Background: an optimization exercise with open tools, aiming at small area, a short achievable clock period and few clock cycles per item. Do not read the settings as production practice. Only simulation tests tie the RTL to the original design; equivalence was not proved. Not every run is shown, and edits may drop behaviour that the tests do not exercise. Power is estimated from default activity; no workload was simulated.

## flow/config.mk

```make
export PLATFORM = sky130hd
export DESIGN_NAME = fft
export DESIGN_NICKNAME = fft
export VERILOG_FILES = /design/flow/design.v
export SDC_FILE = /design/flow/constraint.sdc
export NUM_CORES = 8
export LEC_CHECK = 0
export CAP_MARGIN = 20
export CORE_AREA = 5 5 515 515
export CTS_CLUSTER_DIAMETER = 90
export CTS_CLUSTER_SIZE = 24
export DIE_AREA = 0 0 520 520
export PLACE_DENSITY = 0.72
export SLEW_MARGIN = 20
```

## flow/flow/run.sh

```bash
#!/bin/bash
# Layout flow: the standard ORFS flow (standard.sh, all steps, with the
# settings of config.mk), except that the timing repairs (after floorplan,
# clock tree synthesis and global routing) aim for 16 ns of setup slack at
# the 22 ns clock instead of 0, so that they also speed up paths that already
# meet it.  The clock, constraints, synthesis and everything else are the
# standard flow's.  The whole output of the flow goes to flow.log; ORFS keeps
# the log of each of its steps under orfs/logs.
set -euo pipefail
export SETUP_SLACK_MARGIN=16
bash standard.sh > flow.log 2>&1
```

## flow/design.v

```verilog
module fft(clk, rst, data_in, wr_en, data_out, next_data_rd, busy, start);
input wire clk;
input wire rst;
input wire [19:0] data_in;
input wire wr_en;
output reg [19:0] data_out;
input wire next_data_rd;
input wire start;
output reg busy;
localparam ST_WR = 2'd0, ST_BUSY = 2'd1, ST_RD = 2'd2;
localparam BC_DONE = 7'd89;
reg [1:0] state;
reg [5:0] wcnt;
reg wfull;
reg [6:0] bc;
reg [6:0] ir;
reg [6:0] rdc;
reg [19:0] xq;
reg weq;
function [2:0] rev3;
    input [2:0] v;
    rev3 = {v[0], v[1], v[2]};
endfunction
function [41:0] twb;
    input [5:0] w;
    case (w)
      6'd0: twb = {21'h040000, 21'h000000};
      6'd1: twb = {21'h040168, 21'h002c41};
      6'd2: twb = {21'h040b41, 21'h00d085};
      6'd3: twb = {21'h045240, 21'h009b89};
      6'd4: twb = {21'h045a70, 21'h016085};
      6'd5: twb = {21'h0460a8, 21'h010c6d};
      6'd6: twb = {21'h069246, 21'h071188};
      6'd7: twb = {21'h068286, 21'h06e396};
      6'd8: twb = {21'h06d240, 21'h06d240};
      6'd9: twb = {21'h06e396, 21'h068286};
      6'd10: twb = {21'h071188, 21'h069246};
      6'd11: twb = {21'h010c6d, 21'h0460a8};
      6'd12: twb = {21'h016085, 21'h045a70};
      6'd13: twb = {21'h009b89, 21'h045240};
      6'd14: twb = {21'h00d085, 21'h040b41};
      6'd15: twb = {21'h002c41, 21'h040168};
      6'd16: twb = {21'h000000, 21'h040000};
      6'd17: twb = {21'h006545, 21'h040168};
      6'd18: twb = {21'h029181, 21'h040b41};
      6'd19: twb = {21'h02d2ad, 21'h045240};
      6'd20: twb = {21'h032181, 21'h045a70};
      6'd21: twb = {21'h030549, 21'h0460a8};
      6'd22: twb = {21'h1550a8, 21'h069246};
      6'd23: twb = {21'h14aaae, 21'h068286};
      6'd24: twb = {21'h149b40, 21'h06d240};
      6'd25: twb = {21'h148b8e, 21'h06e396};
      6'd26: twb = {21'h14db4e, 21'h071188};
      6'd27: twb = {21'h142188, 21'h010c6d};
      6'd28: twb = {21'h141230, 21'h016085};
      6'd29: twb = {21'h141b40, 21'h009b89};
      6'd30: twb = {21'h140245, 21'h00d085};
      6'd31: twb = {21'h140048, 21'h002c41};
      6'd32: twb = {21'h140000, 21'h000000};
      6'd33: twb = {21'h140048, 21'h006545};
      6'd34: twb = {21'h140245, 21'h029181};
      6'd35: twb = {21'h141b40, 21'h02d2ad};
      6'd36: twb = {21'h141230, 21'h032181};
      6'd37: twb = {21'h142188, 21'h030549};
      6'd38: twb = {21'h14db4e, 21'h1550a8};
      6'd39: twb = {21'h148b8e, 21'h14aaae};
      6'd40: twb = {21'h149b40, 21'h149b40};
      6'd41: twb = {21'h14aaae, 21'h148b8e};
      6'd42: twb = {21'h1550a8, 21'h14db4e};
      6'd43: twb = {21'h030549, 21'h142188};
      6'd44: twb = {21'h032181, 21'h141230};
      6'd45: twb = {21'h02d2ad, 21'h141b40};
      6'd46: twb = {21'h029181, 21'h140245};
      6'd47: twb = {21'h006545, 21'h140048};
      6'd48: twb = {21'h000000, 21'h140000};
      6'd49: twb = {21'h002c41, 21'h140048};
      6'd50: twb = {21'h00d085, 21'h140245};
      6'd51: twb = {21'h009b89, 21'h141b40};
      6'd52: twb = {21'h016085, 21'h141230};
      6'd53: twb = {21'h010c6d, 21'h142188};
      6'd54: twb = {21'h071188, 21'h14db4e};
      6'd55: twb = {21'h06e396, 21'h148b8e};
      6'd56: twb = {21'h06d240, 21'h149b40};
      6'd57: twb = {21'h068286, 21'h14aaae};
      6'd58: twb = {21'h069246, 21'h1550a8};
      6'd59: twb = {21'h0460a8, 21'h030549};
      6'd60: twb = {21'h045a70, 21'h032181};
      6'd61: twb = {21'h045240, 21'h02d2ad};
      6'd62: twb = {21'h040b41, 21'h029181};
      6'd63: twb = {21'h040168, 21'h006545};
    endcase
endfunction
function [19:0] RE;
    input [39:0] v;
    RE = v[39:20];
endfunction
function [19:0] IM;
    input [39:0] v;
    IM = v[19:0];
endfunction
function [19:0] proc;
    input [6:0] e;
    reg pX, pY, hX, hY;
    reg [1:0] sX, sY;
    reg [4:0] tX, tY;
    reg [6:0] eX2, eX3, eX4, eY2, eY3, eY4;
    reg [1:0] lX, lY;
    reg [2:0] rX, rY;
    reg [5:0] wX, wY;
    begin
        eX2 = e - 7'd6; eX3 = e - 7'd22; eX4 = e - 7'd54;
        eY2 = e - 7'd2; eY3 = e - 7'd18; eY4 = e - 7'd52;
        hX = 1'b0; hY = 1'b0;
        if (e >= 7'd6 && e < 7'd22) begin
            sX = 2'd0; tX = eX2[4:0]; pX = 1'b1; hX = tX[3];
        end else if (e >= 7'd22 && e < 7'd54) begin
            sX = 2'd1; tX = eX3[4:0]; pX = ~tX[2];
        end else if (e >= 7'd54 && e < 7'd86) begin
            sX = 2'd2; tX = eX4[4:0]; pX = ~tX[1];
        end else begin
            sX = 2'd3; tX = 5'd0; pX = 1'b0;
        end
        if (e >= 7'd2 && e < 7'd18) begin
            sY = 2'd0; tY = eY2[4:0]; pY = 1'b1; hY = tY[3];
        end else if (e >= 7'd18 && e < 7'd46) begin
            sY = 2'd1; tY = eY3[4:0]; pY = ~tY[2];
        end else if (e >= 7'd52 && e < 7'd84) begin
            sY = 2'd2; tY = eY4[4:0]; pY = ~tY[1];
        end else begin
            sY = 2'd3; tY = 5'd0; pY = 1'b0;
        end
        lX = tX[4:3] + 2'd2;
        lY = tY[4:3] + 2'd2;
        rX = rev3({1'b0, lX});
        rY = rev3({1'b1, lY});
        wX = (sX == 2'd1) ? {1'b0, rX, 2'b00} : {2'b00, rX, 1'b0} + {1'b0, tX[2], 4'b0000};
        wY = (sY == 2'd0) ? (hY ? 6'd24 : 6'd8) : (sY == 2'd1) ? {1'b0, rY, 2'b00} :
             {2'b00, rY, 1'b0} + {1'b0, tY[2], 4'b0000};
        proc = {pX, sX, hX, wX, pY, sY, hY, wY};
    end
endfunction
localparam CW_XROT = 0, CW_YROT = 1, CW_YFLAT = 2, CW_PXT = 3, CW_XH = 4, CW_PXB = 5,
           CW_WBX3 = 6, CW_WBX1 = 7, CW_PY = 8, CW_WBY7 = 9, CW_WBY3 = 10, CW_WBY1 = 11,
           CW_TX6 = 12, CW_TX4 = 13, CW_TY0 = 14, CW_TY1 = 15, CW_TY2 = 16, CW_TY6 = 17,
           CW_TY4 = 18, CW_W = 19, CW_PRE = 25, CW_DONE = 26, CW_PB1 = 27, CW_PB2 = 28,
           CW_FX = 29, CW_FY0 = 30, CW_FY1 = 31, CW_XFLAT = 32, CW_TY18 = 33, CW_FY9 = 34,
           CW_PY2H = 35, CW_N = 36;
function [CW_N-1:0] dec;
    input [6:0] c;
    reg [19:0] p0, p1, p2;
    reg pX0, pY0, pX1, pY1, pX2, pY2, hX0, hY0, hY1, hY2;
    reg [1:0] sX0, sY0, sX1, sY1, sX2, sY2;
    reg [CW_N-1:0] d;
    begin
        p0 = proc(c);
        p1 = proc(c + 7'd1);
        p2 = proc(c + 7'd2);
        pX0 = p0[19]; sX0 = p0[18:17]; hX0 = p0[16]; pY0 = p0[9]; sY0 = p0[8:7]; hY0 = p0[6];
        pX1 = p1[19]; sX1 = p1[18:17]; pY1 = p1[9]; sY1 = p1[8:7]; hY1 = p1[6];
        pX2 = p2[19]; sX2 = p2[18:17]; pY2 = p2[9]; sY2 = p2[8:7]; hY2 = p2[6];
        d = {CW_N{1'b0}};
        d[CW_XROT] = (c >= 7'd6) && (c < 7'd86);
        d[CW_XFLAT] = (c < 7'd86);
        d[CW_YROT] = ((c >= 7'd2) && (c < 7'd46)) || ((c >= 7'd48) && (c < 7'd84));
        d[CW_YFLAT] = (c < 7'd84);
        d[CW_PXT] = pX0 & (sX0 == 2'd0);
        d[CW_XH] = hX0;
        d[CW_PXB] = pX0 & (sX0 != 2'd0);
        d[CW_WBX3] = pX0 & (sX0 == 2'd1);
        d[CW_WBX1] = pX0 & (sX0 == 2'd2);
        d[CW_PY] = pY0;
        d[CW_WBY7] = pY0 & (sY0 == 2'd0) & ~hY0;
        d[CW_PY2H] = pY0 & (sY0 == 2'd0) & hY0;
        d[CW_WBY3] = pY0 & (sY0 == 2'd1);
        d[CW_WBY1] = pY0 & (sY0 == 2'd2);
        if (pY2) begin
            d[CW_TY0] = (sY2 == 2'd0) & (c == 7'd0);
            d[CW_TY1] = (sY2 == 2'd0) & (c == 7'd1);
            d[CW_TY2] = (sY2 == 2'd0) & ~hY2 & (c != 7'd0) & (c != 7'd1);
            d[CW_TY18] = (sY2 == 2'd0) & hY2;
            d[CW_TY6] = (sY2 == 2'd1);
            d[CW_TY4] = (sY2 == 2'd2);
            d[CW_W+5:CW_W] = p2[5:0];
        end else if (pX2 & (sX2 != 2'd0)) begin
            d[CW_TX6] = (sX2 == 2'd1);
            d[CW_TX4] = (sX2 == 2'd2);
            d[CW_W+5:CW_W] = p2[15:10];
        end
        d[CW_FX] = pX1 & (sX1 != 2'd0);
        d[CW_FY0] = pY1 & (c == 7'd1);
        d[CW_FY1] = pY1 & (c != 7'd1) & ~((sY1 == 2'd0) & hY1);
        d[CW_FY9] = pY1 & (sY1 == 2'd0) & hY1;
        d[CW_PRE] = (c >= BC_DONE - 7'd3) && (c <= BC_DONE);
        d[CW_DONE] = (c == BC_DONE);
        d[CW_PB1] = (c == BC_DONE);
        d[CW_PB2] = (c == BC_DONE - 7'd1);
        dec = d;
    end
endfunction
wire busy_st = (state == ST_BUSY);
reg [CW_N-1:0] cw;
always @(posedge clk)
    cw <= (state == ST_WR) ? dec(7'd0) : (busy_st & ~cw[CW_DONE]) ? dec(bc + 7'd1) : {CW_N{1'b0}};
wire [CW_N-1:0] cwb = cw & {CW_N{busy_st}};
wire [39:0] Q [0:63];
wire [39:0] Dn [0:63];
wire [39:0] tin [0:7];
wire [7:0] en;
genvar gb, gp;
generate
    for (gb = 0; gb < 8; gb = gb + 1) begin : lane
        for (gp = 0; gp < 8; gp = gp + 1) begin : pos
            reg [39:0] r;
            assign Q[gb*8+gp] = r;
            always @(posedge clk)
                if (en[gb]) r <= Dn[gb*8+gp];
        end
    end
endgenerate
wire wr_go = (state == ST_WR) & weq & ~wfull;
wire [2:0] wb = wcnt[5:3];
wire w67 = wb[2] & wb[1];
wire [19:0] hX = RE(Q[0]);           
wire [19:0] hG = RE(Q[16]);          
wire [19:0] hE = RE(Q[48]);          
wire [19:0] wp = hX + xq;
wire [19:0] wq = hX - xq;
wire [19:0] wGp = hG + wp;
wire [19:0] wGm = hG - wp;
wire [19:0] wnq = -wq;
wire [39:0] Xin = {(wb[2] ? (wb[1] ? wGm : wp) : xq), 20'd0};
wire [39:0] Yin = wb[1] ? {hE, wq} : {wq, 20'd0};
wire [39:0] X15 = {wGp, 20'd0};
wire [39:0] Y15 = {hE, wnq};
reg rdq;
wire rd_st = (state == ST_RD);
wire rd_go = rd_st & next_data_rd;
wire iss = cwb[CW_PRE] | (rd_st & rdq);
wire imode = rd_st | cwb[CW_PRE];
wire adv = busy_st | (rd_st & rdq);
wire [2:0] il = rev3(ir[2:0]);                  
wire [2:0] ib = {il[2], il[1:0] + 2'd2};        
wire [39:0] iss_f = Q[{ib, 3'd0}];
wire [39:0] iss_g = Q[{ib, 3'd1}];
wire [39:0] tap = ({40{cwb[CW_TX6]}} & Q[6]) | ({40{cwb[CW_TX4]}} & Q[4]) |
                  ({40{cwb[CW_TY0]}} & Q[40]) | ({40{cwb[CW_TY1]}} & Q[41]) |
                  ({40{cwb[CW_TY2]}} & Q[42]) | ({40{cwb[CW_TY18]}} & Q[50]) |
                  ({40{cwb[CW_TY6]}} & Q[38]) |
                  ({40{cwb[CW_TY4]}} & Q[36]);
wire [41:0] twv = twb(imode ? ir[5:0] : cw[CW_W+5:CW_W]);
reg [39:0] ga;
reg [20:0] tca, tsa;
reg [19:0] fa;
reg pa;
always @(posedge clk) begin
    if (adv) begin
        ga <= imode ? iss_g : tap;
        tca <= twv[41:21];
        tsa <= twv[20:0];
        fa <= ir[6] ? IM(iss_f) : RE(iss_f);
        pa <= ir[6];
    end
end
wire [19:0] S1, C1, S2, C2, S3, C3, S4, C4;
wire c1, c2, c3, c4, y1, y2, y3, y4;
bmul m1 (.x(ga[39:20]), .bd(tca), .sh(S1), .ch(C1), .c12(c1), .z(y1));
bmul m2 (.x(ga[19:0]),  .bd(tsa), .sh(S2), .ch(C2), .c12(c2), .z(y2));
bmul m3 (.x(ga[19:0]),  .bd(tca), .sh(S3), .ch(C3), .c12(c3), .z(y3));
bmul m4 (.x(ga[39:20]), .bd(tsa), .sh(S4), .ch(C4), .c12(c4), .z(y4));
function [39:0] csa20;
    input [19:0] a, b, c;
    input cin;
    reg [19:0] x, y;
    begin
        x = a ^ b ^ c;
        y = (a & b) | (a & c) | (b & c);
        csa20 = {x, y[18:0], cin};
    end
endfunction
wire [39:0] ra1 = csa20(S1, C1, S2, c1);
wire [39:0] ra2 = csa20(ra1[39:20], ra1[19:0], C2, c2);
wire [39:0] ri1 = csa20(S3, C3, ~S4, c3);
wire [39:0] ri2 = csa20(ri1[39:20], ri1[19:0], ~C4, ~c4);
reg [19:0] rA, rB, rD, rE;
reg z1, z2, z3, z4;
reg [39:0] F;
reg pb;
always @(posedge clk) begin
    if (adv) begin
        rA <= ra2[39:20]; rB <= ra2[19:0];
        rD <= ri2[39:20]; rE <= ri2[19:0];
        z1 <= y1; z2 <= y2; z3 <= y3; z4 <= y4;
        F <= cwb[CW_FX] ? Q[1] : cwb[CW_FY0] ? Q[32] : cwb[CW_FY1] ? Q[33] :
             cwb[CW_FY9] ? Q[41] : {fa, fa};
        pb <= pa;
    end
end
wire [19:0] fre = F[39:20];
wire [19:0] fim = F[19:0];
wire [19:0] bf_re = fre + rA + rB;
wire [19:0] bf_im = fim + rD + rE + 20'd1;
wire [19:0] bg_re = fre + ~rA + ~rB + {19'd0, z1} + {19'd0, z2};
wire [19:0] bg_im = fim + ~rD + ~rE + {19'd0, z3} + {19'd0, ~z4};
wire [39:0] bf = {bf_re, bf_im};
wire [39:0] bg = {bg_re, bg_im};
wire [19:0] tf = cw[CW_XH] ? RE(Q[8]) : RE(Q[0]);
wire [19:0] tg = cw[CW_XH] ? RE(Q[16]) : RE(Q[8]);
wire [19:0] tsum = tf + tg;
wire [19:0] tdif = tf - tg;
wire [19:0] tneg = -tg;
wire [39:0] trf = cw[CW_XH] ? {tf, tneg} : {tsum, 20'd0};
wire [39:0] trg = cw[CW_XH] ? {tf, tg} : {tdif, 20'd0};
wire [19:0] ow = pb ? bf_im : bf_re;
reg [19:0] ob1, ob2;
reg [19:0] dq;        
wire xt0 = cwb[CW_PXT] & ~cw[CW_XH];
wire xt1 = cwb[CW_PXT] & cw[CW_XH];
wire [39:0] Xout = xt0 ? trf : cwb[CW_PXB] ? bf : Q[0];
wire [39:0] Yout = (cwb[CW_PY] & ~cwb[CW_PY2H]) ? bf : Q[32];
wire [2:0] istep = (ir[4:3] == 2'd1) ? 3'd6 : (ir[4:3] == 2'd3) ? 3'd2 : 3'd4;
genvar gl;
generate
    for (gl = 0; gl < 8; gl = gl + 1) begin : lctl
        reg [2:0] rot;
        wire wrst = (state == ST_WR);
        wire flat = wrst | (busy_st & ((gl < 4) ? cw[CW_XFLAT] : cw[CW_YFLAT]));
        wire frot = busy_st & ((gl < 4) ? cw[CW_XROT] : cw[CW_YROT]);
        wire wsh = (gl < 4) ? wr_go : (wr_go & wcnt[5]);
        assign en[gl] = wsh | frot | (~wrst & (rot != 3'd0));
        wire [39:0] own = Q[gl*8];
        wire [39:0] nxt = (gl == 3) ? (wrst ? Xin : Xout) :
                          (gl == 7) ? (wrst ? Yin : Yout) :
                          (gl == 1) ? ((wrst & w67) ? X15 : xt1 ? trg : Q[16]) :
                          (gl == 5) ? ((wrst & w67) ? Y15 : cwb[CW_PY2H] ? bg : Q[48]) :
                          (gl == 0) ? (xt0 ? trg : xt1 ? trf : Q[8]) :
                          (gl == 4) ? (cwb[CW_WBY7] ? bg : cwb[CW_PY2H] ? bf : Q[40]) : Q[gl*8+8];
        assign tin[gl] = flat ? nxt : own;
        always @(posedge clk) begin
            if (wrst)
                rot <= 3'd0;
            else if (iss && ib == gl)
                rot <= istep;
            else if (rot != 3'd0)
                rot <= rot - 3'd1;
        end
        for (gp = 0; gp < 8; gp = gp + 1) begin : dn
            if (gp == 7) begin : t
                assign Dn[gl*8+gp] = tin[gl];
            end else if (gl == 0 && gp == 3) begin : w3x
                assign Dn[gl*8+gp] = cwb[CW_WBX3] ? bg : Q[gl*8+gp+1];
            end else if (gl == 0 && gp == 1) begin : w1x
                assign Dn[gl*8+gp] = cwb[CW_WBX1] ? bg : Q[gl*8+gp+1];
            end else if (gl == 4 && gp == 3) begin : w3y
                assign Dn[gl*8+gp] = cwb[CW_WBY3] ? bg : Q[gl*8+gp+1];
            end else if (gl == 4 && gp == 1) begin : w1y
                assign Dn[gl*8+gp] = cwb[CW_WBY1] ? bg : Q[gl*8+gp+1];
            end else begin : sh
                assign Dn[gl*8+gp] = Q[gl*8+gp+1];
            end
        end
    end
endgenerate
always @(posedge clk) begin
    xq <= data_in;
    weq <= wr_en & ~rst;
    rdq <= rd_go | cwb[CW_DONE];
    if (cwb[CW_PB2] | rd_go)
        dq <= cwb[CW_PB2] ? ow : ob1;
    data_out <= cwb[CW_PB2] ? ow : rd_go ? ob1 : dq;
    busy <= ~rst & (((state == ST_WR) & start) | (busy_st & ~cw[CW_DONE]));
    if (cwb[CW_PB1] | rd_go)
        ob1 <= (cwb[CW_PB1] | rdq) ? ow : ob2;
    if (rd_st & rdq)
        ob2 <= ow;
    if (iss)
        ir <= ir + 7'd1;
    if (rst) begin
        state <= ST_WR;
        wcnt <= 6'd0;
        wfull <= 1'b0;
        bc <= 7'd0;
    end else begin
        case (state)
        ST_WR: begin
            if (wr_go) begin
                wcnt <= wcnt + 6'd1;
                if (wcnt == 6'd63)
                    wfull <= 1'b1;
            end
            if (start) begin
                state <= ST_BUSY;
                bc <= 7'd0;
                ir <= 7'd0;
            end
        end
        ST_BUSY: begin
            bc <= bc + 7'd1;
            if (cw[CW_DONE]) begin
                state <= ST_RD;
                rdc <= 7'd0;
            end
        end
        default: begin
            if (next_data_rd) begin
                rdc <= rdc + 7'd1;
                if (rdc == 7'd127) begin
                    state <= ST_WR;
                    wcnt <= 6'd0;
                    wfull <= 1'b0;
                end
            end
        end
        endcase
    end
end
endmodule
module bmul(x, bd, sh, ch, c12, z);
input wire [19:0] x;
input wire [20:0] bd;
output wire [19:0] sh;
output wire [19:0] ch;
output wire c12;
output wire z;
wire [20:0] xe = {x[19], x};
wire [20:0] xt = {x, 1'b0};
wire [6:0] ng = {bd[20], bd[17], bd[14], bd[11], bd[8], bd[5], bd[2]};
wire [20:0] pp0 = (({21{bd[0]}} & xe) | ({21{bd[1]}} & xt)) ^ {21{ng[0]}};
wire [20:0] pp1 = (({21{bd[3]}} & xe) | ({21{bd[4]}} & xt)) ^ {21{ng[1]}};
wire [20:0] pp2 = (({21{bd[6]}} & xe) | ({21{bd[7]}} & xt)) ^ {21{ng[2]}};
wire [20:0] pp3 = (({21{bd[9]}} & xe) | ({21{bd[10]}} & xt)) ^ {21{ng[3]}};
wire [20:0] pp4 = (({21{bd[12]}} & xe) | ({21{bd[13]}} & xt)) ^ {21{ng[4]}};
wire [20:0] pp5 = (({21{bd[15]}} & xe) | ({21{bd[16]}} & xt)) ^ {21{ng[5]}};
wire [20:0] pp6 = (({21{bd[18]}} & xe) | ({21{bd[19]}} & xt)) ^ {21{ng[6]}};
wire s1 = pp0[10] ^ pp1[8];
wire k2 = pp0[10] & pp1[8];
wire s3 = pp0[11] ^ pp1[9];
wire k4 = pp0[11] & pp1[9];
wire s5 = pp0[12] ^ pp1[10] ^ pp2[8];
wire k6 = (pp0[12] & pp1[10]) | (pp0[12] & pp2[8]) | (pp1[10] & pp2[8]);
wire s7 = pp3[6] ^ pp4[4];
wire k8 = pp3[6] & pp4[4];
wire s9 = pp0[13] ^ pp1[11] ^ pp2[9];
wire k10 = (pp0[13] & pp1[11]) | (pp0[13] & pp2[9]) | (pp1[11] & pp2[9]);
wire s11 = pp3[7] ^ pp4[5];
wire k12 = pp3[7] & pp4[5];
wire s13 = pp0[14] ^ pp1[12] ^ pp2[10];
wire k14 = (pp0[14] & pp1[12]) | (pp0[14] & pp2[10]) | (pp1[12] & pp2[10]);
wire s15 = pp3[8] ^ pp4[6];
wire k16 = pp3[8] & pp4[6];
wire s17 = pp0[15] ^ pp1[13] ^ pp2[11];
wire k18 = (pp0[15] & pp1[13]) | (pp0[15] & pp2[11]) | (pp1[13] & pp2[11]);
wire s19 = pp3[9] ^ pp4[7];
wire k20 = pp3[9] & pp4[7];
wire s21 = pp0[16] ^ pp1[14] ^ pp2[12];
wire k22 = (pp0[16] & pp1[14]) | (pp0[16] & pp2[12]) | (pp1[14] & pp2[12]);
wire s23 = pp3[10] ^ pp4[8];
wire k24 = pp3[10] & pp4[8];
wire s25 = pp0[17] ^ pp1[15] ^ pp2[13];
wire k26 = (pp0[17] & pp1[15]) | (pp0[17] & pp2[13]) | (pp1[15] & pp2[13]);
wire s27 = pp3[11] ^ pp4[9];
wire k28 = pp3[11] & pp4[9];
wire s29 = pp0[18] ^ pp1[16] ^ pp2[14];
wire k30 = (pp0[18] & pp1[16]) | (pp0[18] & pp2[14]) | (pp1[16] & pp2[14]);
wire s31 = pp3[12] ^ pp4[10];
wire k32 = pp3[12] & pp4[10];
wire s33 = pp0[19] ^ pp1[17] ^ pp2[15];
wire k34 = (pp0[19] & pp1[17]) | (pp0[19] & pp2[15]) | (pp1[17] & pp2[15]);
wire s35 = pp3[13] ^ pp4[11];
wire k36 = pp3[13] & pp4[11];
wire s37 = ~pp0[20] ^ pp1[18] ^ pp2[16];
wire k38 = (~pp0[20] & pp1[18]) | (~pp0[20] & pp2[16]) | (pp1[18] & pp2[16]);
wire s39 = pp3[14] ^ pp4[12] ^ pp5[10];
wire k40 = (pp3[14] & pp4[12]) | (pp3[14] & pp5[10]) | (pp4[12] & pp5[10]);
wire s41 = pp1[19] ^ pp2[17] ^ pp3[15];
wire k42 = (pp1[19] & pp2[17]) | (pp1[19] & pp3[15]) | (pp2[17] & pp3[15]);
wire s43 = pp4[13] ^ pp5[11];
wire k44 = pp4[13] & pp5[11];
wire s45 = ~pp1[20] ^ pp2[18] ^ pp3[16];
wire k46 = (~pp1[20] & pp2[18]) | (~pp1[20] & pp3[16]) | (pp2[18] & pp3[16]);
wire s47 = pp2[19] ^ pp3[17];
wire k48 = pp2[19] & pp3[17];
wire s49 = pp0[6] ^ pp1[4];
wire k50 = pp0[6] & pp1[4];
wire s51 = pp0[7] ^ pp1[5];
wire k52 = pp0[7] & pp1[5];
wire s53 = pp0[8] ^ pp1[6] ^ pp2[4];
wire k54 = (pp0[8] & pp1[6]) | (pp0[8] & pp2[4]) | (pp1[6] & pp2[4]);
wire s55 = pp3[2] ^ pp4[0];
wire k56 = pp3[2] & pp4[0];
wire s57 = pp0[9] ^ pp1[7] ^ pp2[5];
wire k58 = (pp0[9] & pp1[7]) | (pp0[9] & pp2[5]) | (pp1[7] & pp2[5]);
wire s59 = pp3[3] ^ pp4[1];
wire k60 = pp3[3] & pp4[1];
wire s61 = s1 ^ pp2[6] ^ pp3[4];
wire k62 = (s1 & pp2[6]) | (s1 & pp3[4]) | (pp2[6] & pp3[4]);
wire s63 = pp4[2] ^ pp5[0] ^ ng[5];
wire k64 = (pp4[2] & pp5[0]) | (pp4[2] & ng[5]) | (pp5[0] & ng[5]);
wire s65 = k2 ^ s3 ^ pp2[7];
wire k66 = (k2 & s3) | (k2 & pp2[7]) | (s3 & pp2[7]);
wire s67 = pp3[5] ^ pp4[3] ^ pp5[1];
wire k68 = (pp3[5] & pp4[3]) | (pp3[5] & pp5[1]) | (pp4[3] & pp5[1]);
wire s69 = k4 ^ s5 ^ s7;
wire k70 = (k4 & s5) | (k4 & s7) | (s5 & s7);
wire s71 = pp5[2] ^ pp6[0] ^ ng[6];
wire k72 = (pp5[2] & pp6[0]) | (pp5[2] & ng[6]) | (pp6[0] & ng[6]);
wire s73 = k6 ^ k8 ^ s9;
wire k74 = (k6 & k8) | (k6 & s9) | (k8 & s9);
wire s75 = s11 ^ pp5[3] ^ pp6[1];
wire k76 = (s11 & pp5[3]) | (s11 & pp6[1]) | (pp5[3] & pp6[1]);
wire s77 = k10 ^ k12 ^ s13;
wire k78 = (k10 & k12) | (k10 & s13) | (k12 & s13);
wire s79 = s15 ^ pp5[4] ^ pp6[2];
wire k80 = (s15 & pp5[4]) | (s15 & pp6[2]) | (pp5[4] & pp6[2]);
wire s81 = k14 ^ k16 ^ s17;
wire k82 = (k14 & k16) | (k14 & s17) | (k16 & s17);
wire s83 = s19 ^ pp5[5] ^ pp6[3];
wire k84 = (s19 & pp5[5]) | (s19 & pp6[3]) | (pp5[5] & pp6[3]);
wire s85 = k18 ^ k20 ^ s21;
wire k86 = (k18 & k20) | (k18 & s21) | (k20 & s21);
wire s87 = s23 ^ pp5[6] ^ pp6[4];
wire k88 = (s23 & pp5[6]) | (s23 & pp6[4]) | (pp5[6] & pp6[4]);
wire s89 = k22 ^ k24 ^ s25;
wire k90 = (k22 & k24) | (k22 & s25) | (k24 & s25);
wire s91 = s27 ^ pp5[7] ^ pp6[5];
wire k92 = (s27 & pp5[7]) | (s27 & pp6[5]) | (pp5[7] & pp6[5]);
wire s93 = k26 ^ k28 ^ s29;
wire k94 = (k26 & k28) | (k26 & s29) | (k28 & s29);
wire s95 = s31 ^ pp5[8] ^ pp6[6];
wire k96 = (s31 & pp5[8]) | (s31 & pp6[6]) | (pp5[8] & pp6[6]);
wire s97 = k30 ^ k32 ^ s33;
wire k98 = (k30 & k32) | (k30 & s33) | (k32 & s33);
wire s99 = s35 ^ pp5[9] ^ pp6[7];
wire k100 = (s35 & pp5[9]) | (s35 & pp6[7]) | (pp5[9] & pp6[7]);
wire s101 = k34 ^ k36 ^ s37;
wire k102 = (k34 & k36) | (k34 & s37) | (k36 & s37);
wire s103 = s39 ^ pp6[8] ^ 1'b1;
wire k104 = (s39 & pp6[8]) | (s39 & 1'b1) | (pp6[8] & 1'b1);
wire s105 = k38 ^ k40 ^ s41;
wire k106 = (k38 & k40) | (k38 & s41) | (k40 & s41);
wire s107 = s43 ^ pp6[9] ^ 1'b1;
wire k108 = (s43 & pp6[9]) | (s43 & 1'b1) | (pp6[9] & 1'b1);
wire s109 = k42 ^ k44 ^ s45;
wire k110 = (k42 & k44) | (k42 & s45) | (k44 & s45);
wire s111 = pp4[14] ^ pp5[12] ^ pp6[10];
wire k112 = (pp4[14] & pp5[12]) | (pp4[14] & pp6[10]) | (pp5[12] & pp6[10]);
wire s113 = k46 ^ s47 ^ pp4[15];
wire k114 = (k46 & s47) | (k46 & pp4[15]) | (s47 & pp4[15]);
wire s115 = pp5[13] ^ pp6[11] ^ 1'b1;
wire k116 = (pp5[13] & pp6[11]) | (pp5[13] & 1'b1) | (pp6[11] & 1'b1);
wire s117 = k48 ^ ~pp2[20] ^ pp3[18];
wire k118 = (k48 & ~pp2[20]) | (k48 & pp3[18]) | (~pp2[20] & pp3[18]);
wire s119 = pp4[16] ^ pp5[14] ^ pp6[12];
wire k120 = (pp4[16] & pp5[14]) | (pp4[16] & pp6[12]) | (pp5[14] & pp6[12]);
wire s121 = pp3[19] ^ pp4[17] ^ pp5[15];
wire k122 = (pp3[19] & pp4[17]) | (pp3[19] & pp5[15]) | (pp4[17] & pp5[15]);
wire s123 = pp6[13] ^ 1'b1;
wire k124 = pp6[13] & 1'b1;
wire s125 = ~pp3[20] ^ pp4[18] ^ pp5[16];
wire k126 = (~pp3[20] & pp4[18]) | (~pp3[20] & pp5[16]) | (pp4[18] & pp5[16]);
wire s127 = pp4[19] ^ pp5[17];
wire k128 = pp4[19] & pp5[17];
wire s129 = pp0[4] ^ pp1[2];
wire k130 = pp0[4] & pp1[2];
wire s131 = pp0[5] ^ pp1[3];
wire k132 = pp0[5] & pp1[3];
wire s133 = s49 ^ pp2[2] ^ pp3[0];
wire k134 = (s49 & pp2[2]) | (s49 & pp3[0]) | (pp2[2] & pp3[0]);
wire s135 = k50 ^ s51 ^ pp2[3];
wire k136 = (k50 & s51) | (k50 & pp2[3]) | (s51 & pp2[3]);
wire s137 = k52 ^ s53 ^ s55;
wire k138 = (k52 & s53) | (k52 & s55) | (s53 & s55);
wire s139 = k54 ^ k56 ^ s57;
wire k140 = (k54 & k56) | (k54 & s57) | (k56 & s57);
wire s141 = k58 ^ k60 ^ s61;
wire k142 = (k58 & k60) | (k58 & s61) | (k60 & s61);
wire s143 = k62 ^ k64 ^ s65;
wire k144 = (k62 & k64) | (k62 & s65) | (k64 & s65);
wire s145 = k66 ^ k68 ^ s69;
wire k146 = (k66 & k68) | (k66 & s69) | (k68 & s69);
wire s147 = k70 ^ k72 ^ s73;
wire k148 = (k70 & k72) | (k70 & s73) | (k72 & s73);
wire s149 = k74 ^ k76 ^ s77;
wire k150 = (k74 & k76) | (k74 & s77) | (k76 & s77);
wire s151 = k78 ^ k80 ^ s81;
wire k152 = (k78 & k80) | (k78 & s81) | (k80 & s81);
wire s153 = k82 ^ k84 ^ s85;
wire k154 = (k82 & k84) | (k82 & s85) | (k84 & s85);
wire s155 = k86 ^ k88 ^ s89;
wire k156 = (k86 & k88) | (k86 & s89) | (k88 & s89);
wire s157 = k90 ^ k92 ^ s93;
wire k158 = (k90 & k92) | (k90 & s93) | (k92 & s93);
wire s159 = k94 ^ k96 ^ s97;
wire k160 = (k94 & k96) | (k94 & s97) | (k96 & s97);
wire s161 = k98 ^ k100 ^ s101;
wire k162 = (k98 & k100) | (k98 & s101) | (k100 & s101);
wire s163 = k102 ^ k104 ^ s105;
wire k164 = (k102 & k104) | (k102 & s105) | (k104 & s105);
wire s165 = k106 ^ k108 ^ s109;
wire k166 = (k106 & k108) | (k106 & s109) | (k108 & s109);
wire s167 = k110 ^ k112 ^ s113;
wire k168 = (k110 & k112) | (k110 & s113) | (k112 & s113);
wire s169 = k114 ^ k116 ^ s117;
wire k170 = (k114 & k116) | (k114 & s117) | (k116 & s117);
wire s171 = k118 ^ k120 ^ s121;
wire k172 = (k118 & k120) | (k118 & s121) | (k120 & s121);
wire s173 = k122 ^ k124 ^ s125;
wire k174 = (k122 & k124) | (k122 & s125) | (k124 & s125);
wire s175 = k126 ^ s127 ^ pp6[15];
wire k176 = (k126 & s127) | (k126 & pp6[15]) | (s127 & pp6[15]);
wire s177 = k128 ^ ~pp4[20] ^ pp5[18];
wire k178 = (k128 & ~pp4[20]) | (k128 & pp5[18]) | (~pp4[20] & pp5[18]);
wire s179 = pp5[19] ^ pp6[17];
wire k180 = pp5[19] & pp6[17];
wire s181 = pp0[2] ^ pp1[0];
wire k182 = pp0[2] & pp1[0];
wire s183 = pp0[3] ^ pp1[1];
wire k184 = pp0[3] & pp1[1];
wire s185 = s129 ^ pp2[0] ^ ng[2];
wire k186 = (s129 & pp2[0]) | (s129 & ng[2]) | (pp2[0] & ng[2]);
wire s187 = k130 ^ s131 ^ pp2[1];
wire k188 = (k130 & s131) | (k130 & pp2[1]) | (s131 & pp2[1]);
wire s189 = k132 ^ s133 ^ ng[3];
wire k190 = (k132 & s133) | (k132 & ng[3]) | (s133 & ng[3]);
wire s191 = k134 ^ s135 ^ pp3[1];
wire k192 = (k134 & s135) | (k134 & pp3[1]) | (s135 & pp3[1]);
wire s193 = k136 ^ s137 ^ ng[4];
wire k194 = (k136 & s137) | (k136 & ng[4]) | (s137 & ng[4]);
wire s195 = k138 ^ s139 ^ s59;
wire k196 = (k138 & s139) | (k138 & s59) | (s139 & s59);
wire s197 = k140 ^ s141 ^ s63;
wire k198 = (k140 & s141) | (k140 & s63) | (s141 & s63);
wire s199 = k142 ^ s143 ^ s67;
wire k200 = (k142 & s143) | (k142 & s67) | (s143 & s67);
wire s201 = k144 ^ s145 ^ s71;
wire k202 = (k144 & s145) | (k144 & s71) | (s145 & s71);
wire s203 = k146 ^ s147 ^ s75;
wire k204 = (k146 & s147) | (k146 & s75) | (s147 & s75);
wire s205 = k148 ^ s149 ^ s79;
wire k206 = (k148 & s149) | (k148 & s79) | (s149 & s79);
wire s207 = k150 ^ s151 ^ s83;
wire k208 = (k150 & s151) | (k150 & s83) | (s151 & s83);
wire s209 = k152 ^ s153 ^ s87;
wire k210 = (k152 & s153) | (k152 & s87) | (s153 & s87);
wire s211 = k154 ^ s155 ^ s91;
wire k212 = (k154 & s155) | (k154 & s91) | (s155 & s91);
wire s213 = k156 ^ s157 ^ s95;
wire k214 = (k156 & s157) | (k156 & s95) | (s157 & s95);
wire s215 = k158 ^ s159 ^ s99;
wire k216 = (k158 & s159) | (k158 & s99) | (s159 & s99);
wire s217 = k160 ^ s161 ^ s103;
wire k218 = (k160 & s161) | (k160 & s103) | (s161 & s103);
wire s219 = k162 ^ s163 ^ s107;
wire k220 = (k162 & s163) | (k162 & s107) | (s163 & s107);
wire s221 = k164 ^ s165 ^ s111;
wire k222 = (k164 & s165) | (k164 & s111) | (s165 & s111);
wire s223 = k166 ^ s167 ^ s115;
wire k224 = (k166 & s167) | (k166 & s115) | (s167 & s115);
wire s225 = k168 ^ s169 ^ s119;
wire k226 = (k168 & s169) | (k168 & s119) | (s169 & s119);
wire s227 = k170 ^ s171 ^ s123;
wire k228 = (k170 & s171) | (k170 & s123) | (s171 & s123);
wire s229 = k172 ^ s173 ^ pp6[14];
wire k230 = (k172 & s173) | (k172 & pp6[14]) | (s173 & pp6[14]);
wire s231 = k174 ^ s175 ^ 1'b1;
wire k232 = (k174 & s175) | (k174 & 1'b1) | (s175 & 1'b1);
wire s233 = k176 ^ s177 ^ pp6[16];
wire k234 = (k176 & s177) | (k176 & pp6[16]) | (s177 & pp6[16]);
wire s235 = k178 ^ s179 ^ 1'b1;
wire k236 = (k178 & s179) | (k178 & 1'b1) | (s179 & 1'b1);
wire s237 = k180 ^ ~pp5[20] ^ pp6[18];
wire k238 = (k180 & ~pp5[20]) | (k180 & pp6[18]) | (~pp5[20] & pp6[18]);
wire s239 = pp6[19] ^ 1'b1;
wire k240 = pp6[19] & 1'b1;
wire [31:0] S = {k238, k236, k234, k232, k230, k228, k226, k224, k222, k220, k218, k216, k214, k212, k210, k208, k206, k204, k202, k200, k198, k196, k194, k192, k190, k188, k186, k184, k182, s181, pp0[1], pp0[0]};
wire [31:0] C = {s239, s237, s235, s233, s231, s229, s227, s225, s223, s221, s219, s217, s215, s213, s211, s209, s207, s205, s203, s201, s199, s197, s195, s193, s191, s189, s187, s185, s183, ng[1], 1'b0, ng[0]};
wire [12:0] lo = {1'b0, S[11:0]} + {1'b0, C[11:0]};
assign sh = S[31:12];
assign ch = C[31:12];
assign c12 = lo[12];
assign z = (lo[11:0] == 12'd0);
endmodule
```

## flow/standard.sh

```bash
#!/bin/bash
# synth_recipe.tcl (not shown) runs the flow's synth.tcl, then flattens the netlist and writes it again
# the make line also repeats each setting of config.mk as NAME=value (left out here)
make -C /OpenROAD-flow-scripts/flow DESIGN_CONFIG=/design/flow/config.mk WORK_HOME=/design/flow/orfs CLKGATE_MAP_FILE= SYNTH_SCRIPT=/design/flow/synth_recipe.tcl "${@:-finish}"
```

## flow/constraint.sdc

```tcl
create_clock -name core_clock -period 22.0 [get_ports {clk}]
set_input_delay 4.4000 -clock core_clock [delete_from_list [all_inputs] [get_ports {clk}]]
set_output_delay 4.4000 -clock core_clock [all_outputs]
set_load 0.01 [all_outputs]
```

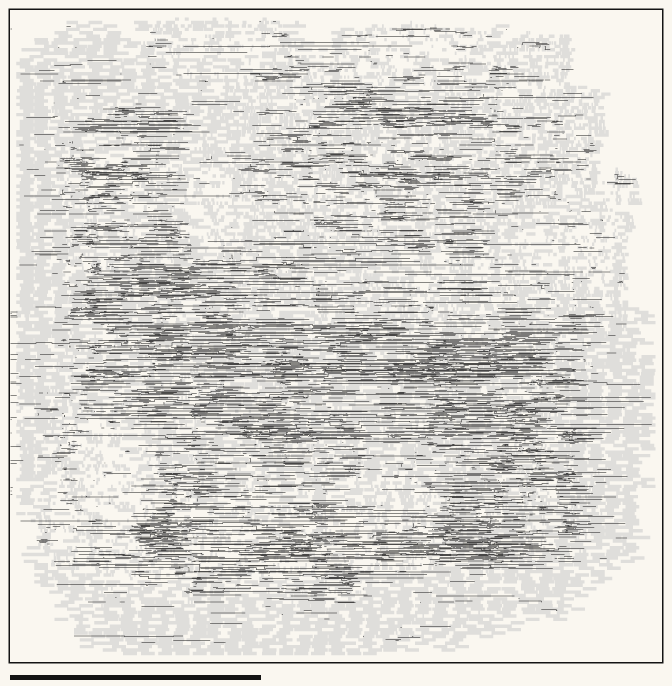
Run 1: M3 wires
Scale bar: 200 um.
1488 nets have wire on it. The layer carries 65.8 mm of wire. The layer holds 13% of the routed length.
total wire length: 488000 um
met3 routing resource usage after global routing: 0.0994
detailed-route via count: 98700

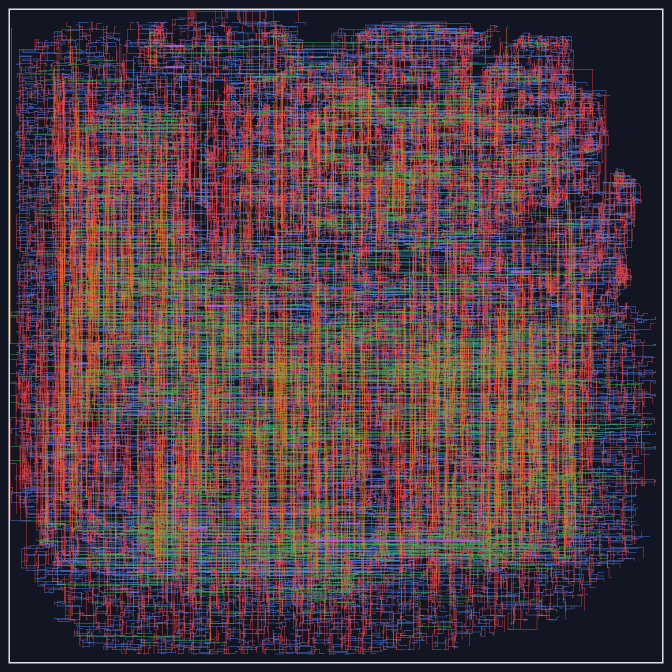
Run 1: routed metal, one color a layer
Key: red = metal 2 [wire length 208 mm]; purple = metal 5 [wire length 255 um]; green = metal 3 [wire length 65.8 mm]; blue = metal 1 [wire length 176 mm]; orange = metal 4 [wire length 37.6 mm]
wire length per cell after detailed routing: 33.3 um
overall fraction of global-route tracks in use: 0.355

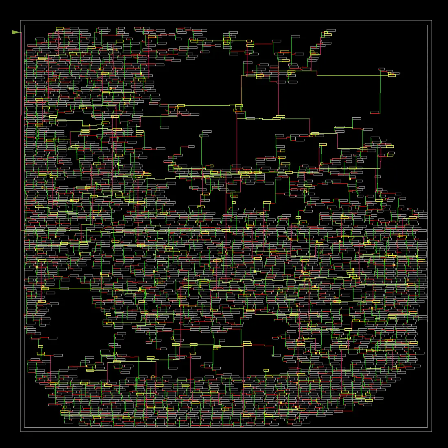
Run 1: clock routing
total clock buffers created by CTS: 161
reported clock group power: 0.00340 W
worst clock skew: 65.2 ps
count of clock-net buffers in the final layout: 219

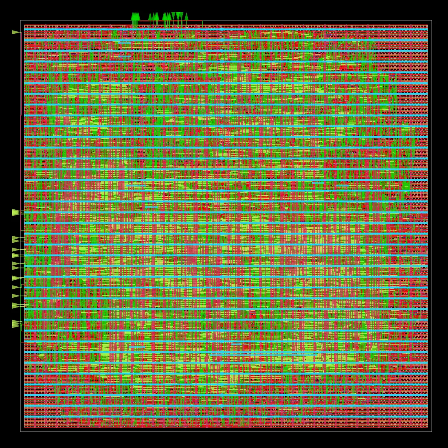
Run 1: full-chip view from the flow's report step
boundary pin count: 46
post-layout instance count excluding filler cells: 14700
overall die width: 520 um
die area: 270000 sq um

==> run notes, run 1 <==
TIMING
------------------------------------------------------------------------------------------------------
Slack of the critical path                                                                    15900 ps
Final Max Tran Viols                                                                                 0
Unrepaired setup endpoints after global routing                                                   true
Fmax achieved                                                                                0.164 GHz

DIE
------------------------------------------------------------------------------------------------------
Total number of placement rows                                                                     187
Area inside the core boundary                                                             259000 sq um

PLACE
------------------------------------------------------------------------------------------------------
Buffers added on ports                                                                              45
Post-DP Area                                                                              151000 sq um
Final weighted congestion in routability-driven placement                                         1.00

LAYOUT
------------------------------------------------------------------------------------------------------
End-of-flow core utilization                                                                     0.603
Most frequent standard cell in the layout excluding fill and tap cells                        edfxtp_1
Final net count                                                                                  12100
Synthesis-to-layout area growth                                                                  6.65%

GLOBAL ROUTE
------------------------------------------------------------------------------------------------------
Via count of the first global-routing pass                                                       93600
Final global-route overflow total                                                                    0
Number of antenna violations at the first check in global routing                                   31

JOB
------------------------------------------------------------------------------------------------------
Number of maximum-capacitance constraint violations                                                  0

CLOCK NETWORK
------------------------------------------------------------------------------------------------------
CTS root buf                                                                                 clkbuf_16
Max clock buf depth                                                                                  3
Clock transition at the register clock pins on the worst setup and hold paths after CTS         100 ps
TritonCTS clock tree                                                                              done
TritonCTS Sinks                                                                                   2976

SYNTH
------------------------------------------------------------------------------------------------------
Fraction of registers with async set or reset after synthesis                                        0
Mean Syn Cell Area                                                                          12.9 sq um
Number of enable-type register cells in the synthesized netlist                                   2853
Multiplexer share of the synthesized area                                                       0.0146
Number of instances in the synthesized netlist                                                   11400
Adder-cell share of the synthesized area                                                         0.105
Yosys warnings                                                                                       1
Dominant combinational cell family by area after synthesis                                compound AO/OA/AOI/OAI gates

WORST SETUP PATH
------------------------------------------------------------------------------------------------------
Maximum net fanout on the critical path                                                             20

RUN STATUS
------------------------------------------------------------------------------------------------------
Status                                                                        timing/DRC/antenna clean

DETAILED ROUTING
------------------------------------------------------------------------------------------------------
DRC errors left                                                                                      0
Remaining antenna violation count                                                                    0
First drt pass iteration count                                                                       9

Testbench counts for the RTL of run 1, summed over its fixed seeds: cycles 18,112, frames 64.
[run 1: flip-flops by register name, indices dropped and copies added (netlist names), 7 cells and up]
name and flops:
tca 20, ob1 20, ob2 20, ir 7
data_out 20, lane.pos.r 2560, cw 33, ga 40
rA 20, lctl.rot 24, dq 20, tsa 20
fa 20, rD 20, rdc 7, bc 7
rB 20, xq 20, rE 20, F 40
[run 1: metal layers]
metal / vias up / GRT usage
met5: - / 0
met4: 18 / 0.209
met1: 48800 / 0.483
met2: 7745 / 0.514
met3: 1628 / 0.0994
li1: 40600 / -
[run 1: where the power goes]
group	switching [W]	internal [W]	leakage (nW)
clock network	0.00195	0.00145	2.43
logic	0.00966	0.00479	26.5
registers	0.000768	0.00874	27.5
total	0.0124	0.0150	56.4
[run 1: through the flow]
| step | hold slack [ps] | power, W |
|---|---|---|
| floorplan | 400 | 0.0180 |
| global placement | 400 | 0.0234 |
| detailed placement | 405 | 0.0238 |
| CTS | 378 | 0.0272 |
| global route | 393 | 0.0289 |
| finish | 381 | 0.0274 |
[run 1: worst max-delay path, stage by stage]
cell             delay [ps]
clkdlybuf4s50_1         870
nand2_1                 640
nand2_2                 690
[run 1: cell type report]
type,count,area [sq um]
fill,20000,103000
sequential,2976,88200
multi-input combinational,6865,52900
clock buffer,219,4300
tap,3402,4260
inverter,798,3000
timing repair buffer,330,2740
clock inverter,46,801
antenna,24,60.1
[run 1: cells by family (layout without fill, tap and decap cells)]
| kind of cell | after synthesis | in the layout |
|---|---|---|
| AOI/OAI and AO/OA | 2697 | 2697 |
| xor gates and xnor gates | 864 | 864 |
| adders and majority gates | 920 | 920 |
| buffers and inverters | 1552 | 1393 |
| DFF | 2976 | 2976 |
| muxes | 198 | 198 |
| other | 0 | 24 |
| and+or+nand+nor | 2186 | 2186 |
[run 1: synthesized netlist by cell type, types with 15 or more instances]
master    number  area (sq um)
nand3_1      120           601
nand4_1       16           100
mux2i_1      122          1220
o21bai_1      36           270
xnor2_1      516          4520
o31ai_1       26           195
a22o_1       155          1360
nor3_1       105           526
o21ai_1       15          75.1
a31oi_1      110           688
o211ai_1      76           571
fa_1         515         10300
and3_1        30           188
xor2_1       335          2930
buf_1         97           364
o21a_1        36           270
a221o_1       20           200
a211oi_1     103           773
nor2b_1       71           444
dfxtp_1      123          2460
inv_1        791          2970
mux2_2        70           788
o21ai_0      611          3060
o22ai_1       38           238
nor2_1       615          2310
nand2_1     1065          4000
edfxtp_1    2853         85700
nand2b_1      40           250
o221ai_1      29           254
a21o_1        57           428
a221oi_1     159          1390
clkbuf_1     639          2400
a22oi_1      599          4500
and2_1        30           188
ha_1         405          5070
nor4_1        15          93.8
a21oi_1      511          2560
[run 1: what timing repair did]
| item | CTS | global route |
|---|---|---|
| setup buffers | 0 | 0 |
| setup endpoints to repair | 62 | 41 |
| gates resized for setup | 25 | 1 |
| endpoints found under the hold margin | 0 | 0 |
[run 1: final timing paths]
kind	slack [ps]	to	startpoint	cells past startpoint
setup / recovery	15900	dq[10]$_DFFE_PP_	next_data_rd	3
hold / removal	380	lane[6].pos[5].r[7]$_DFFE_PP_	lane[6].pos[6].r[7]$_DFFE_PP_	0
setup reg to reg	16100	lane[3].pos[7].r[36]$_DFFE_PP_	cw[4]$_SDFF_PP0_	16
hold reg to reg	380	lane[6].pos[5].r[7]$_DFFE_PP_	lane[6].pos[6].r[7]$_DFFE_PP_	0
## Run 2: what changed since run 1
==> flow/flow/run.sh (replaced) <==
#!/bin/bash
# Layout flow: the standard ORFS flow (standard.sh, all steps, with the
# settings of config.mk), with two changes:
#  - the timing repairs (after floorplan, clock tree synthesis and global
#    routing) aim for 16 ns of setup slack at the 22 ns clock instead of 0,
#    so that they also speed up paths that already meet it;
#  - the buffers that the flow puts on every input and output port are
#    sky130_fd_sc_hd__buf_2 cells (instead of the flow's first pick, a delay
#    cell), which the repairs may then resize.
# The clock, constraints, synthesis and everything else are the standard
# flow's.  The whole output of the flow goes to flow.log; ORFS keeps the log
# of each of its steps under orfs/logs.
set -euo pipefail
export SETUP_SLACK_MARGIN=16
export BUFFER_PORTS_ARGS="-buffer_cell sky130_fd_sc_hd__buf_2"
bash standard.sh > flow.log 2>&1
--- a/flow/config.mk
+++ b/flow/config.mk
@@ -9,4 +9,4 @@
 export CORE_AREA = 5 5 515 515
-export CTS_CLUSTER_DIAMETER = 90
-export CTS_CLUSTER_SIZE = 24
+export CTS_CLUSTER_DIAMETER = 80
+export CTS_CLUSTER_SIZE = 20
 export DIE_AREA = 0 0 520 520
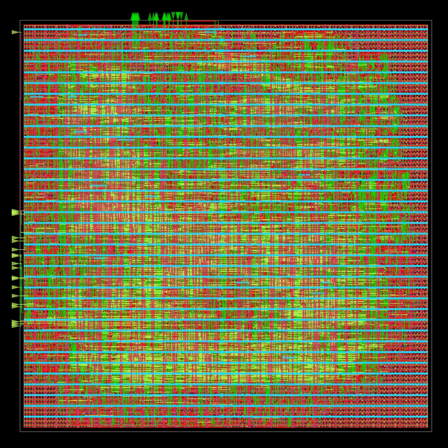
Run 2: full-chip view from the flow's report step
height of the chip: 520 um
post-layout instance count excluding filler cells: 14700
end-of-flow core utilization: 0.603
total wire length: 483000 um

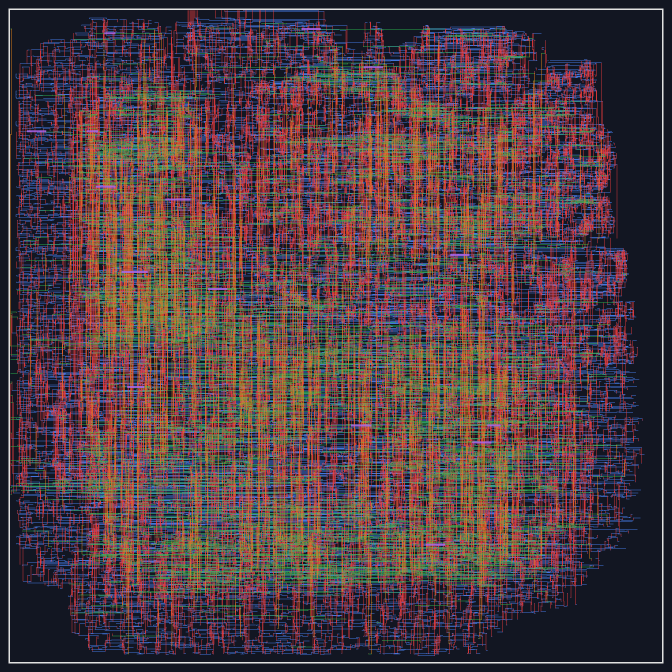
Run 2: routed metal, one color a layer
Key: purple = metal 5 [wire length 199 um]; orange = metal 4 [wire length 39.0 mm]; blue = metal 1 [wire length 174 mm]; red = metal 2 [wire length 200 mm]; green = metal 3 [wire length 70.3 mm]
detailed-route via count: 99100
wire length per cell after detailed routing: 33.0 um

==> run 2 against run 1 <==
Global-route usage decreased by 0.27 points. Synthesized cell count unchanged. Register-to-register slack improved by 160 ps. Non-clock buffer count decreased by 16. Worst hold slack got worse by 17 ps. Cell count about the same. Cell area about the same. Highest routed layer unchanged. Sequential power about the same.
==> run notes, run 2 <==
RUN STATUS
------------------------------------------------------------------------------------------------------
Status                                                                        timing/DRC/antenna clean   unchanged

HOLD PATH
------------------------------------------------------------------------------------------------------
Min-Delay Startpoint                                                                      lane[5].pos[4].r[20]$_DFFE_PP_   was lane[6].pos[6].r[7]$_DFFE_PP_
Instance count along the most critical hold path                                                     0   unchanged
Hold worst-path end                                                                       lane[5].pos[3].r[20]$_DFFE_PP_   was lane[6].pos[5].r[7]$_DFFE_PP_

DIE
------------------------------------------------------------------------------------------------------
Boundary pin count                                                                                  46   unchanged
Overall die width                                                                               520 um   unchanged
Die area                                                                                  270000 sq um   unchanged
Total number of placement rows                                                                     187   unchanged
Area inside the core boundary                                                             259000 sq um   unchanged

PLACE
------------------------------------------------------------------------------------------------------
Final weighted congestion in routability-driven placement                                         1.02   was 1.00
Placed cell count                                                                                14400   about the same
Buffers added on ports                                                                              45   unchanged

CLOCK NETWORK
------------------------------------------------------------------------------------------------------
Max clock buf depth                                                                                  3   unchanged
TritonCTS Sinks                                                                                   2976   unchanged
Clock transition at the register clock pins on the worst setup and hold paths after CTS          90 ps   was 100 ps
Buffers inserted during post-CTS setup optimization                                                  0   unchanged
TritonCTS clock tree                                                                              done   unchanged
CTS root buf                                                                                 clkbuf_16   unchanged
Total clock buffers created by CTS                                                                 183   was 161

LAYOUT
------------------------------------------------------------------------------------------------------
Synthesis-to-layout area growth                                                                  6.70%   was 6.65%
Largest register FFs                                                                              2560   unchanged
Final net count                                                                                  12100   about the same
Most frequent standard cell in the layout excluding fill and tap cells                        edfxtp_1   unchanged
Most flop-heavy register                                                                    lane.pos.r   unchanged

WORST SETUP PATH
------------------------------------------------------------------------------------------------------
Crit path max-delay cell type                                                                  dfxtp_2   was clkdlybuf4s50_1
Buffer and inverter count on the worst path                                                          1   unchanged
Length in cells of the worst reg-to-reg path                                                        17   was 16
Launch point of the worst reg-to-reg path                                                 tca[11]$_DFFE_PP_   was cw[4]$_SDFF_PP0_
Worst r2r dst                                                                             z3$_DFFE_PP_   was lane[3].pos[7].r[36]$_DFFE_PP_
Maximum single-stage delay on the critical path                                                 480 ps   was 870 ps
R2R Setup Slk                                                                                 16260 ps   was 16100 ps
Maximum net fanout on the critical path                                                              1   was 20

SYNTH
------------------------------------------------------------------------------------------------------
Number of distinct library cells after synthesis                                                   103   unchanged
Largest area contributor in the netlist                                                       edfxtp_1   unchanged
Yosys warnings                                                                                       1   unchanged
Number of instances in the synthesized netlist                                                   11400   unchanged
Mean Syn Cell Area                                                                          12.9 sq um   unchanged
Number of enable-type register cells in the synthesized netlist                                   2853   unchanged
Fraction of registers with async set or reset after synthesis                                        0   unchanged
Mapped cell area                                                                          146000 sq um   unchanged
Share of the synthesized area in the top cell type                                               0.585   unchanged
Most common cell in the netlist                                                               edfxtp_1   unchanged
Post-synth top cells                                                                      2853 x edfxtp_1, 1065 x nand2_1, 791 x inv_1, 639 x clkbuf_1, 615 x nor2_1   unchanged

TIMING
------------------------------------------------------------------------------------------------------
Worst clock skew                                                                                111 ps   was 65.2 ps
Final Max Tran Viols                                                                                 0   unchanged
Fmax achieved                                                                                0.169 GHz   was 0.164 GHz
Number of hold-slack violations in the final timing report                                           0   unchanged
Unrepaired setup endpoints after global routing                                                  false   was true

PWR
------------------------------------------------------------------------------------------------------
Psw                                                                                           0.0124 W   about the same
Clock Power Share                                                                                0.130   was 0.124
Sequential power share                                                                           0.347   was 0.348
Cell-internal power                                                                           0.0151 W   was 0.0150 W

DETAILED ROUTING
------------------------------------------------------------------------------------------------------
DRC errors left                                                                                      0   unchanged
Remaining antenna violation count                                                                    0   unchanged
First drt pass iteration count                                                                       9   unchanged

GLOBAL ROUTE
------------------------------------------------------------------------------------------------------
Number of antenna violations at the first check in global routing                                   33   was 31
Via count of the first global-routing pass                                                       95000   was 93600
Final global-route overflow total                                                                    0   unchanged
Overall fraction of global-route tracks in use                                                   0.352   was 0.355

JOB
------------------------------------------------------------------------------------------------------
Number of maximum-capacitance constraint violations                                                  0   unchanged

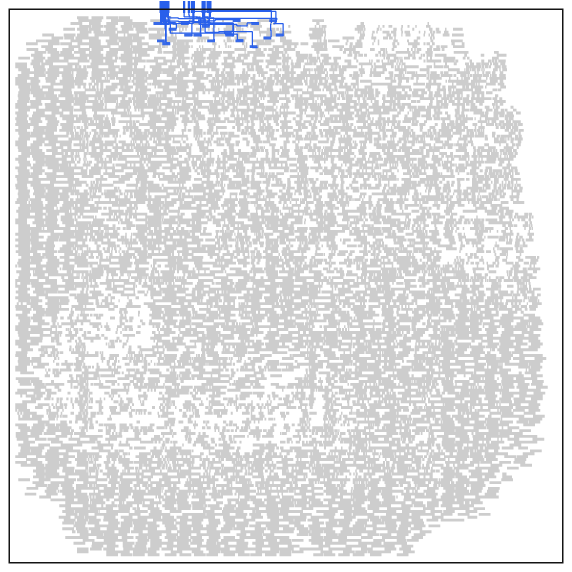
Run 2: nets reached from selected ports
Key: blue = data_out [bits 20, direction output, end cells 20, buffers 20, wire 1090 um]

==> run 2: cell type report <==
| cell class | instances | area, sq um |
|---|---|---|
| Antenna cell | 12 | 30.0 |
| Fill cell | 19900 | 103000 |
| Multi-Input combinational cell | 6865 | 53000 |
| Sequential cell | 2976 | 88200 |
| Timing Repair Buffer | 314 | 2360 |
| Clock inverter | 46 | 723 |
| Clock buffer | 237 | 4810 |
| Tap cell | 3402 | 4260 |
| Inverter | 798 | 3000 |
==> run 2: what timing repair did <==
item	4_1_cts	5_1_grt
gates resized for setup	2	1
pin swaps	0	0
setup endpoints to repair	2	1
cloned	0	0
==> run 2: how the worst max path moves through the flow <==
stage,cells after the start,startpoint,to,slack (ps)
finish,1,busy$_DFF_P_,busy,16080
global placement,3,next_data_rd,dq[19]$_DFFE_PP_,15450
floorplan,5,state[0]$_SDFFE_PP0P_,lane[0].pos[0].r[0]$_DFFE_PP_,15560
detailed placement,3,next_data_rd,dq[3]$_DFFE_PP_,15440
global route,1,busy$_DFF_P_,busy,16020
CTS,1,busy$_DFF_P_,busy,16000
==> run 2: metal layers <==
metal	part of all wire	track usage	routed length (um)
met4	0.081	0.216	39000
met3	0.15	0.111	70300
met5	0.00041	0	198
met2	0.41	0.492	200000
met1	0.36	0.483	174000
==> run 2: through the flow <==
step	total power, W	cell area, sq um	util	worst slack [ps]	hold WS (ps)
after floorplan	0.0180	147000	-	15560	400
after global placement	0.0232	151000	0.581	15450	400
after detailed placement	0.0236	151000	0.581	15440	405
after CTS	0.0272	156000	0.603	16000	373
after global routing	0.0289	156000	0.603	16020	393
final	0.0274	156000	0.603	16080	364
==> run 2: kinds of logic after synthesis <==
logic type / synth area share
AOI/OAI and AO/OA: 0.123
xor gates and xnor gates: 0.0524
adders and majority gates: 0.105
buffers and inverters: 0.0400
DFF: 0.602
muxes: 0.0146
and+or+nand+nor: 0.0636
==> run 2: power by group through the flow <==
stage / registers [W] / logic [W] / clock network, W
after floorplan: 0.00948 / 0.00850 / 0
after global placement: 0.00954 / 0.0137 / 0
after global routing: 0.00960 / 0.0155 / 0.00382
after CTS: 0.00948 / 0.0142 / 0.00359
final: 0.00950 / 0.0143 / 0.00357
after detailed placement: 0.00959 / 0.0140 / 0
## Run 3: what changed since run 2
--- a/flow/design.v
+++ b/flow/design.v
@@ -10,3 +10,3 @@
 localparam ST_WR = 2'd0, ST_BUSY = 2'd1, ST_RD = 2'd2;
-localparam BC_DONE = 7'd89;
+localparam BC_DONE = 7'd88;
 reg [1:0] state;
@@ -192,3 +192,3 @@
         d[CW_FY9] = pY1 & (sY1 == 2'd0) & hY1;
-        d[CW_PRE] = (c >= BC_DONE - 7'd3) && (c <= BC_DONE);
+        d[CW_PRE] = (c >= BC_DONE - 7'd2) && (c <= BC_DONE);
         d[CW_DONE] = (c == BC_DONE);
@@ -234,8 +234,7 @@
 wire [39:0] Y15 = {hE, wnq};
-reg rdq;
 wire rd_st = (state == ST_RD);
 wire rd_go = rd_st & next_data_rd;
-wire iss = cwb[CW_PRE] | (rd_st & rdq);
+wire iss = cwb[CW_PRE] | rd_go;
 wire imode = rd_st | cwb[CW_PRE];
-wire adv = busy_st | (rd_st & rdq);
+wire adv = busy_st | rd_go;
 wire [2:0] il = rev3(ir[2:0]);                  
@@ -313,3 +312,2 @@
 wire [19:0] ow = pb ? bf_im : bf_re;
-reg [19:0] ob1, ob2;
 reg [19:0] dq;        
@@ -365,11 +363,6 @@
     weq <= wr_en & ~rst;
-    rdq <= rd_go | cwb[CW_DONE];
-    if (cwb[CW_PB2] | rd_go)
-        dq <= cwb[CW_PB2] ? ow : ob1;
-    data_out <= cwb[CW_PB2] ? ow : rd_go ? ob1 : dq;
+    if (cwb[CW_DONE] | rd_go)
+        dq <= ow;
+    data_out <= (cwb[CW_DONE] | rd_go) ? ow : dq;
     busy <= ~rst & (((state == ST_WR) & start) | (busy_st & ~cw[CW_DONE]));
-    if (cwb[CW_PB1] | rd_go)
-        ob1 <= (cwb[CW_PB1] | rdq) ? ow : ob2;
-    if (rd_st & rdq)
-        ob2 <= ow;
     if (iss)
--- a/flow/flow/run.sh
+++ b/flow/flow/run.sh
@@ -4,3 +4,3 @@
 #  - the timing repairs (after floorplan, clock tree synthesis and global
-#    routing) aim for 16 ns of setup slack at the 22 ns clock instead of 0,
+#    routing) aim for 16.2 ns of setup slack at the 22 ns clock instead of 0,
 #    so that they also speed up paths that already meet it;
@@ -13,3 +13,3 @@
 set -euo pipefail
-export SETUP_SLACK_MARGIN=16
+export SETUP_SLACK_MARGIN=16.2
 export BUFFER_PORTS_ARGS="-buffer_cell sky130_fd_sc_hd__buf_2"
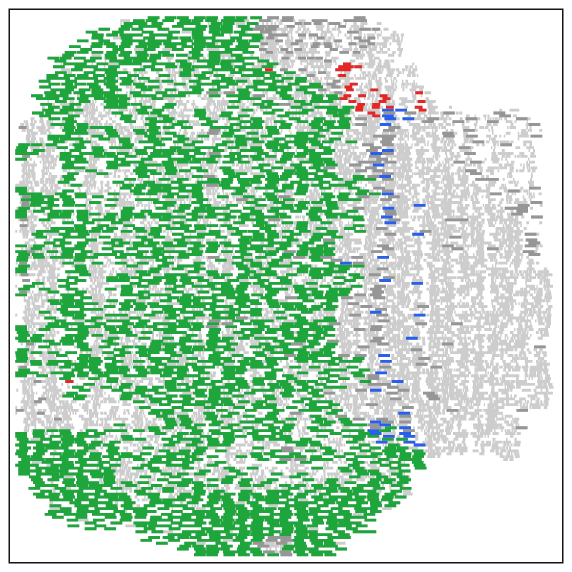
Run 3: register map, names as in the netlist
Key: blue = ga [flops 40]; red = cw [flops 32]; green = lane.pos.r [flops 2560]
Another 282 sequential cells are not colored.
register area: 86500 sq um
sequential logic power: 0.00858 W
share of cell area taken by flip-flops and latches: 0.564
end-of-flow core utilization: 0.592

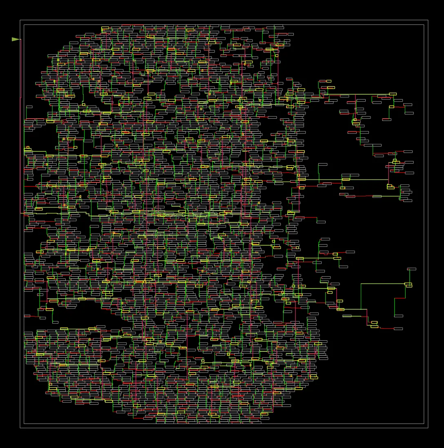
Run 3: clock routing
reported clock group power: 0.00344 W
total clock buffers created by CTS: 177
TritonCTS Sinks: 2914

==> run 3 against run 2 <==
Routed wire length decreased by 6.1%. Cell count is 1.6% lower. Sequential power shrank 9.7%. Area after synthesis shrank 1.9%. Worst hold slack improved by 43 ps. Critical path depth did not move. Utilization fell by 1.1 points. Clock skew is 73 ps lower. Sequential cell count decreased by 62. Worst setup slack better by 130 ps. Via count down 2.1%.
==> run notes, run 3 <==
RUN STATUS
------------------------------------------------------------------------------------------------------
Status                                                                        timing/DRC/antenna clean   unchanged

DETAILED ROUTING
------------------------------------------------------------------------------------------------------
Remaining antenna violation count                                                                    0   unchanged
First drt pass iteration count                                                                       9   unchanged

CLOCK NETWORK
------------------------------------------------------------------------------------------------------
CTS root buf                                                                                 clkbuf_16   unchanged
Clock transition at the register clock pins on the worst setup and hold paths after CTS          90 ps   about the same

WORST SETUP PATH
------------------------------------------------------------------------------------------------------
Maximum single-stage delay on the critical path                                                 380 ps   was 480 ps
R2R Setup Slk                                                                                 16300 ps   was 16260 ps
Kind of cell adding the most delay to the critical path                                     flip-flops   unchanged
Buffer and inverter count on the worst path                                                          1   unchanged
Crit path max-delay cell type                                                                 edfxtp_1   was dfxtp_2

SYNTH
------------------------------------------------------------------------------------------------------
Number of enable-type register cells in the synthesized netlist                                   2813   was 2853
Mapped cell area                                                                          144000 sq um   was 146000 sq um
Post-synth top cells                                                                      2813 x edfxtp_1, 1028 x nand2_1, 782 x inv_1, 701 x a22oi_1, 624 x clkbuf_1   was 2853 x edfxtp_1, 1065 x nand2_1, 791 x inv_1, 639 x clkbuf_1, 615 x nor2_1
Biggest area contributors in the synthesized netlist                                      edfxtp_1 59%, fa_1 7.2%, a22oi_1 3.7%, ha_1 3.5%, xnor2_1 3.2%   was edfxtp_1 58%, fa_1 7.0%, ha_1 3.5%, xnor2_1 3.1%, a22oi_1 3.1%
Most common cell in the netlist                                                               edfxtp_1   unchanged
Fraction of registers with async set or reset after synthesis                                        0   unchanged
Number of distinct library cells after synthesis                                                    98   was 103
Yosys warnings                                                                                       1   unchanged
Number of instances in the synthesized netlist                                                   11100   was 11400

GLOBAL ROUTE
------------------------------------------------------------------------------------------------------
Final global-route overflow total                                                                    0   unchanged
Number of antenna violations at the first check in global routing                                   29   was 33
Overall fraction of global-route tracks in use                                                   0.329   was 0.352

LAYOUT
------------------------------------------------------------------------------------------------------
Most frequent standard cell in the layout excluding fill and tap cells                        edfxtp_1   unchanged
Synthesis-to-layout area growth                                                                  6.71%   was 6.70%
Largest regs                                                                              lane.pos.r: 2560 flops, F: 40 flops, ga: 40 flops   unchanged
Final net count                                                                                  11900   was 12100
Largest register FFs                                                                              2560   unchanged
Non-Filler Cell Area, Final                                                               153000 sq um   was 156000 sq um
Fillers                                                                                          19900   about the same

TIMING
------------------------------------------------------------------------------------------------------
Unrepaired setup endpoints after global routing                                                   true   was false
Worst clock skew                                                                               37.7 ps   was 111 ps
Final Max Tran Viols                                                                                 0   unchanged
Number of hold-slack violations in the final timing report                                           0   unchanged
Fmax achieved                                                                                0.173 GHz   was 0.169 GHz

PWR
------------------------------------------------------------------------------------------------------
Total design power                                                                            0.0243 W   was 0.0274 W

DIE
------------------------------------------------------------------------------------------------------
Die area                                                                                  270000 sq um   unchanged
Total number of placement rows                                                                     187   unchanged
Area inside the core boundary                                                             259000 sq um   unchanged

JOB
------------------------------------------------------------------------------------------------------
Number of maximum-capacitance constraint violations                                                  0   unchanged

PLACE
------------------------------------------------------------------------------------------------------
Final weighted congestion in routability-driven placement                                        0.972   was 1.02
Buffers added on ports                                                                              45   unchanged

Testbench counts for the RTL of run 3, summed over its fixed seeds: cycles 18,048, frames 64.
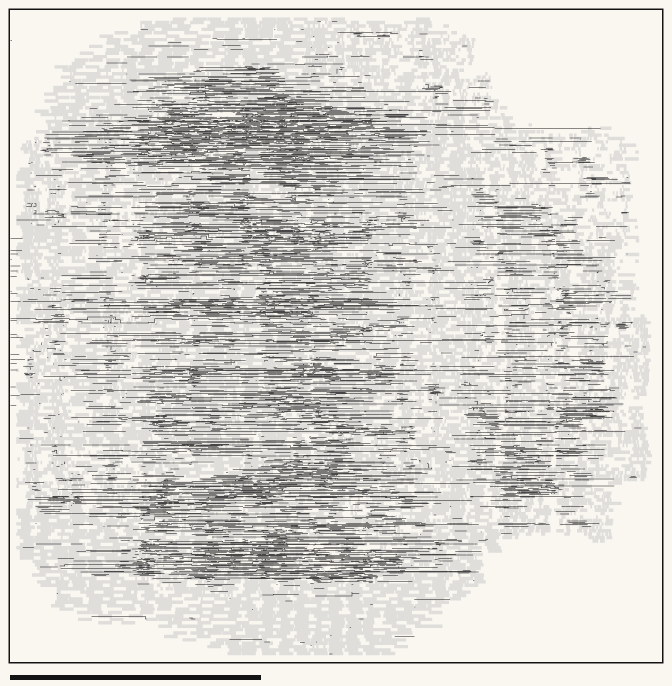
Run 3: M3 wires
Scale bar: 200 um.
The layer carries 69.3 mm of wire. The wires run mostly horizontal.

-- run 3: changes by cell type after synthesis, sizes merged, moves of 38 or more --
| cell | change |
|---|---|
| a221oi | -38 |
| a22o | -55 |
| a22oi | +102 |
| edfxtp | -40 |
| nand3 | -49 |
| nor2 | -46 |
-- run 3: layout make-up --
| cell class | instances | share of cell area |
|---|---|---|
| antenna | 26 | 0.000424 |
| clock buffer | 220 | 0.0305 |
| clock inverter | 40 | 0.00334 |
| inverter | 787 | 0.0193 |
| multi-input combinational | 6705 | 0.339 |
| sequential | 2914 | 0.564 |
| tap | 3402 | 0.0278 |
| timing repair buffer | 323 | 0.0160 |
-- run 3: final timing paths --
| kind | from | end | depth (start not counted) |
|---|---|---|---|
| worst min-delay path | lane[7].pos[6].r[1]$_DFFE_PP_ | lane[7].pos[5].r[1]$_DFFE_PP_ | 0 |
| worst min register to register | lane[7].pos[6].r[1]$_DFFE_PP_ | lane[7].pos[5].r[1]$_DFFE_PP_ | 0 |
| worst max-delay path | dq[11]$_DFFE_PP_ | data_out[11] | 1 |
| worst max register to register | F[22]$_DFFE_PP_ | lane[3].pos[7].r[38]$_DFFE_PP_ | 13 |
-- run 3: metrics by stage --
step | hold WS [ps] | instances | util | setup slack [ps]
floorplan | 400 | 11100 | - | 13440
global placement | 400 | 14100 | 0.570 | 14350
detailed placement | 405 | 14100 | 0.571 | 14330
CTS | 404 | 14400 | 0.591 | 16150
global route | 415 | 14400 | 0.591 | 16160
finish | 407 | 14400 | 0.592 | 16200
-- run 3: cells by family after synthesis --
| kind of cell | count (synthesis) | share of synthesized area |
|---|---|---|
| xor+xnor | 859 | 0.0531 |
| compound gates | 2683 | 0.123 |
| fa+ha+maj | 918 | 0.107 |
| flops | 2914 | 0.602 |
| simple gates | 2060 | 0.0614 |
| mux | 185 | 0.0139 |
| buf+inv | 1530 | 0.0402 |
-- run 3: repair_timing --
action	CTS	global route
pin swaps	1	0
gates resized for setup	5	7
setup endpoints to repair	230	83
buffers inserted	2	0
-- run 3: routing by layer --
| metal | share of wire | wire length [um] | vias up | GRT usage |
|---|---|---|---|---|
| li1 | - | - | 39800 | - |
| met1 | 0.36 | 162000 | 47800 | 0.439 |
| met2 | 0.43 | 196000 | 7799 | 0.485 |
| met4 | 0.059 | 26600 | 36 | 0.148 |
| met5 | 0.0013 | 586 | - | 0.00544 |
| met3 | 0.15 | 69300 | 1619 | 0.119 |
-- run 3: where the power goes --
part           switching, W  internal [W]  total [W]
Combinational       0.00832       0.00396     0.0123
Clock               0.00189       0.00155    0.00344
Sequential         0.000578       0.00800    0.00858
## Run 4: what changed since run 3
--- a/flow/design.v
+++ b/flow/design.v
@@ -100,2 +100,3 @@
 endfunction
+wire wr_go = (state == ST_WR) & weq & ~wfull;
 function [19:0] proc;
@@ -144,5 +145,4 @@
            CW_TX6 = 12, CW_TX4 = 13, CW_TY0 = 14, CW_TY1 = 15, CW_TY2 = 16, CW_TY6 = 17,
-           CW_TY4 = 18, CW_W = 19, CW_PRE = 25, CW_DONE = 26, CW_PB1 = 27, CW_PB2 = 28,
-           CW_FX = 29, CW_FY0 = 30, CW_FY1 = 31, CW_XFLAT = 32, CW_TY18 = 33, CW_FY9 = 34,
-           CW_PY2H = 35, CW_N = 36;
+           CW_TY4 = 18, CW_W = 19, CW_PRE = 25, CW_DONE = 26, CW_FX = 27, CW_FY0 = 28,
+           CW_FY1 = 29, CW_XFLAT = 30, CW_TY18 = 31, CW_FY9 = 32, CW_PY2H = 33, CW_N = 34;
 function [CW_N-1:0] dec;
@@ -194,4 +194,2 @@
         d[CW_DONE] = (c == BC_DONE);
-        d[CW_PB1] = (c == BC_DONE);
-        d[CW_PB2] = (c == BC_DONE - 7'd1);
         dec = d;
@@ -199,7 +197,11 @@
 endfunction
+localparam [CW_N-1:0] CW_SPEC = (1 << CW_TY2) | (8 << CW_W) | (1 << CW_FY1);
 wire busy_st = (state == ST_BUSY);
+reg wgp;                             
+wire fast = wr_go & wgp & (wcnt == 6'd63);
 reg [CW_N-1:0] cw;
 always @(posedge clk)
-    cw <= (state == ST_WR) ? dec(7'd0) : (busy_st & ~cw[CW_DONE]) ? dec(bc + 7'd1) : {CW_N{1'b0}};
-wire [CW_N-1:0] cwb = cw & {CW_N{busy_st}};
+    cw <= (state == ST_WR) ? (start ? (fast ? dec(7'd2) : dec(7'd0)) : CW_SPEC) :
+          (busy_st & ~cw[CW_DONE]) ? dec(bc + 7'd1) : {CW_N{1'b0}};
+wire [CW_N-1:0] cwb = cw;
 wire [39:0] Q [0:63];
@@ -219,3 +221,2 @@
 endgenerate
-wire wr_go = (state == ST_WR) & weq & ~wfull;
 wire [2:0] wb = wcnt[5:3];
@@ -238,3 +239,3 @@
 wire imode = rd_st | cwb[CW_PRE];
-wire adv = busy_st | rd_go;
+wire adv = busy_st | rd_go | (state == ST_WR);
 wire [2:0] il = rev3(ir[2:0]);                  
@@ -311,3 +312,3 @@
 wire [39:0] trg = cw[CW_XH] ? {tf, tg} : {tdif, 20'd0};
-wire [19:0] ow = pb ? bf_im : bf_re;
+wire [19:0] ow = pb ? bf_im : bf_re;    
 reg [19:0] dq;        
@@ -363,2 +364,3 @@
     weq <= wr_en & ~rst;
+    wgp <= wr_go;
     if (cwb[CW_DONE] | rd_go)
@@ -384,3 +386,3 @@
                 state <= ST_BUSY;
-                bc <= 7'd0;
+                bc <= fast ? 7'd2 : 7'd0;
                 ir <= 7'd0;
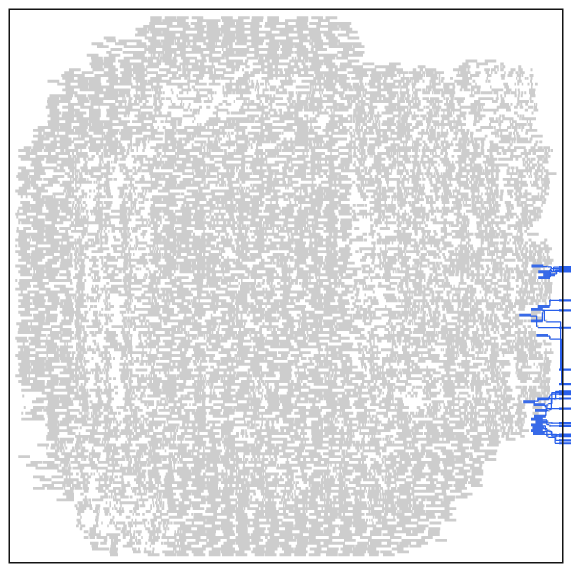
Run 4: nets reached from selected ports
Key: blue = data_out [bits 20, direction output, end cells 20, buffers 20, wire 524 um]
buffers added on ports: 45

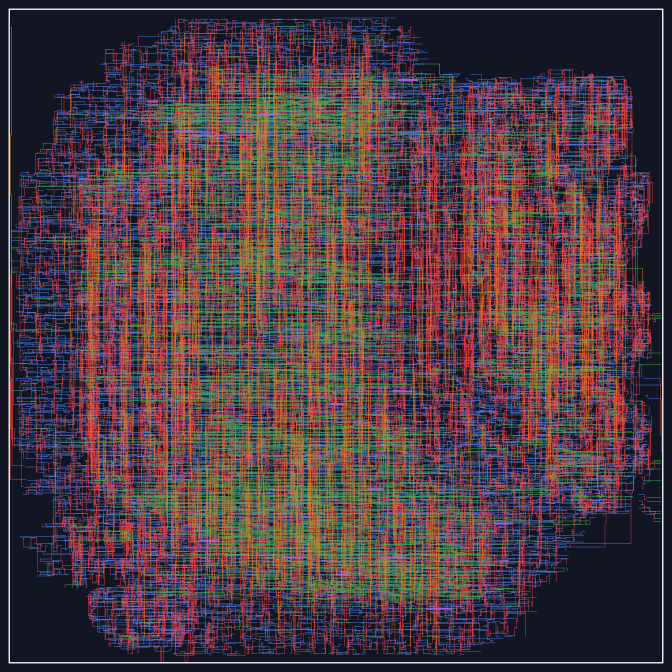
Run 4: routed metal, one color a layer
Key: orange = metal 4 [wire length 28.5 mm]; green = metal 3 [wire length 72.9 mm]; blue = metal 1 [wire length 168 mm]; red = metal 2 [wire length 199 mm]; purple = metal 5 [wire length 212 um]
wire length per cell after detailed routing: 32.6 um
total wire length: 469000 um
overall fraction of global-route tracks in use: 0.340

==> run 4 against run 3 <==
Still clean. Worst hold slack worse by 3.1 ps. Critical path depth is the same. Sequential share of layout area shrank 0.45 points. Die area unchanged. Largest power group unchanged.
==> run notes, run 4 <==
TIMING
------------------------------------------------------------------------------------------------------
Unrepaired setup endpoints after global routing                                                   true   unchanged
Worst clock skew                                                                               42.6 ps   was 37.7 ps
Number of hold-slack violations in the final timing report                                           0   unchanged
Final Max Tran Viols                                                                                 0   unchanged

PWR
------------------------------------------------------------------------------------------------------
Combinational share of power                                                                     0.496   was 0.505

WORST SETUP PATH
------------------------------------------------------------------------------------------------------
Buffer and inverter count on the worst path                                                          1   unchanged
Launch point of the worst reg-to-reg path                                                 lane[0].pos[0].r[20]$_DFFE_PP_   was F[22]$_DFFE_PP_
Maximum single-stage delay on the critical path                                                 370 ps   was 380 ps
Worst setup startpoint                                                                    dq[13]$_DFFE_PP_   was dq[11]$_DFFE_PP_

SYNTH
------------------------------------------------------------------------------------------------------
Biggest area contributors in the synthesized netlist                                      edfxtp_1 58%, fa_1 7.1%, ha_1 3.5%, xnor2_1 3.3%, a22oi_1 3.1%   was edfxtp_1 59%, fa_1 7.2%, a22oi_1 3.7%, ha_1 3.5%, xnor2_1 3.2%
Share of the synthesized area in the top cell type                                               0.583   was 0.588
Number of enable-type register cells in the synthesized netlist                                   2813   unchanged

RUN STATUS
------------------------------------------------------------------------------------------------------
Status                                                                        timing/DRC/antenna clean   unchanged

JOB
------------------------------------------------------------------------------------------------------
Number of maximum-capacitance constraint violations                                                  0   unchanged

GLOBAL ROUTE
------------------------------------------------------------------------------------------------------
Via count of the first global-routing pass                                                       93700   was 93100
Final global-route overflow total                                                                    0   unchanged
Number of antenna violations at the first check in global routing                                   39   was 29

LAYOUT
------------------------------------------------------------------------------------------------------
Final net count                                                                                  11800   was 11900
Fillers                                                                                          20000   was 19900
Non-Filler Cell Area, Final                                                               155000 sq um   was 153000 sq um

DIE
------------------------------------------------------------------------------------------------------
Area inside the core boundary                                                             259000 sq um   unchanged
Die area                                                                                  270000 sq um   unchanged
Boundary pin count                                                                                  46   unchanged

CLOCK NETWORK
------------------------------------------------------------------------------------------------------
TritonCTS clock tree                                                                              done   unchanged
Clock transition at the register clock pins on the worst setup and hold paths after CTS          80 ps   was 90 ps
Total clock buffers created by CTS                                                                 179   was 177

DETAILED ROUTING
------------------------------------------------------------------------------------------------------
First drt pass iteration count                                                                       7   was 9

Testbench counts for the RTL of run 4, summed over its fixed seeds: cycles 17,920, frames 64.
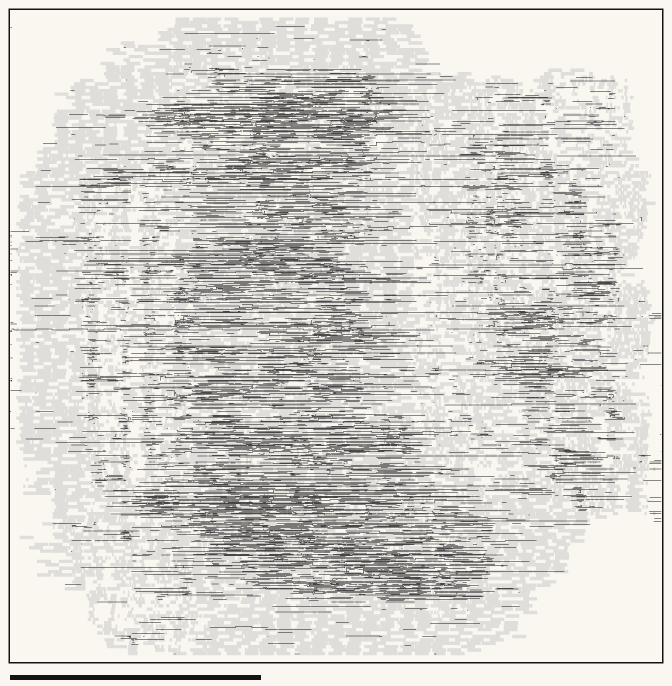
Run 4: M3 wires
Scale bar: 200 um.
The longest straight run is 255 um. The layer holds 16% of the routed length. The wires run mostly horizontal.
met3 routing resource usage after global routing: 0.130
detailed-route via count: 97300

run 4: cell types whose count changed after synthesis, moves of 39 or more:
cell | before | now
a31oi_1 | 88 | 49
a21oi_1 | 522 | 630
nand2_1 | 1028 | 885
mux2_2 | 53 | 223
o21ai_0 | 623 | 492
mux2i_1 | 126 | 220
a22oi_1 | 701 | 596
nand3_1 | 69 | 108
run 4: final timing paths:
check / to / slack, ps / cells past startpoint
max: data_out[13] / 16200 / 1
min: lane[6].pos[3].r[37]$_DFFE_PP_ / 400 / 0
max reg2reg: lane[3].pos[7].r[38]$_DFFE_PP_ / 16320 / 16
min reg2reg: lane[6].pos[3].r[37]$_DFFE_PP_ / 400 / 0
run 4: per-stage QoR:
| stage | instances | power (W) | hold WS (ps) | setup WS, ps | utilization |
|---|---|---|---|---|---|
| after floorplan | 11100 | 0.0134 | 400 | 13470 | - |
| after global placement | 14100 | 0.0178 | 400 | 15310 | 0.575 |
| after detailed placement | 14100 | 0.0180 | 405 | 15270 | 0.575 |
| after CTS | 14400 | 0.0215 | 402 | 16130 | 0.596 |
| after global routing | 14400 | 0.0229 | 412 | 16130 | 0.597 |
| final | 14400 | 0.0218 | 404 | 16200 | 0.597 |
run 4: power by group through the flow:
stage | clock, W | sequential [W] | combinational [W]
after floorplan | 0 | 0.00751 | 0.00584
after global placement | 0 | 0.00760 | 0.0102
after detailed placement | 0 | 0.00761 | 0.0103
after CTS | 0.00350 | 0.00750 | 0.0105
after global routing | 0.00372 | 0.00755 | 0.0116
final | 0.00348 | 0.00751 | 0.0108
run 4: cell type report:
type | count | area share
Clock buffer | 222 | 0.0307
Antenna cell | 19 | 0.000307
Clock inverter | 41 | 0.00403
Timing Repair Buffer | 329 | 0.0161
Multi-Input combinational cell | 6665 | 0.343
Inverter | 780 | 0.0189
Tap cell | 3402 | 0.0275
Sequential cell | 2915 | 0.560
run 4: cell families after synthesis:
family / count (synthesis) / synth area share
compound gates: 2507 / 0.114
xor+xnor: 846 / 0.0516
fa+ha+maj: 919 / 0.106
buf+inv: 1502 / 0.0391
flops: 2915 / 0.597
mux: 455 / 0.0344
simple gates: 1938 / 0.0577
run 4: what timing repair did:
action / in CTS / in global routing
hold buffers: 0 / 0
endpoints found under the setup margin: 21 / 233
resized for setup: 2 / 10
run 4: metal layers:
layer / GRT usage / share of wire
met2: 0.495 / 0.43
met5: 0.00246 / 0.00045
met1: 0.454 / 0.36
met4: 0.158 / 0.061
met3: 0.130 / 0.16
## Run 5: what changed since run 4
--- a/flow/design.v
+++ b/flow/design.v
@@ -10,3 +10,3 @@
 localparam ST_WR = 2'd0, ST_BUSY = 2'd1, ST_RD = 2'd2;
-localparam BC_DONE = 7'd88;
+localparam BC_DONE = 7'd89;
 reg [1:0] state;
@@ -100,3 +100,2 @@
 endfunction
-wire wr_go = (state == ST_WR) & weq & ~wfull;
 function [19:0] proc;
@@ -145,4 +144,5 @@
            CW_TX6 = 12, CW_TX4 = 13, CW_TY0 = 14, CW_TY1 = 15, CW_TY2 = 16, CW_TY6 = 17,
-           CW_TY4 = 18, CW_W = 19, CW_PRE = 25, CW_DONE = 26, CW_FX = 27, CW_FY0 = 28,
-           CW_FY1 = 29, CW_XFLAT = 30, CW_TY18 = 31, CW_FY9 = 32, CW_PY2H = 33, CW_N = 34;
+           CW_TY4 = 18, CW_W = 19, CW_PRE = 25, CW_DONE = 26, CW_PB1 = 27, CW_PB2 = 28,
+           CW_FX = 29, CW_FY0 = 30, CW_FY1 = 31, CW_XFLAT = 32, CW_TY18 = 33, CW_FY9 = 34,
+           CW_PY2H = 35, CW_N = 36;
 function [CW_N-1:0] dec;
@@ -192,4 +192,6 @@
         d[CW_FY9] = pY1 & (sY1 == 2'd0) & hY1;
-        d[CW_PRE] = (c >= BC_DONE - 7'd2) && (c <= BC_DONE);
+        d[CW_PRE] = (c >= BC_DONE - 7'd3) && (c <= BC_DONE);
         d[CW_DONE] = (c == BC_DONE);
+        d[CW_PB1] = (c == BC_DONE);
+        d[CW_PB2] = (c == BC_DONE - 7'd1);
         dec = d;
@@ -197,11 +199,7 @@
 endfunction
-localparam [CW_N-1:0] CW_SPEC = (1 << CW_TY2) | (8 << CW_W) | (1 << CW_FY1);
 wire busy_st = (state == ST_BUSY);
-reg wgp;                             
-wire fast = wr_go & wgp & (wcnt == 6'd63);
 reg [CW_N-1:0] cw;
 always @(posedge clk)
-    cw <= (state == ST_WR) ? (start ? (fast ? dec(7'd2) : dec(7'd0)) : CW_SPEC) :
-          (busy_st & ~cw[CW_DONE]) ? dec(bc + 7'd1) : {CW_N{1'b0}};
-wire [CW_N-1:0] cwb = cw;
+    cw <= (state == ST_WR) ? dec(7'd0) : (busy_st & ~cw[CW_DONE]) ? dec(bc + 7'd1) : {CW_N{1'b0}};
+wire [CW_N-1:0] cwb = cw & {CW_N{busy_st}};
 wire [39:0] Q [0:63];
@@ -221,2 +219,3 @@
 endgenerate
+wire wr_go = (state == ST_WR) & weq & ~wfull;
 wire [2:0] wb = wcnt[5:3];
@@ -235,7 +234,8 @@
 wire [39:0] Y15 = {hE, wnq};
+reg rdq;
 wire rd_st = (state == ST_RD);
 wire rd_go = rd_st & next_data_rd;
-wire iss = cwb[CW_PRE] | rd_go;
+wire iss = cwb[CW_PRE] | (rd_st & rdq);
 wire imode = rd_st | cwb[CW_PRE];
-wire adv = busy_st | rd_go | (state == ST_WR);
+wire adv = busy_st | (rd_st & rdq);
 wire [2:0] il = rev3(ir[2:0]);                  
@@ -312,3 +312,4 @@
 wire [39:0] trg = cw[CW_XH] ? {tf, tg} : {tdif, 20'd0};
-wire [19:0] ow = pb ? bf_im : bf_re;    
+wire [19:0] ow = pb ? bf_im : bf_re;
+reg [19:0] ob1, ob2;
 reg [19:0] dq;        
@@ -364,7 +365,11 @@
     weq <= wr_en & ~rst;
-    wgp <= wr_go;
-    if (cwb[CW_DONE] | rd_go)
-        dq <= ow;
-    data_out <= (cwb[CW_DONE] | rd_go) ? ow : dq;
+    rdq <= rd_go | cwb[CW_DONE];
+    if (cwb[CW_PB2] | rd_go)
+        dq <= cwb[CW_PB2] ? ow : ob1;
+    data_out <= cwb[CW_PB2] ? ow : rd_go ? ob1 : dq;
     busy <= ~rst & (((state == ST_WR) & start) | (busy_st & ~cw[CW_DONE]));
+    if (cwb[CW_PB1] | rd_go)
+        ob1 <= (cwb[CW_PB1] | rdq) ? ow : ob2;
+    if (rd_st & rdq)
+        ob2 <= ow;
     if (iss)
@@ -386,3 +391,3 @@
                 state <= ST_BUSY;
-                bc <= fast ? 7'd2 : 7'd0;
+                bc <= 7'd0;
                 ir <= 7'd0;
==> flow/run.sh (new file) <==
#!/bin/bash
# synth_recipe.tcl (not shown) runs the flow's synth.tcl, then flattens the netlist and writes it again
# the make line also repeats each setting of config.mk as NAME=value (left out here)
make -C /OpenROAD-flow-scripts/flow DESIGN_CONFIG=/design/flow/config.mk WORK_HOME=/design/flow/orfs CLKGATE_MAP_FILE= SYNTH_SCRIPT=/design/flow/synth_recipe.tcl finish
--- a/flow/config.mk
+++ b/flow/config.mk
@@ -7,3 +7,3 @@
 export LEC_CHECK = 0
-export CAP_MARGIN = 20
+export CAP_MARGIN = 70
 export CORE_AREA = 5 5 515 515
@@ -13,2 +13,3 @@
 export PLACE_DENSITY = 0.72
-export SLEW_MARGIN = 20
+export SETUP_SLACK_MARGIN = 5
+export SLEW_MARGIN = 70
removed: flow/flow/run.sh
removed: flow/standard.sh
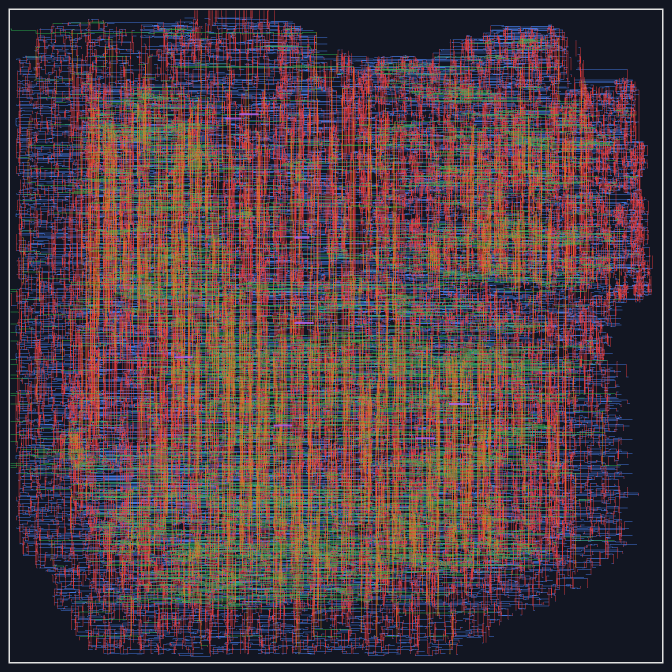
Run 5: routed metal, one color a layer
Key: orange = metal 4 [wire length 38.0 mm]; red = metal 2 [wire length 209 mm]; blue = metal 1 [wire length 177 mm]; purple = metal 5 [wire length 103 um]; green = metal 3 [wire length 69.4 mm]

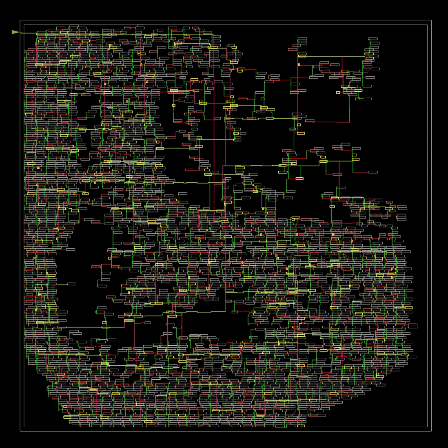
Run 5: clock routing
count of flip-flops and latches: 2976
worst clock skew: 89.5 ps
total clock buffers created by CTS: 184
reported clock group power: 0.00361 W

==> run 5 against run 4 <==
Count of clock-buffer cells in the layout is 17 higher. Combinational power is 51% higher. Clock skew is 47 ps higher. Power is 34% higher. Utilization is 3.4 points higher. Cell area is 5.7% higher. Sequential share of layout area is 2.0 points lower. Worst hold slack worse by 53 ps.
==> run notes, run 5 <==
RUN STATUS
------------------------------------------------------------------------------------------------------
Status                                                                        timing/DRC/antenna clean   unchanged

LAYOUT
------------------------------------------------------------------------------------------------------
Synthesis-to-layout area growth                                                                  11.6%   was 6.84%
Final net count                                                                                  12300   was 11800
Most frequent standard cell in the layout excluding fill and tap cells                        edfxtp_1   unchanged
Largest regs                                                                              lane.pos.r: 2560 flops, F: 40 flops, ga: 40 flops   unchanged
Area of combinational cells with multiple inputs                                           55300 sq um   was 53000 sq um
Register area                                                                              88200 sq um   was 86600 sq um
Largest register FFs                                                                              2560   unchanged
Fillers                                                                                          19100   was 20000

PWR
------------------------------------------------------------------------------------------------------
Combinational share of power                                                                     0.554   was 0.496
Cell-internal power                                                                           0.0160 W   was 0.0122 W
Sequential power share                                                                           0.323   was 0.344
Switch share                                                                                     0.454   was 0.440
Psw                                                                                           0.0133 W   was 0.00960 W

SYNTH
------------------------------------------------------------------------------------------------------
Number of distinct library cells after synthesis                                                   103   was 93
Yosys warnings                                                                                       1   unchanged
Post-synth top cells                                                                      2853 x edfxtp_1, 1065 x nand2_1, 791 x inv_1, 639 x clkbuf_1, 615 x nor2_1   was 2813 x edfxtp_1, 885 x nand2_1, 776 x inv_1, 630 x a21oi_1, 596 x a22oi_1
Mean Syn Cell Area                                                                          12.9 sq um   was 13.1 sq um
Number of enable-type register cells in the synthesized netlist                                   2853   was 2813
Largest area contributor in the netlist                                                       edfxtp_1   unchanged
Fraction of registers with async set or reset after synthesis                                        0   unchanged
Number of instances in the synthesized netlist                                                   11400   was 11100
Mapped cell area                                                                          146000 sq um   was 145000 sq um
Share of the synthesized area in the top cell type                                               0.585   was 0.583
Biggest area contributors in the synthesized netlist                                      edfxtp_1 58%, fa_1 7.0%, ha_1 3.5%, xnor2_1 3.1%, a22oi_1 3.1%   was edfxtp_1 58%, fa_1 7.1%, ha_1 3.5%, xnor2_1 3.3%, a22oi_1 3.1%

PLACE
------------------------------------------------------------------------------------------------------
Buffers added on ports                                                                              45   unchanged
Final weighted congestion in routability-driven placement                                         1.01   was 0.975

CLOCK NETWORK
------------------------------------------------------------------------------------------------------
TritonCTS clock tree                                                                              done   unchanged
Max clock buf depth                                                                                  3   unchanged
Clock transition at the register clock pins on the worst setup and hold paths after CTS          90 ps   was 80 ps
Buffers inserted during post-CTS setup optimization                                                  0   unchanged
Number of gates given a new drive strength after cts                                                 0   was 2
CTS root buf                                                                                 clkbuf_16   unchanged

GLOBAL ROUTE
------------------------------------------------------------------------------------------------------
Overall fraction of global-route tracks in use                                                   0.358   was 0.340
GR Layer Usage met2                                                                              0.518   was 0.495
Final global-route overflow total                                                                    0   unchanged
Most Crowded Layer GR                                                                             met2   unchanged
Via count of the first global-routing pass                                                       96600   was 93700
Met3 routing resource usage after global routing                                                 0.108   was 0.130

TIMING
------------------------------------------------------------------------------------------------------
Final period demand of the worst path                                                          6250 ps   was 5800 ps
Number of hold-slack violations in the final timing report                                           0   unchanged
Unrepaired setup endpoints after global routing                                                  false   was true
Fmax achieved                                                                                0.160 GHz   was 0.172 GHz
Worst hold-check slack                                                                          351 ps   was 404 ps

DETAILED ROUTING
------------------------------------------------------------------------------------------------------
First drt pass iteration count                                                                       7   unchanged
Wire length per cell after detailed routing                                                    33.1 um   was 32.6 um
Detailed-route via count                                                                        101000   was 97300
Remaining antenna violation count                                                                    0   unchanged
DRC errors left                                                                                      0   unchanged

DIE
------------------------------------------------------------------------------------------------------
Area inside the core boundary                                                             259000 sq um   unchanged
Height of the chip                                                                              520 um   unchanged
Overall die width                                                                               520 um   unchanged
Die area                                                                                  270000 sq um   unchanged
Boundary pin count                                                                                  46   unchanged

WORST SETUP PATH
------------------------------------------------------------------------------------------------------
Crit path max-delay cell type                                                             clkdlybuf4s50_1   was edfxtp_1
Kind of cell adding the most delay to the critical path                                   buffers and inverters   was flip-flops
Maximum single-stage delay on the critical path                                                 560 ps   was 370 ps
Worst-path cell chain                                                                     clkdlybuf4s50_1   was buf_2

JOB
------------------------------------------------------------------------------------------------------
Number of maximum-capacitance constraint violations                                                  0   unchanged

Testbench counts for the RTL of run 5, summed over its fixed seeds: cycles 18,112, frames 64.
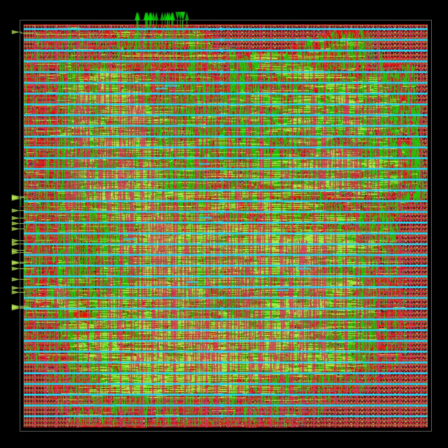
Run 5: full-chip view from the flow's report step
Non-Filler Cell Area, Final: 164000 sq um
end-of-flow core utilization: 0.631
total wire length: 494000 um
post-layout instance count excluding filler cells: 14900
total number of placement rows: 187

run 5: per-stage QoR:
| step | worst slack, ps | util | cells | setup TNS, ps | power (W) |
|---|---|---|---|---|---|
| after floorplan | -2760 | - | 11400 | -7067460 | 0.0192 |
| after global placement | 15190 | 0.582 | 14400 | 0 | 0.0237 |
| after detailed placement | 15690 | 0.605 | 14600 | 0 | 0.0251 |
| after CTS | 15690 | 0.627 | 14900 | 0 | 0.0289 |
| after global routing | 15690 | 0.630 | 14900 | 0 | 0.0308 |
| final | 15750 | 0.631 | 14900 | 0 | 0.0293 |
run 5: cell families after synthesis:
| family | after synthesis | synth area share |
|---|---|---|
| AO/OA/AOI/OAI | 2697 | 0.123 |
| multiplexers | 198 | 0.0146 |
| buffers and inverters | 1552 | 0.0400 |
| flip-flops | 2976 | 0.602 |
| AND/OR/NAND/NOR | 2186 | 0.0636 |
| adder cells (fa/ha/maj) | 920 | 0.105 |
| XOR/XNOR | 864 | 0.0524 |
run 5: layer usage:
metal	share of wire	wire length [um]
met5	0.00021	103
met2	0.42	209000
met1	0.36	177000
met3	0.14	69400
met4	0.077	38000
run 5: worst paths after layout:
| kind | start | end | slack, ps | cells after the start |
|---|---|---|---|---|
| setup / recovery | data_out[7]$_DFF_P_ | data_out[7] | 15750 | 1 |
| hold / removal | lane[5].pos[3].r[20]$_DFFE_PP_ | lane[5].pos[2].r[20]$_DFFE_PP_ | 350 | 0 |
| setup reg to reg | lane[0].pos[0].r[20]$_DFFE_PP_ | lane[3].pos[7].r[36]$_DFFE_PP_ | 16550 | 21 |
| hold reg to reg | lane[5].pos[3].r[20]$_DFFE_PP_ | lane[5].pos[2].r[20]$_DFFE_PP_ | 350 | 0 |
run 5: final cells by class:
class / instances / share of cell area
diodes: 26 / 0.000398
clock buffers: 239 / 0.0297
clock inverters: 49 / 0.00484
inverters: 798 / 0.0184
multi-input cells: 6865 / 0.338
flip-flops and latches: 2976 / 0.539
well taps: 3402 / 0.0260
repair buffers: 570 / 0.0431
run 5: power by group through the flow:
stage / registers [W] / logic [W] / clock network [W]
2_1_floorplan: 0.0107 / 0.00849 / 0
3_3_place_gp: 0.00956 / 0.0141 / 0
3_5_place_dp: 0.00956 / 0.0155 / 0
4_1_cts: 0.00946 / 0.0158 / 0.00362
5_1_grt: 0.00957 / 0.0174 / 0.00386
6_report: 0.00948 / 0.0163 / 0.00361

==> notes/layouts.md <==
Pictures saved along the way, in no particular order.

Register map, names as in the netlist.
Plate I
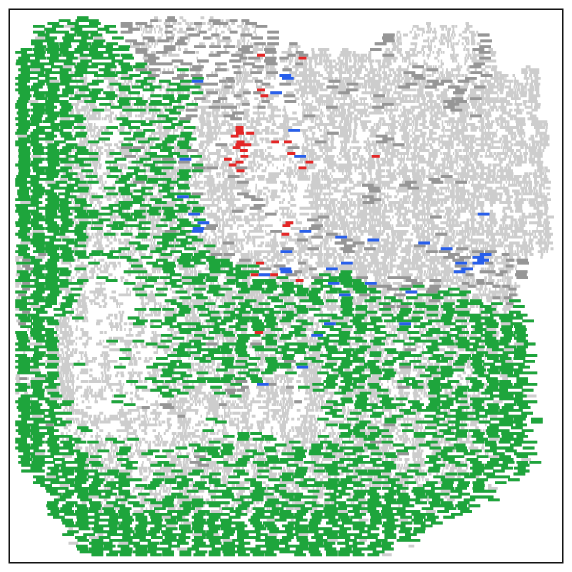
Plate II
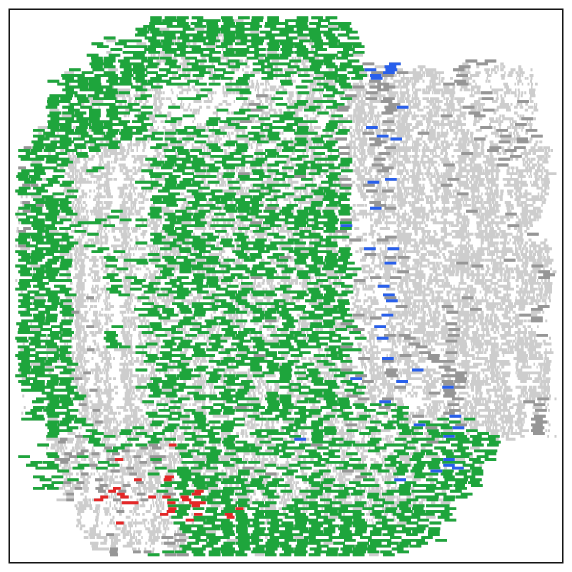
Plate I comes from run 5.
Plate II comes from run 4.

Key to Plate I:
Key: red = cw [flops 33]; green = lane.pos.r [flops 2560, where spread over the die]; blue = ga [flops 40]
Another 343 sequential cells are not colored.

-- what the ideal ports hide --
Ports are ideal in the flow. The routed layouts listed here were re-timed in OpenROAD.
Step 1: set_driving_cell puts a clkbuf_16 on clk and a buf_2 on each other input, an assumption about the parent block.
Step 2 also shifts input and output timing later by t, the mid clock arrival at the registers, as if the neighbouring blocks saw the same clock.
a / b / c = ideal / step 1 / step 2; a / b = the first two.
run | shift t [ns] | setup WS [ns] | worst setup path at the end
run 1 | 0.969 | 15.902 / 15.851 / 15.006 | input to register
run 2 | 0.986 | 16.078 / 15.977 / 15.428 | input to register
run 3 | 0.955 | 16.204 / 16.110 / 15.363 | input to register
run 4 | 0.973 | 16.202 / 16.105 / 15.401 | input to register
run 5 | 0.976 | 15.752 / 15.653 / 15.821 | input to register
After both steps every run listed still meets setup and hold. For run 1, which loses most, drivers alone change the setup slack by -0.051 ns; drivers and shift together by -0.896 ns.
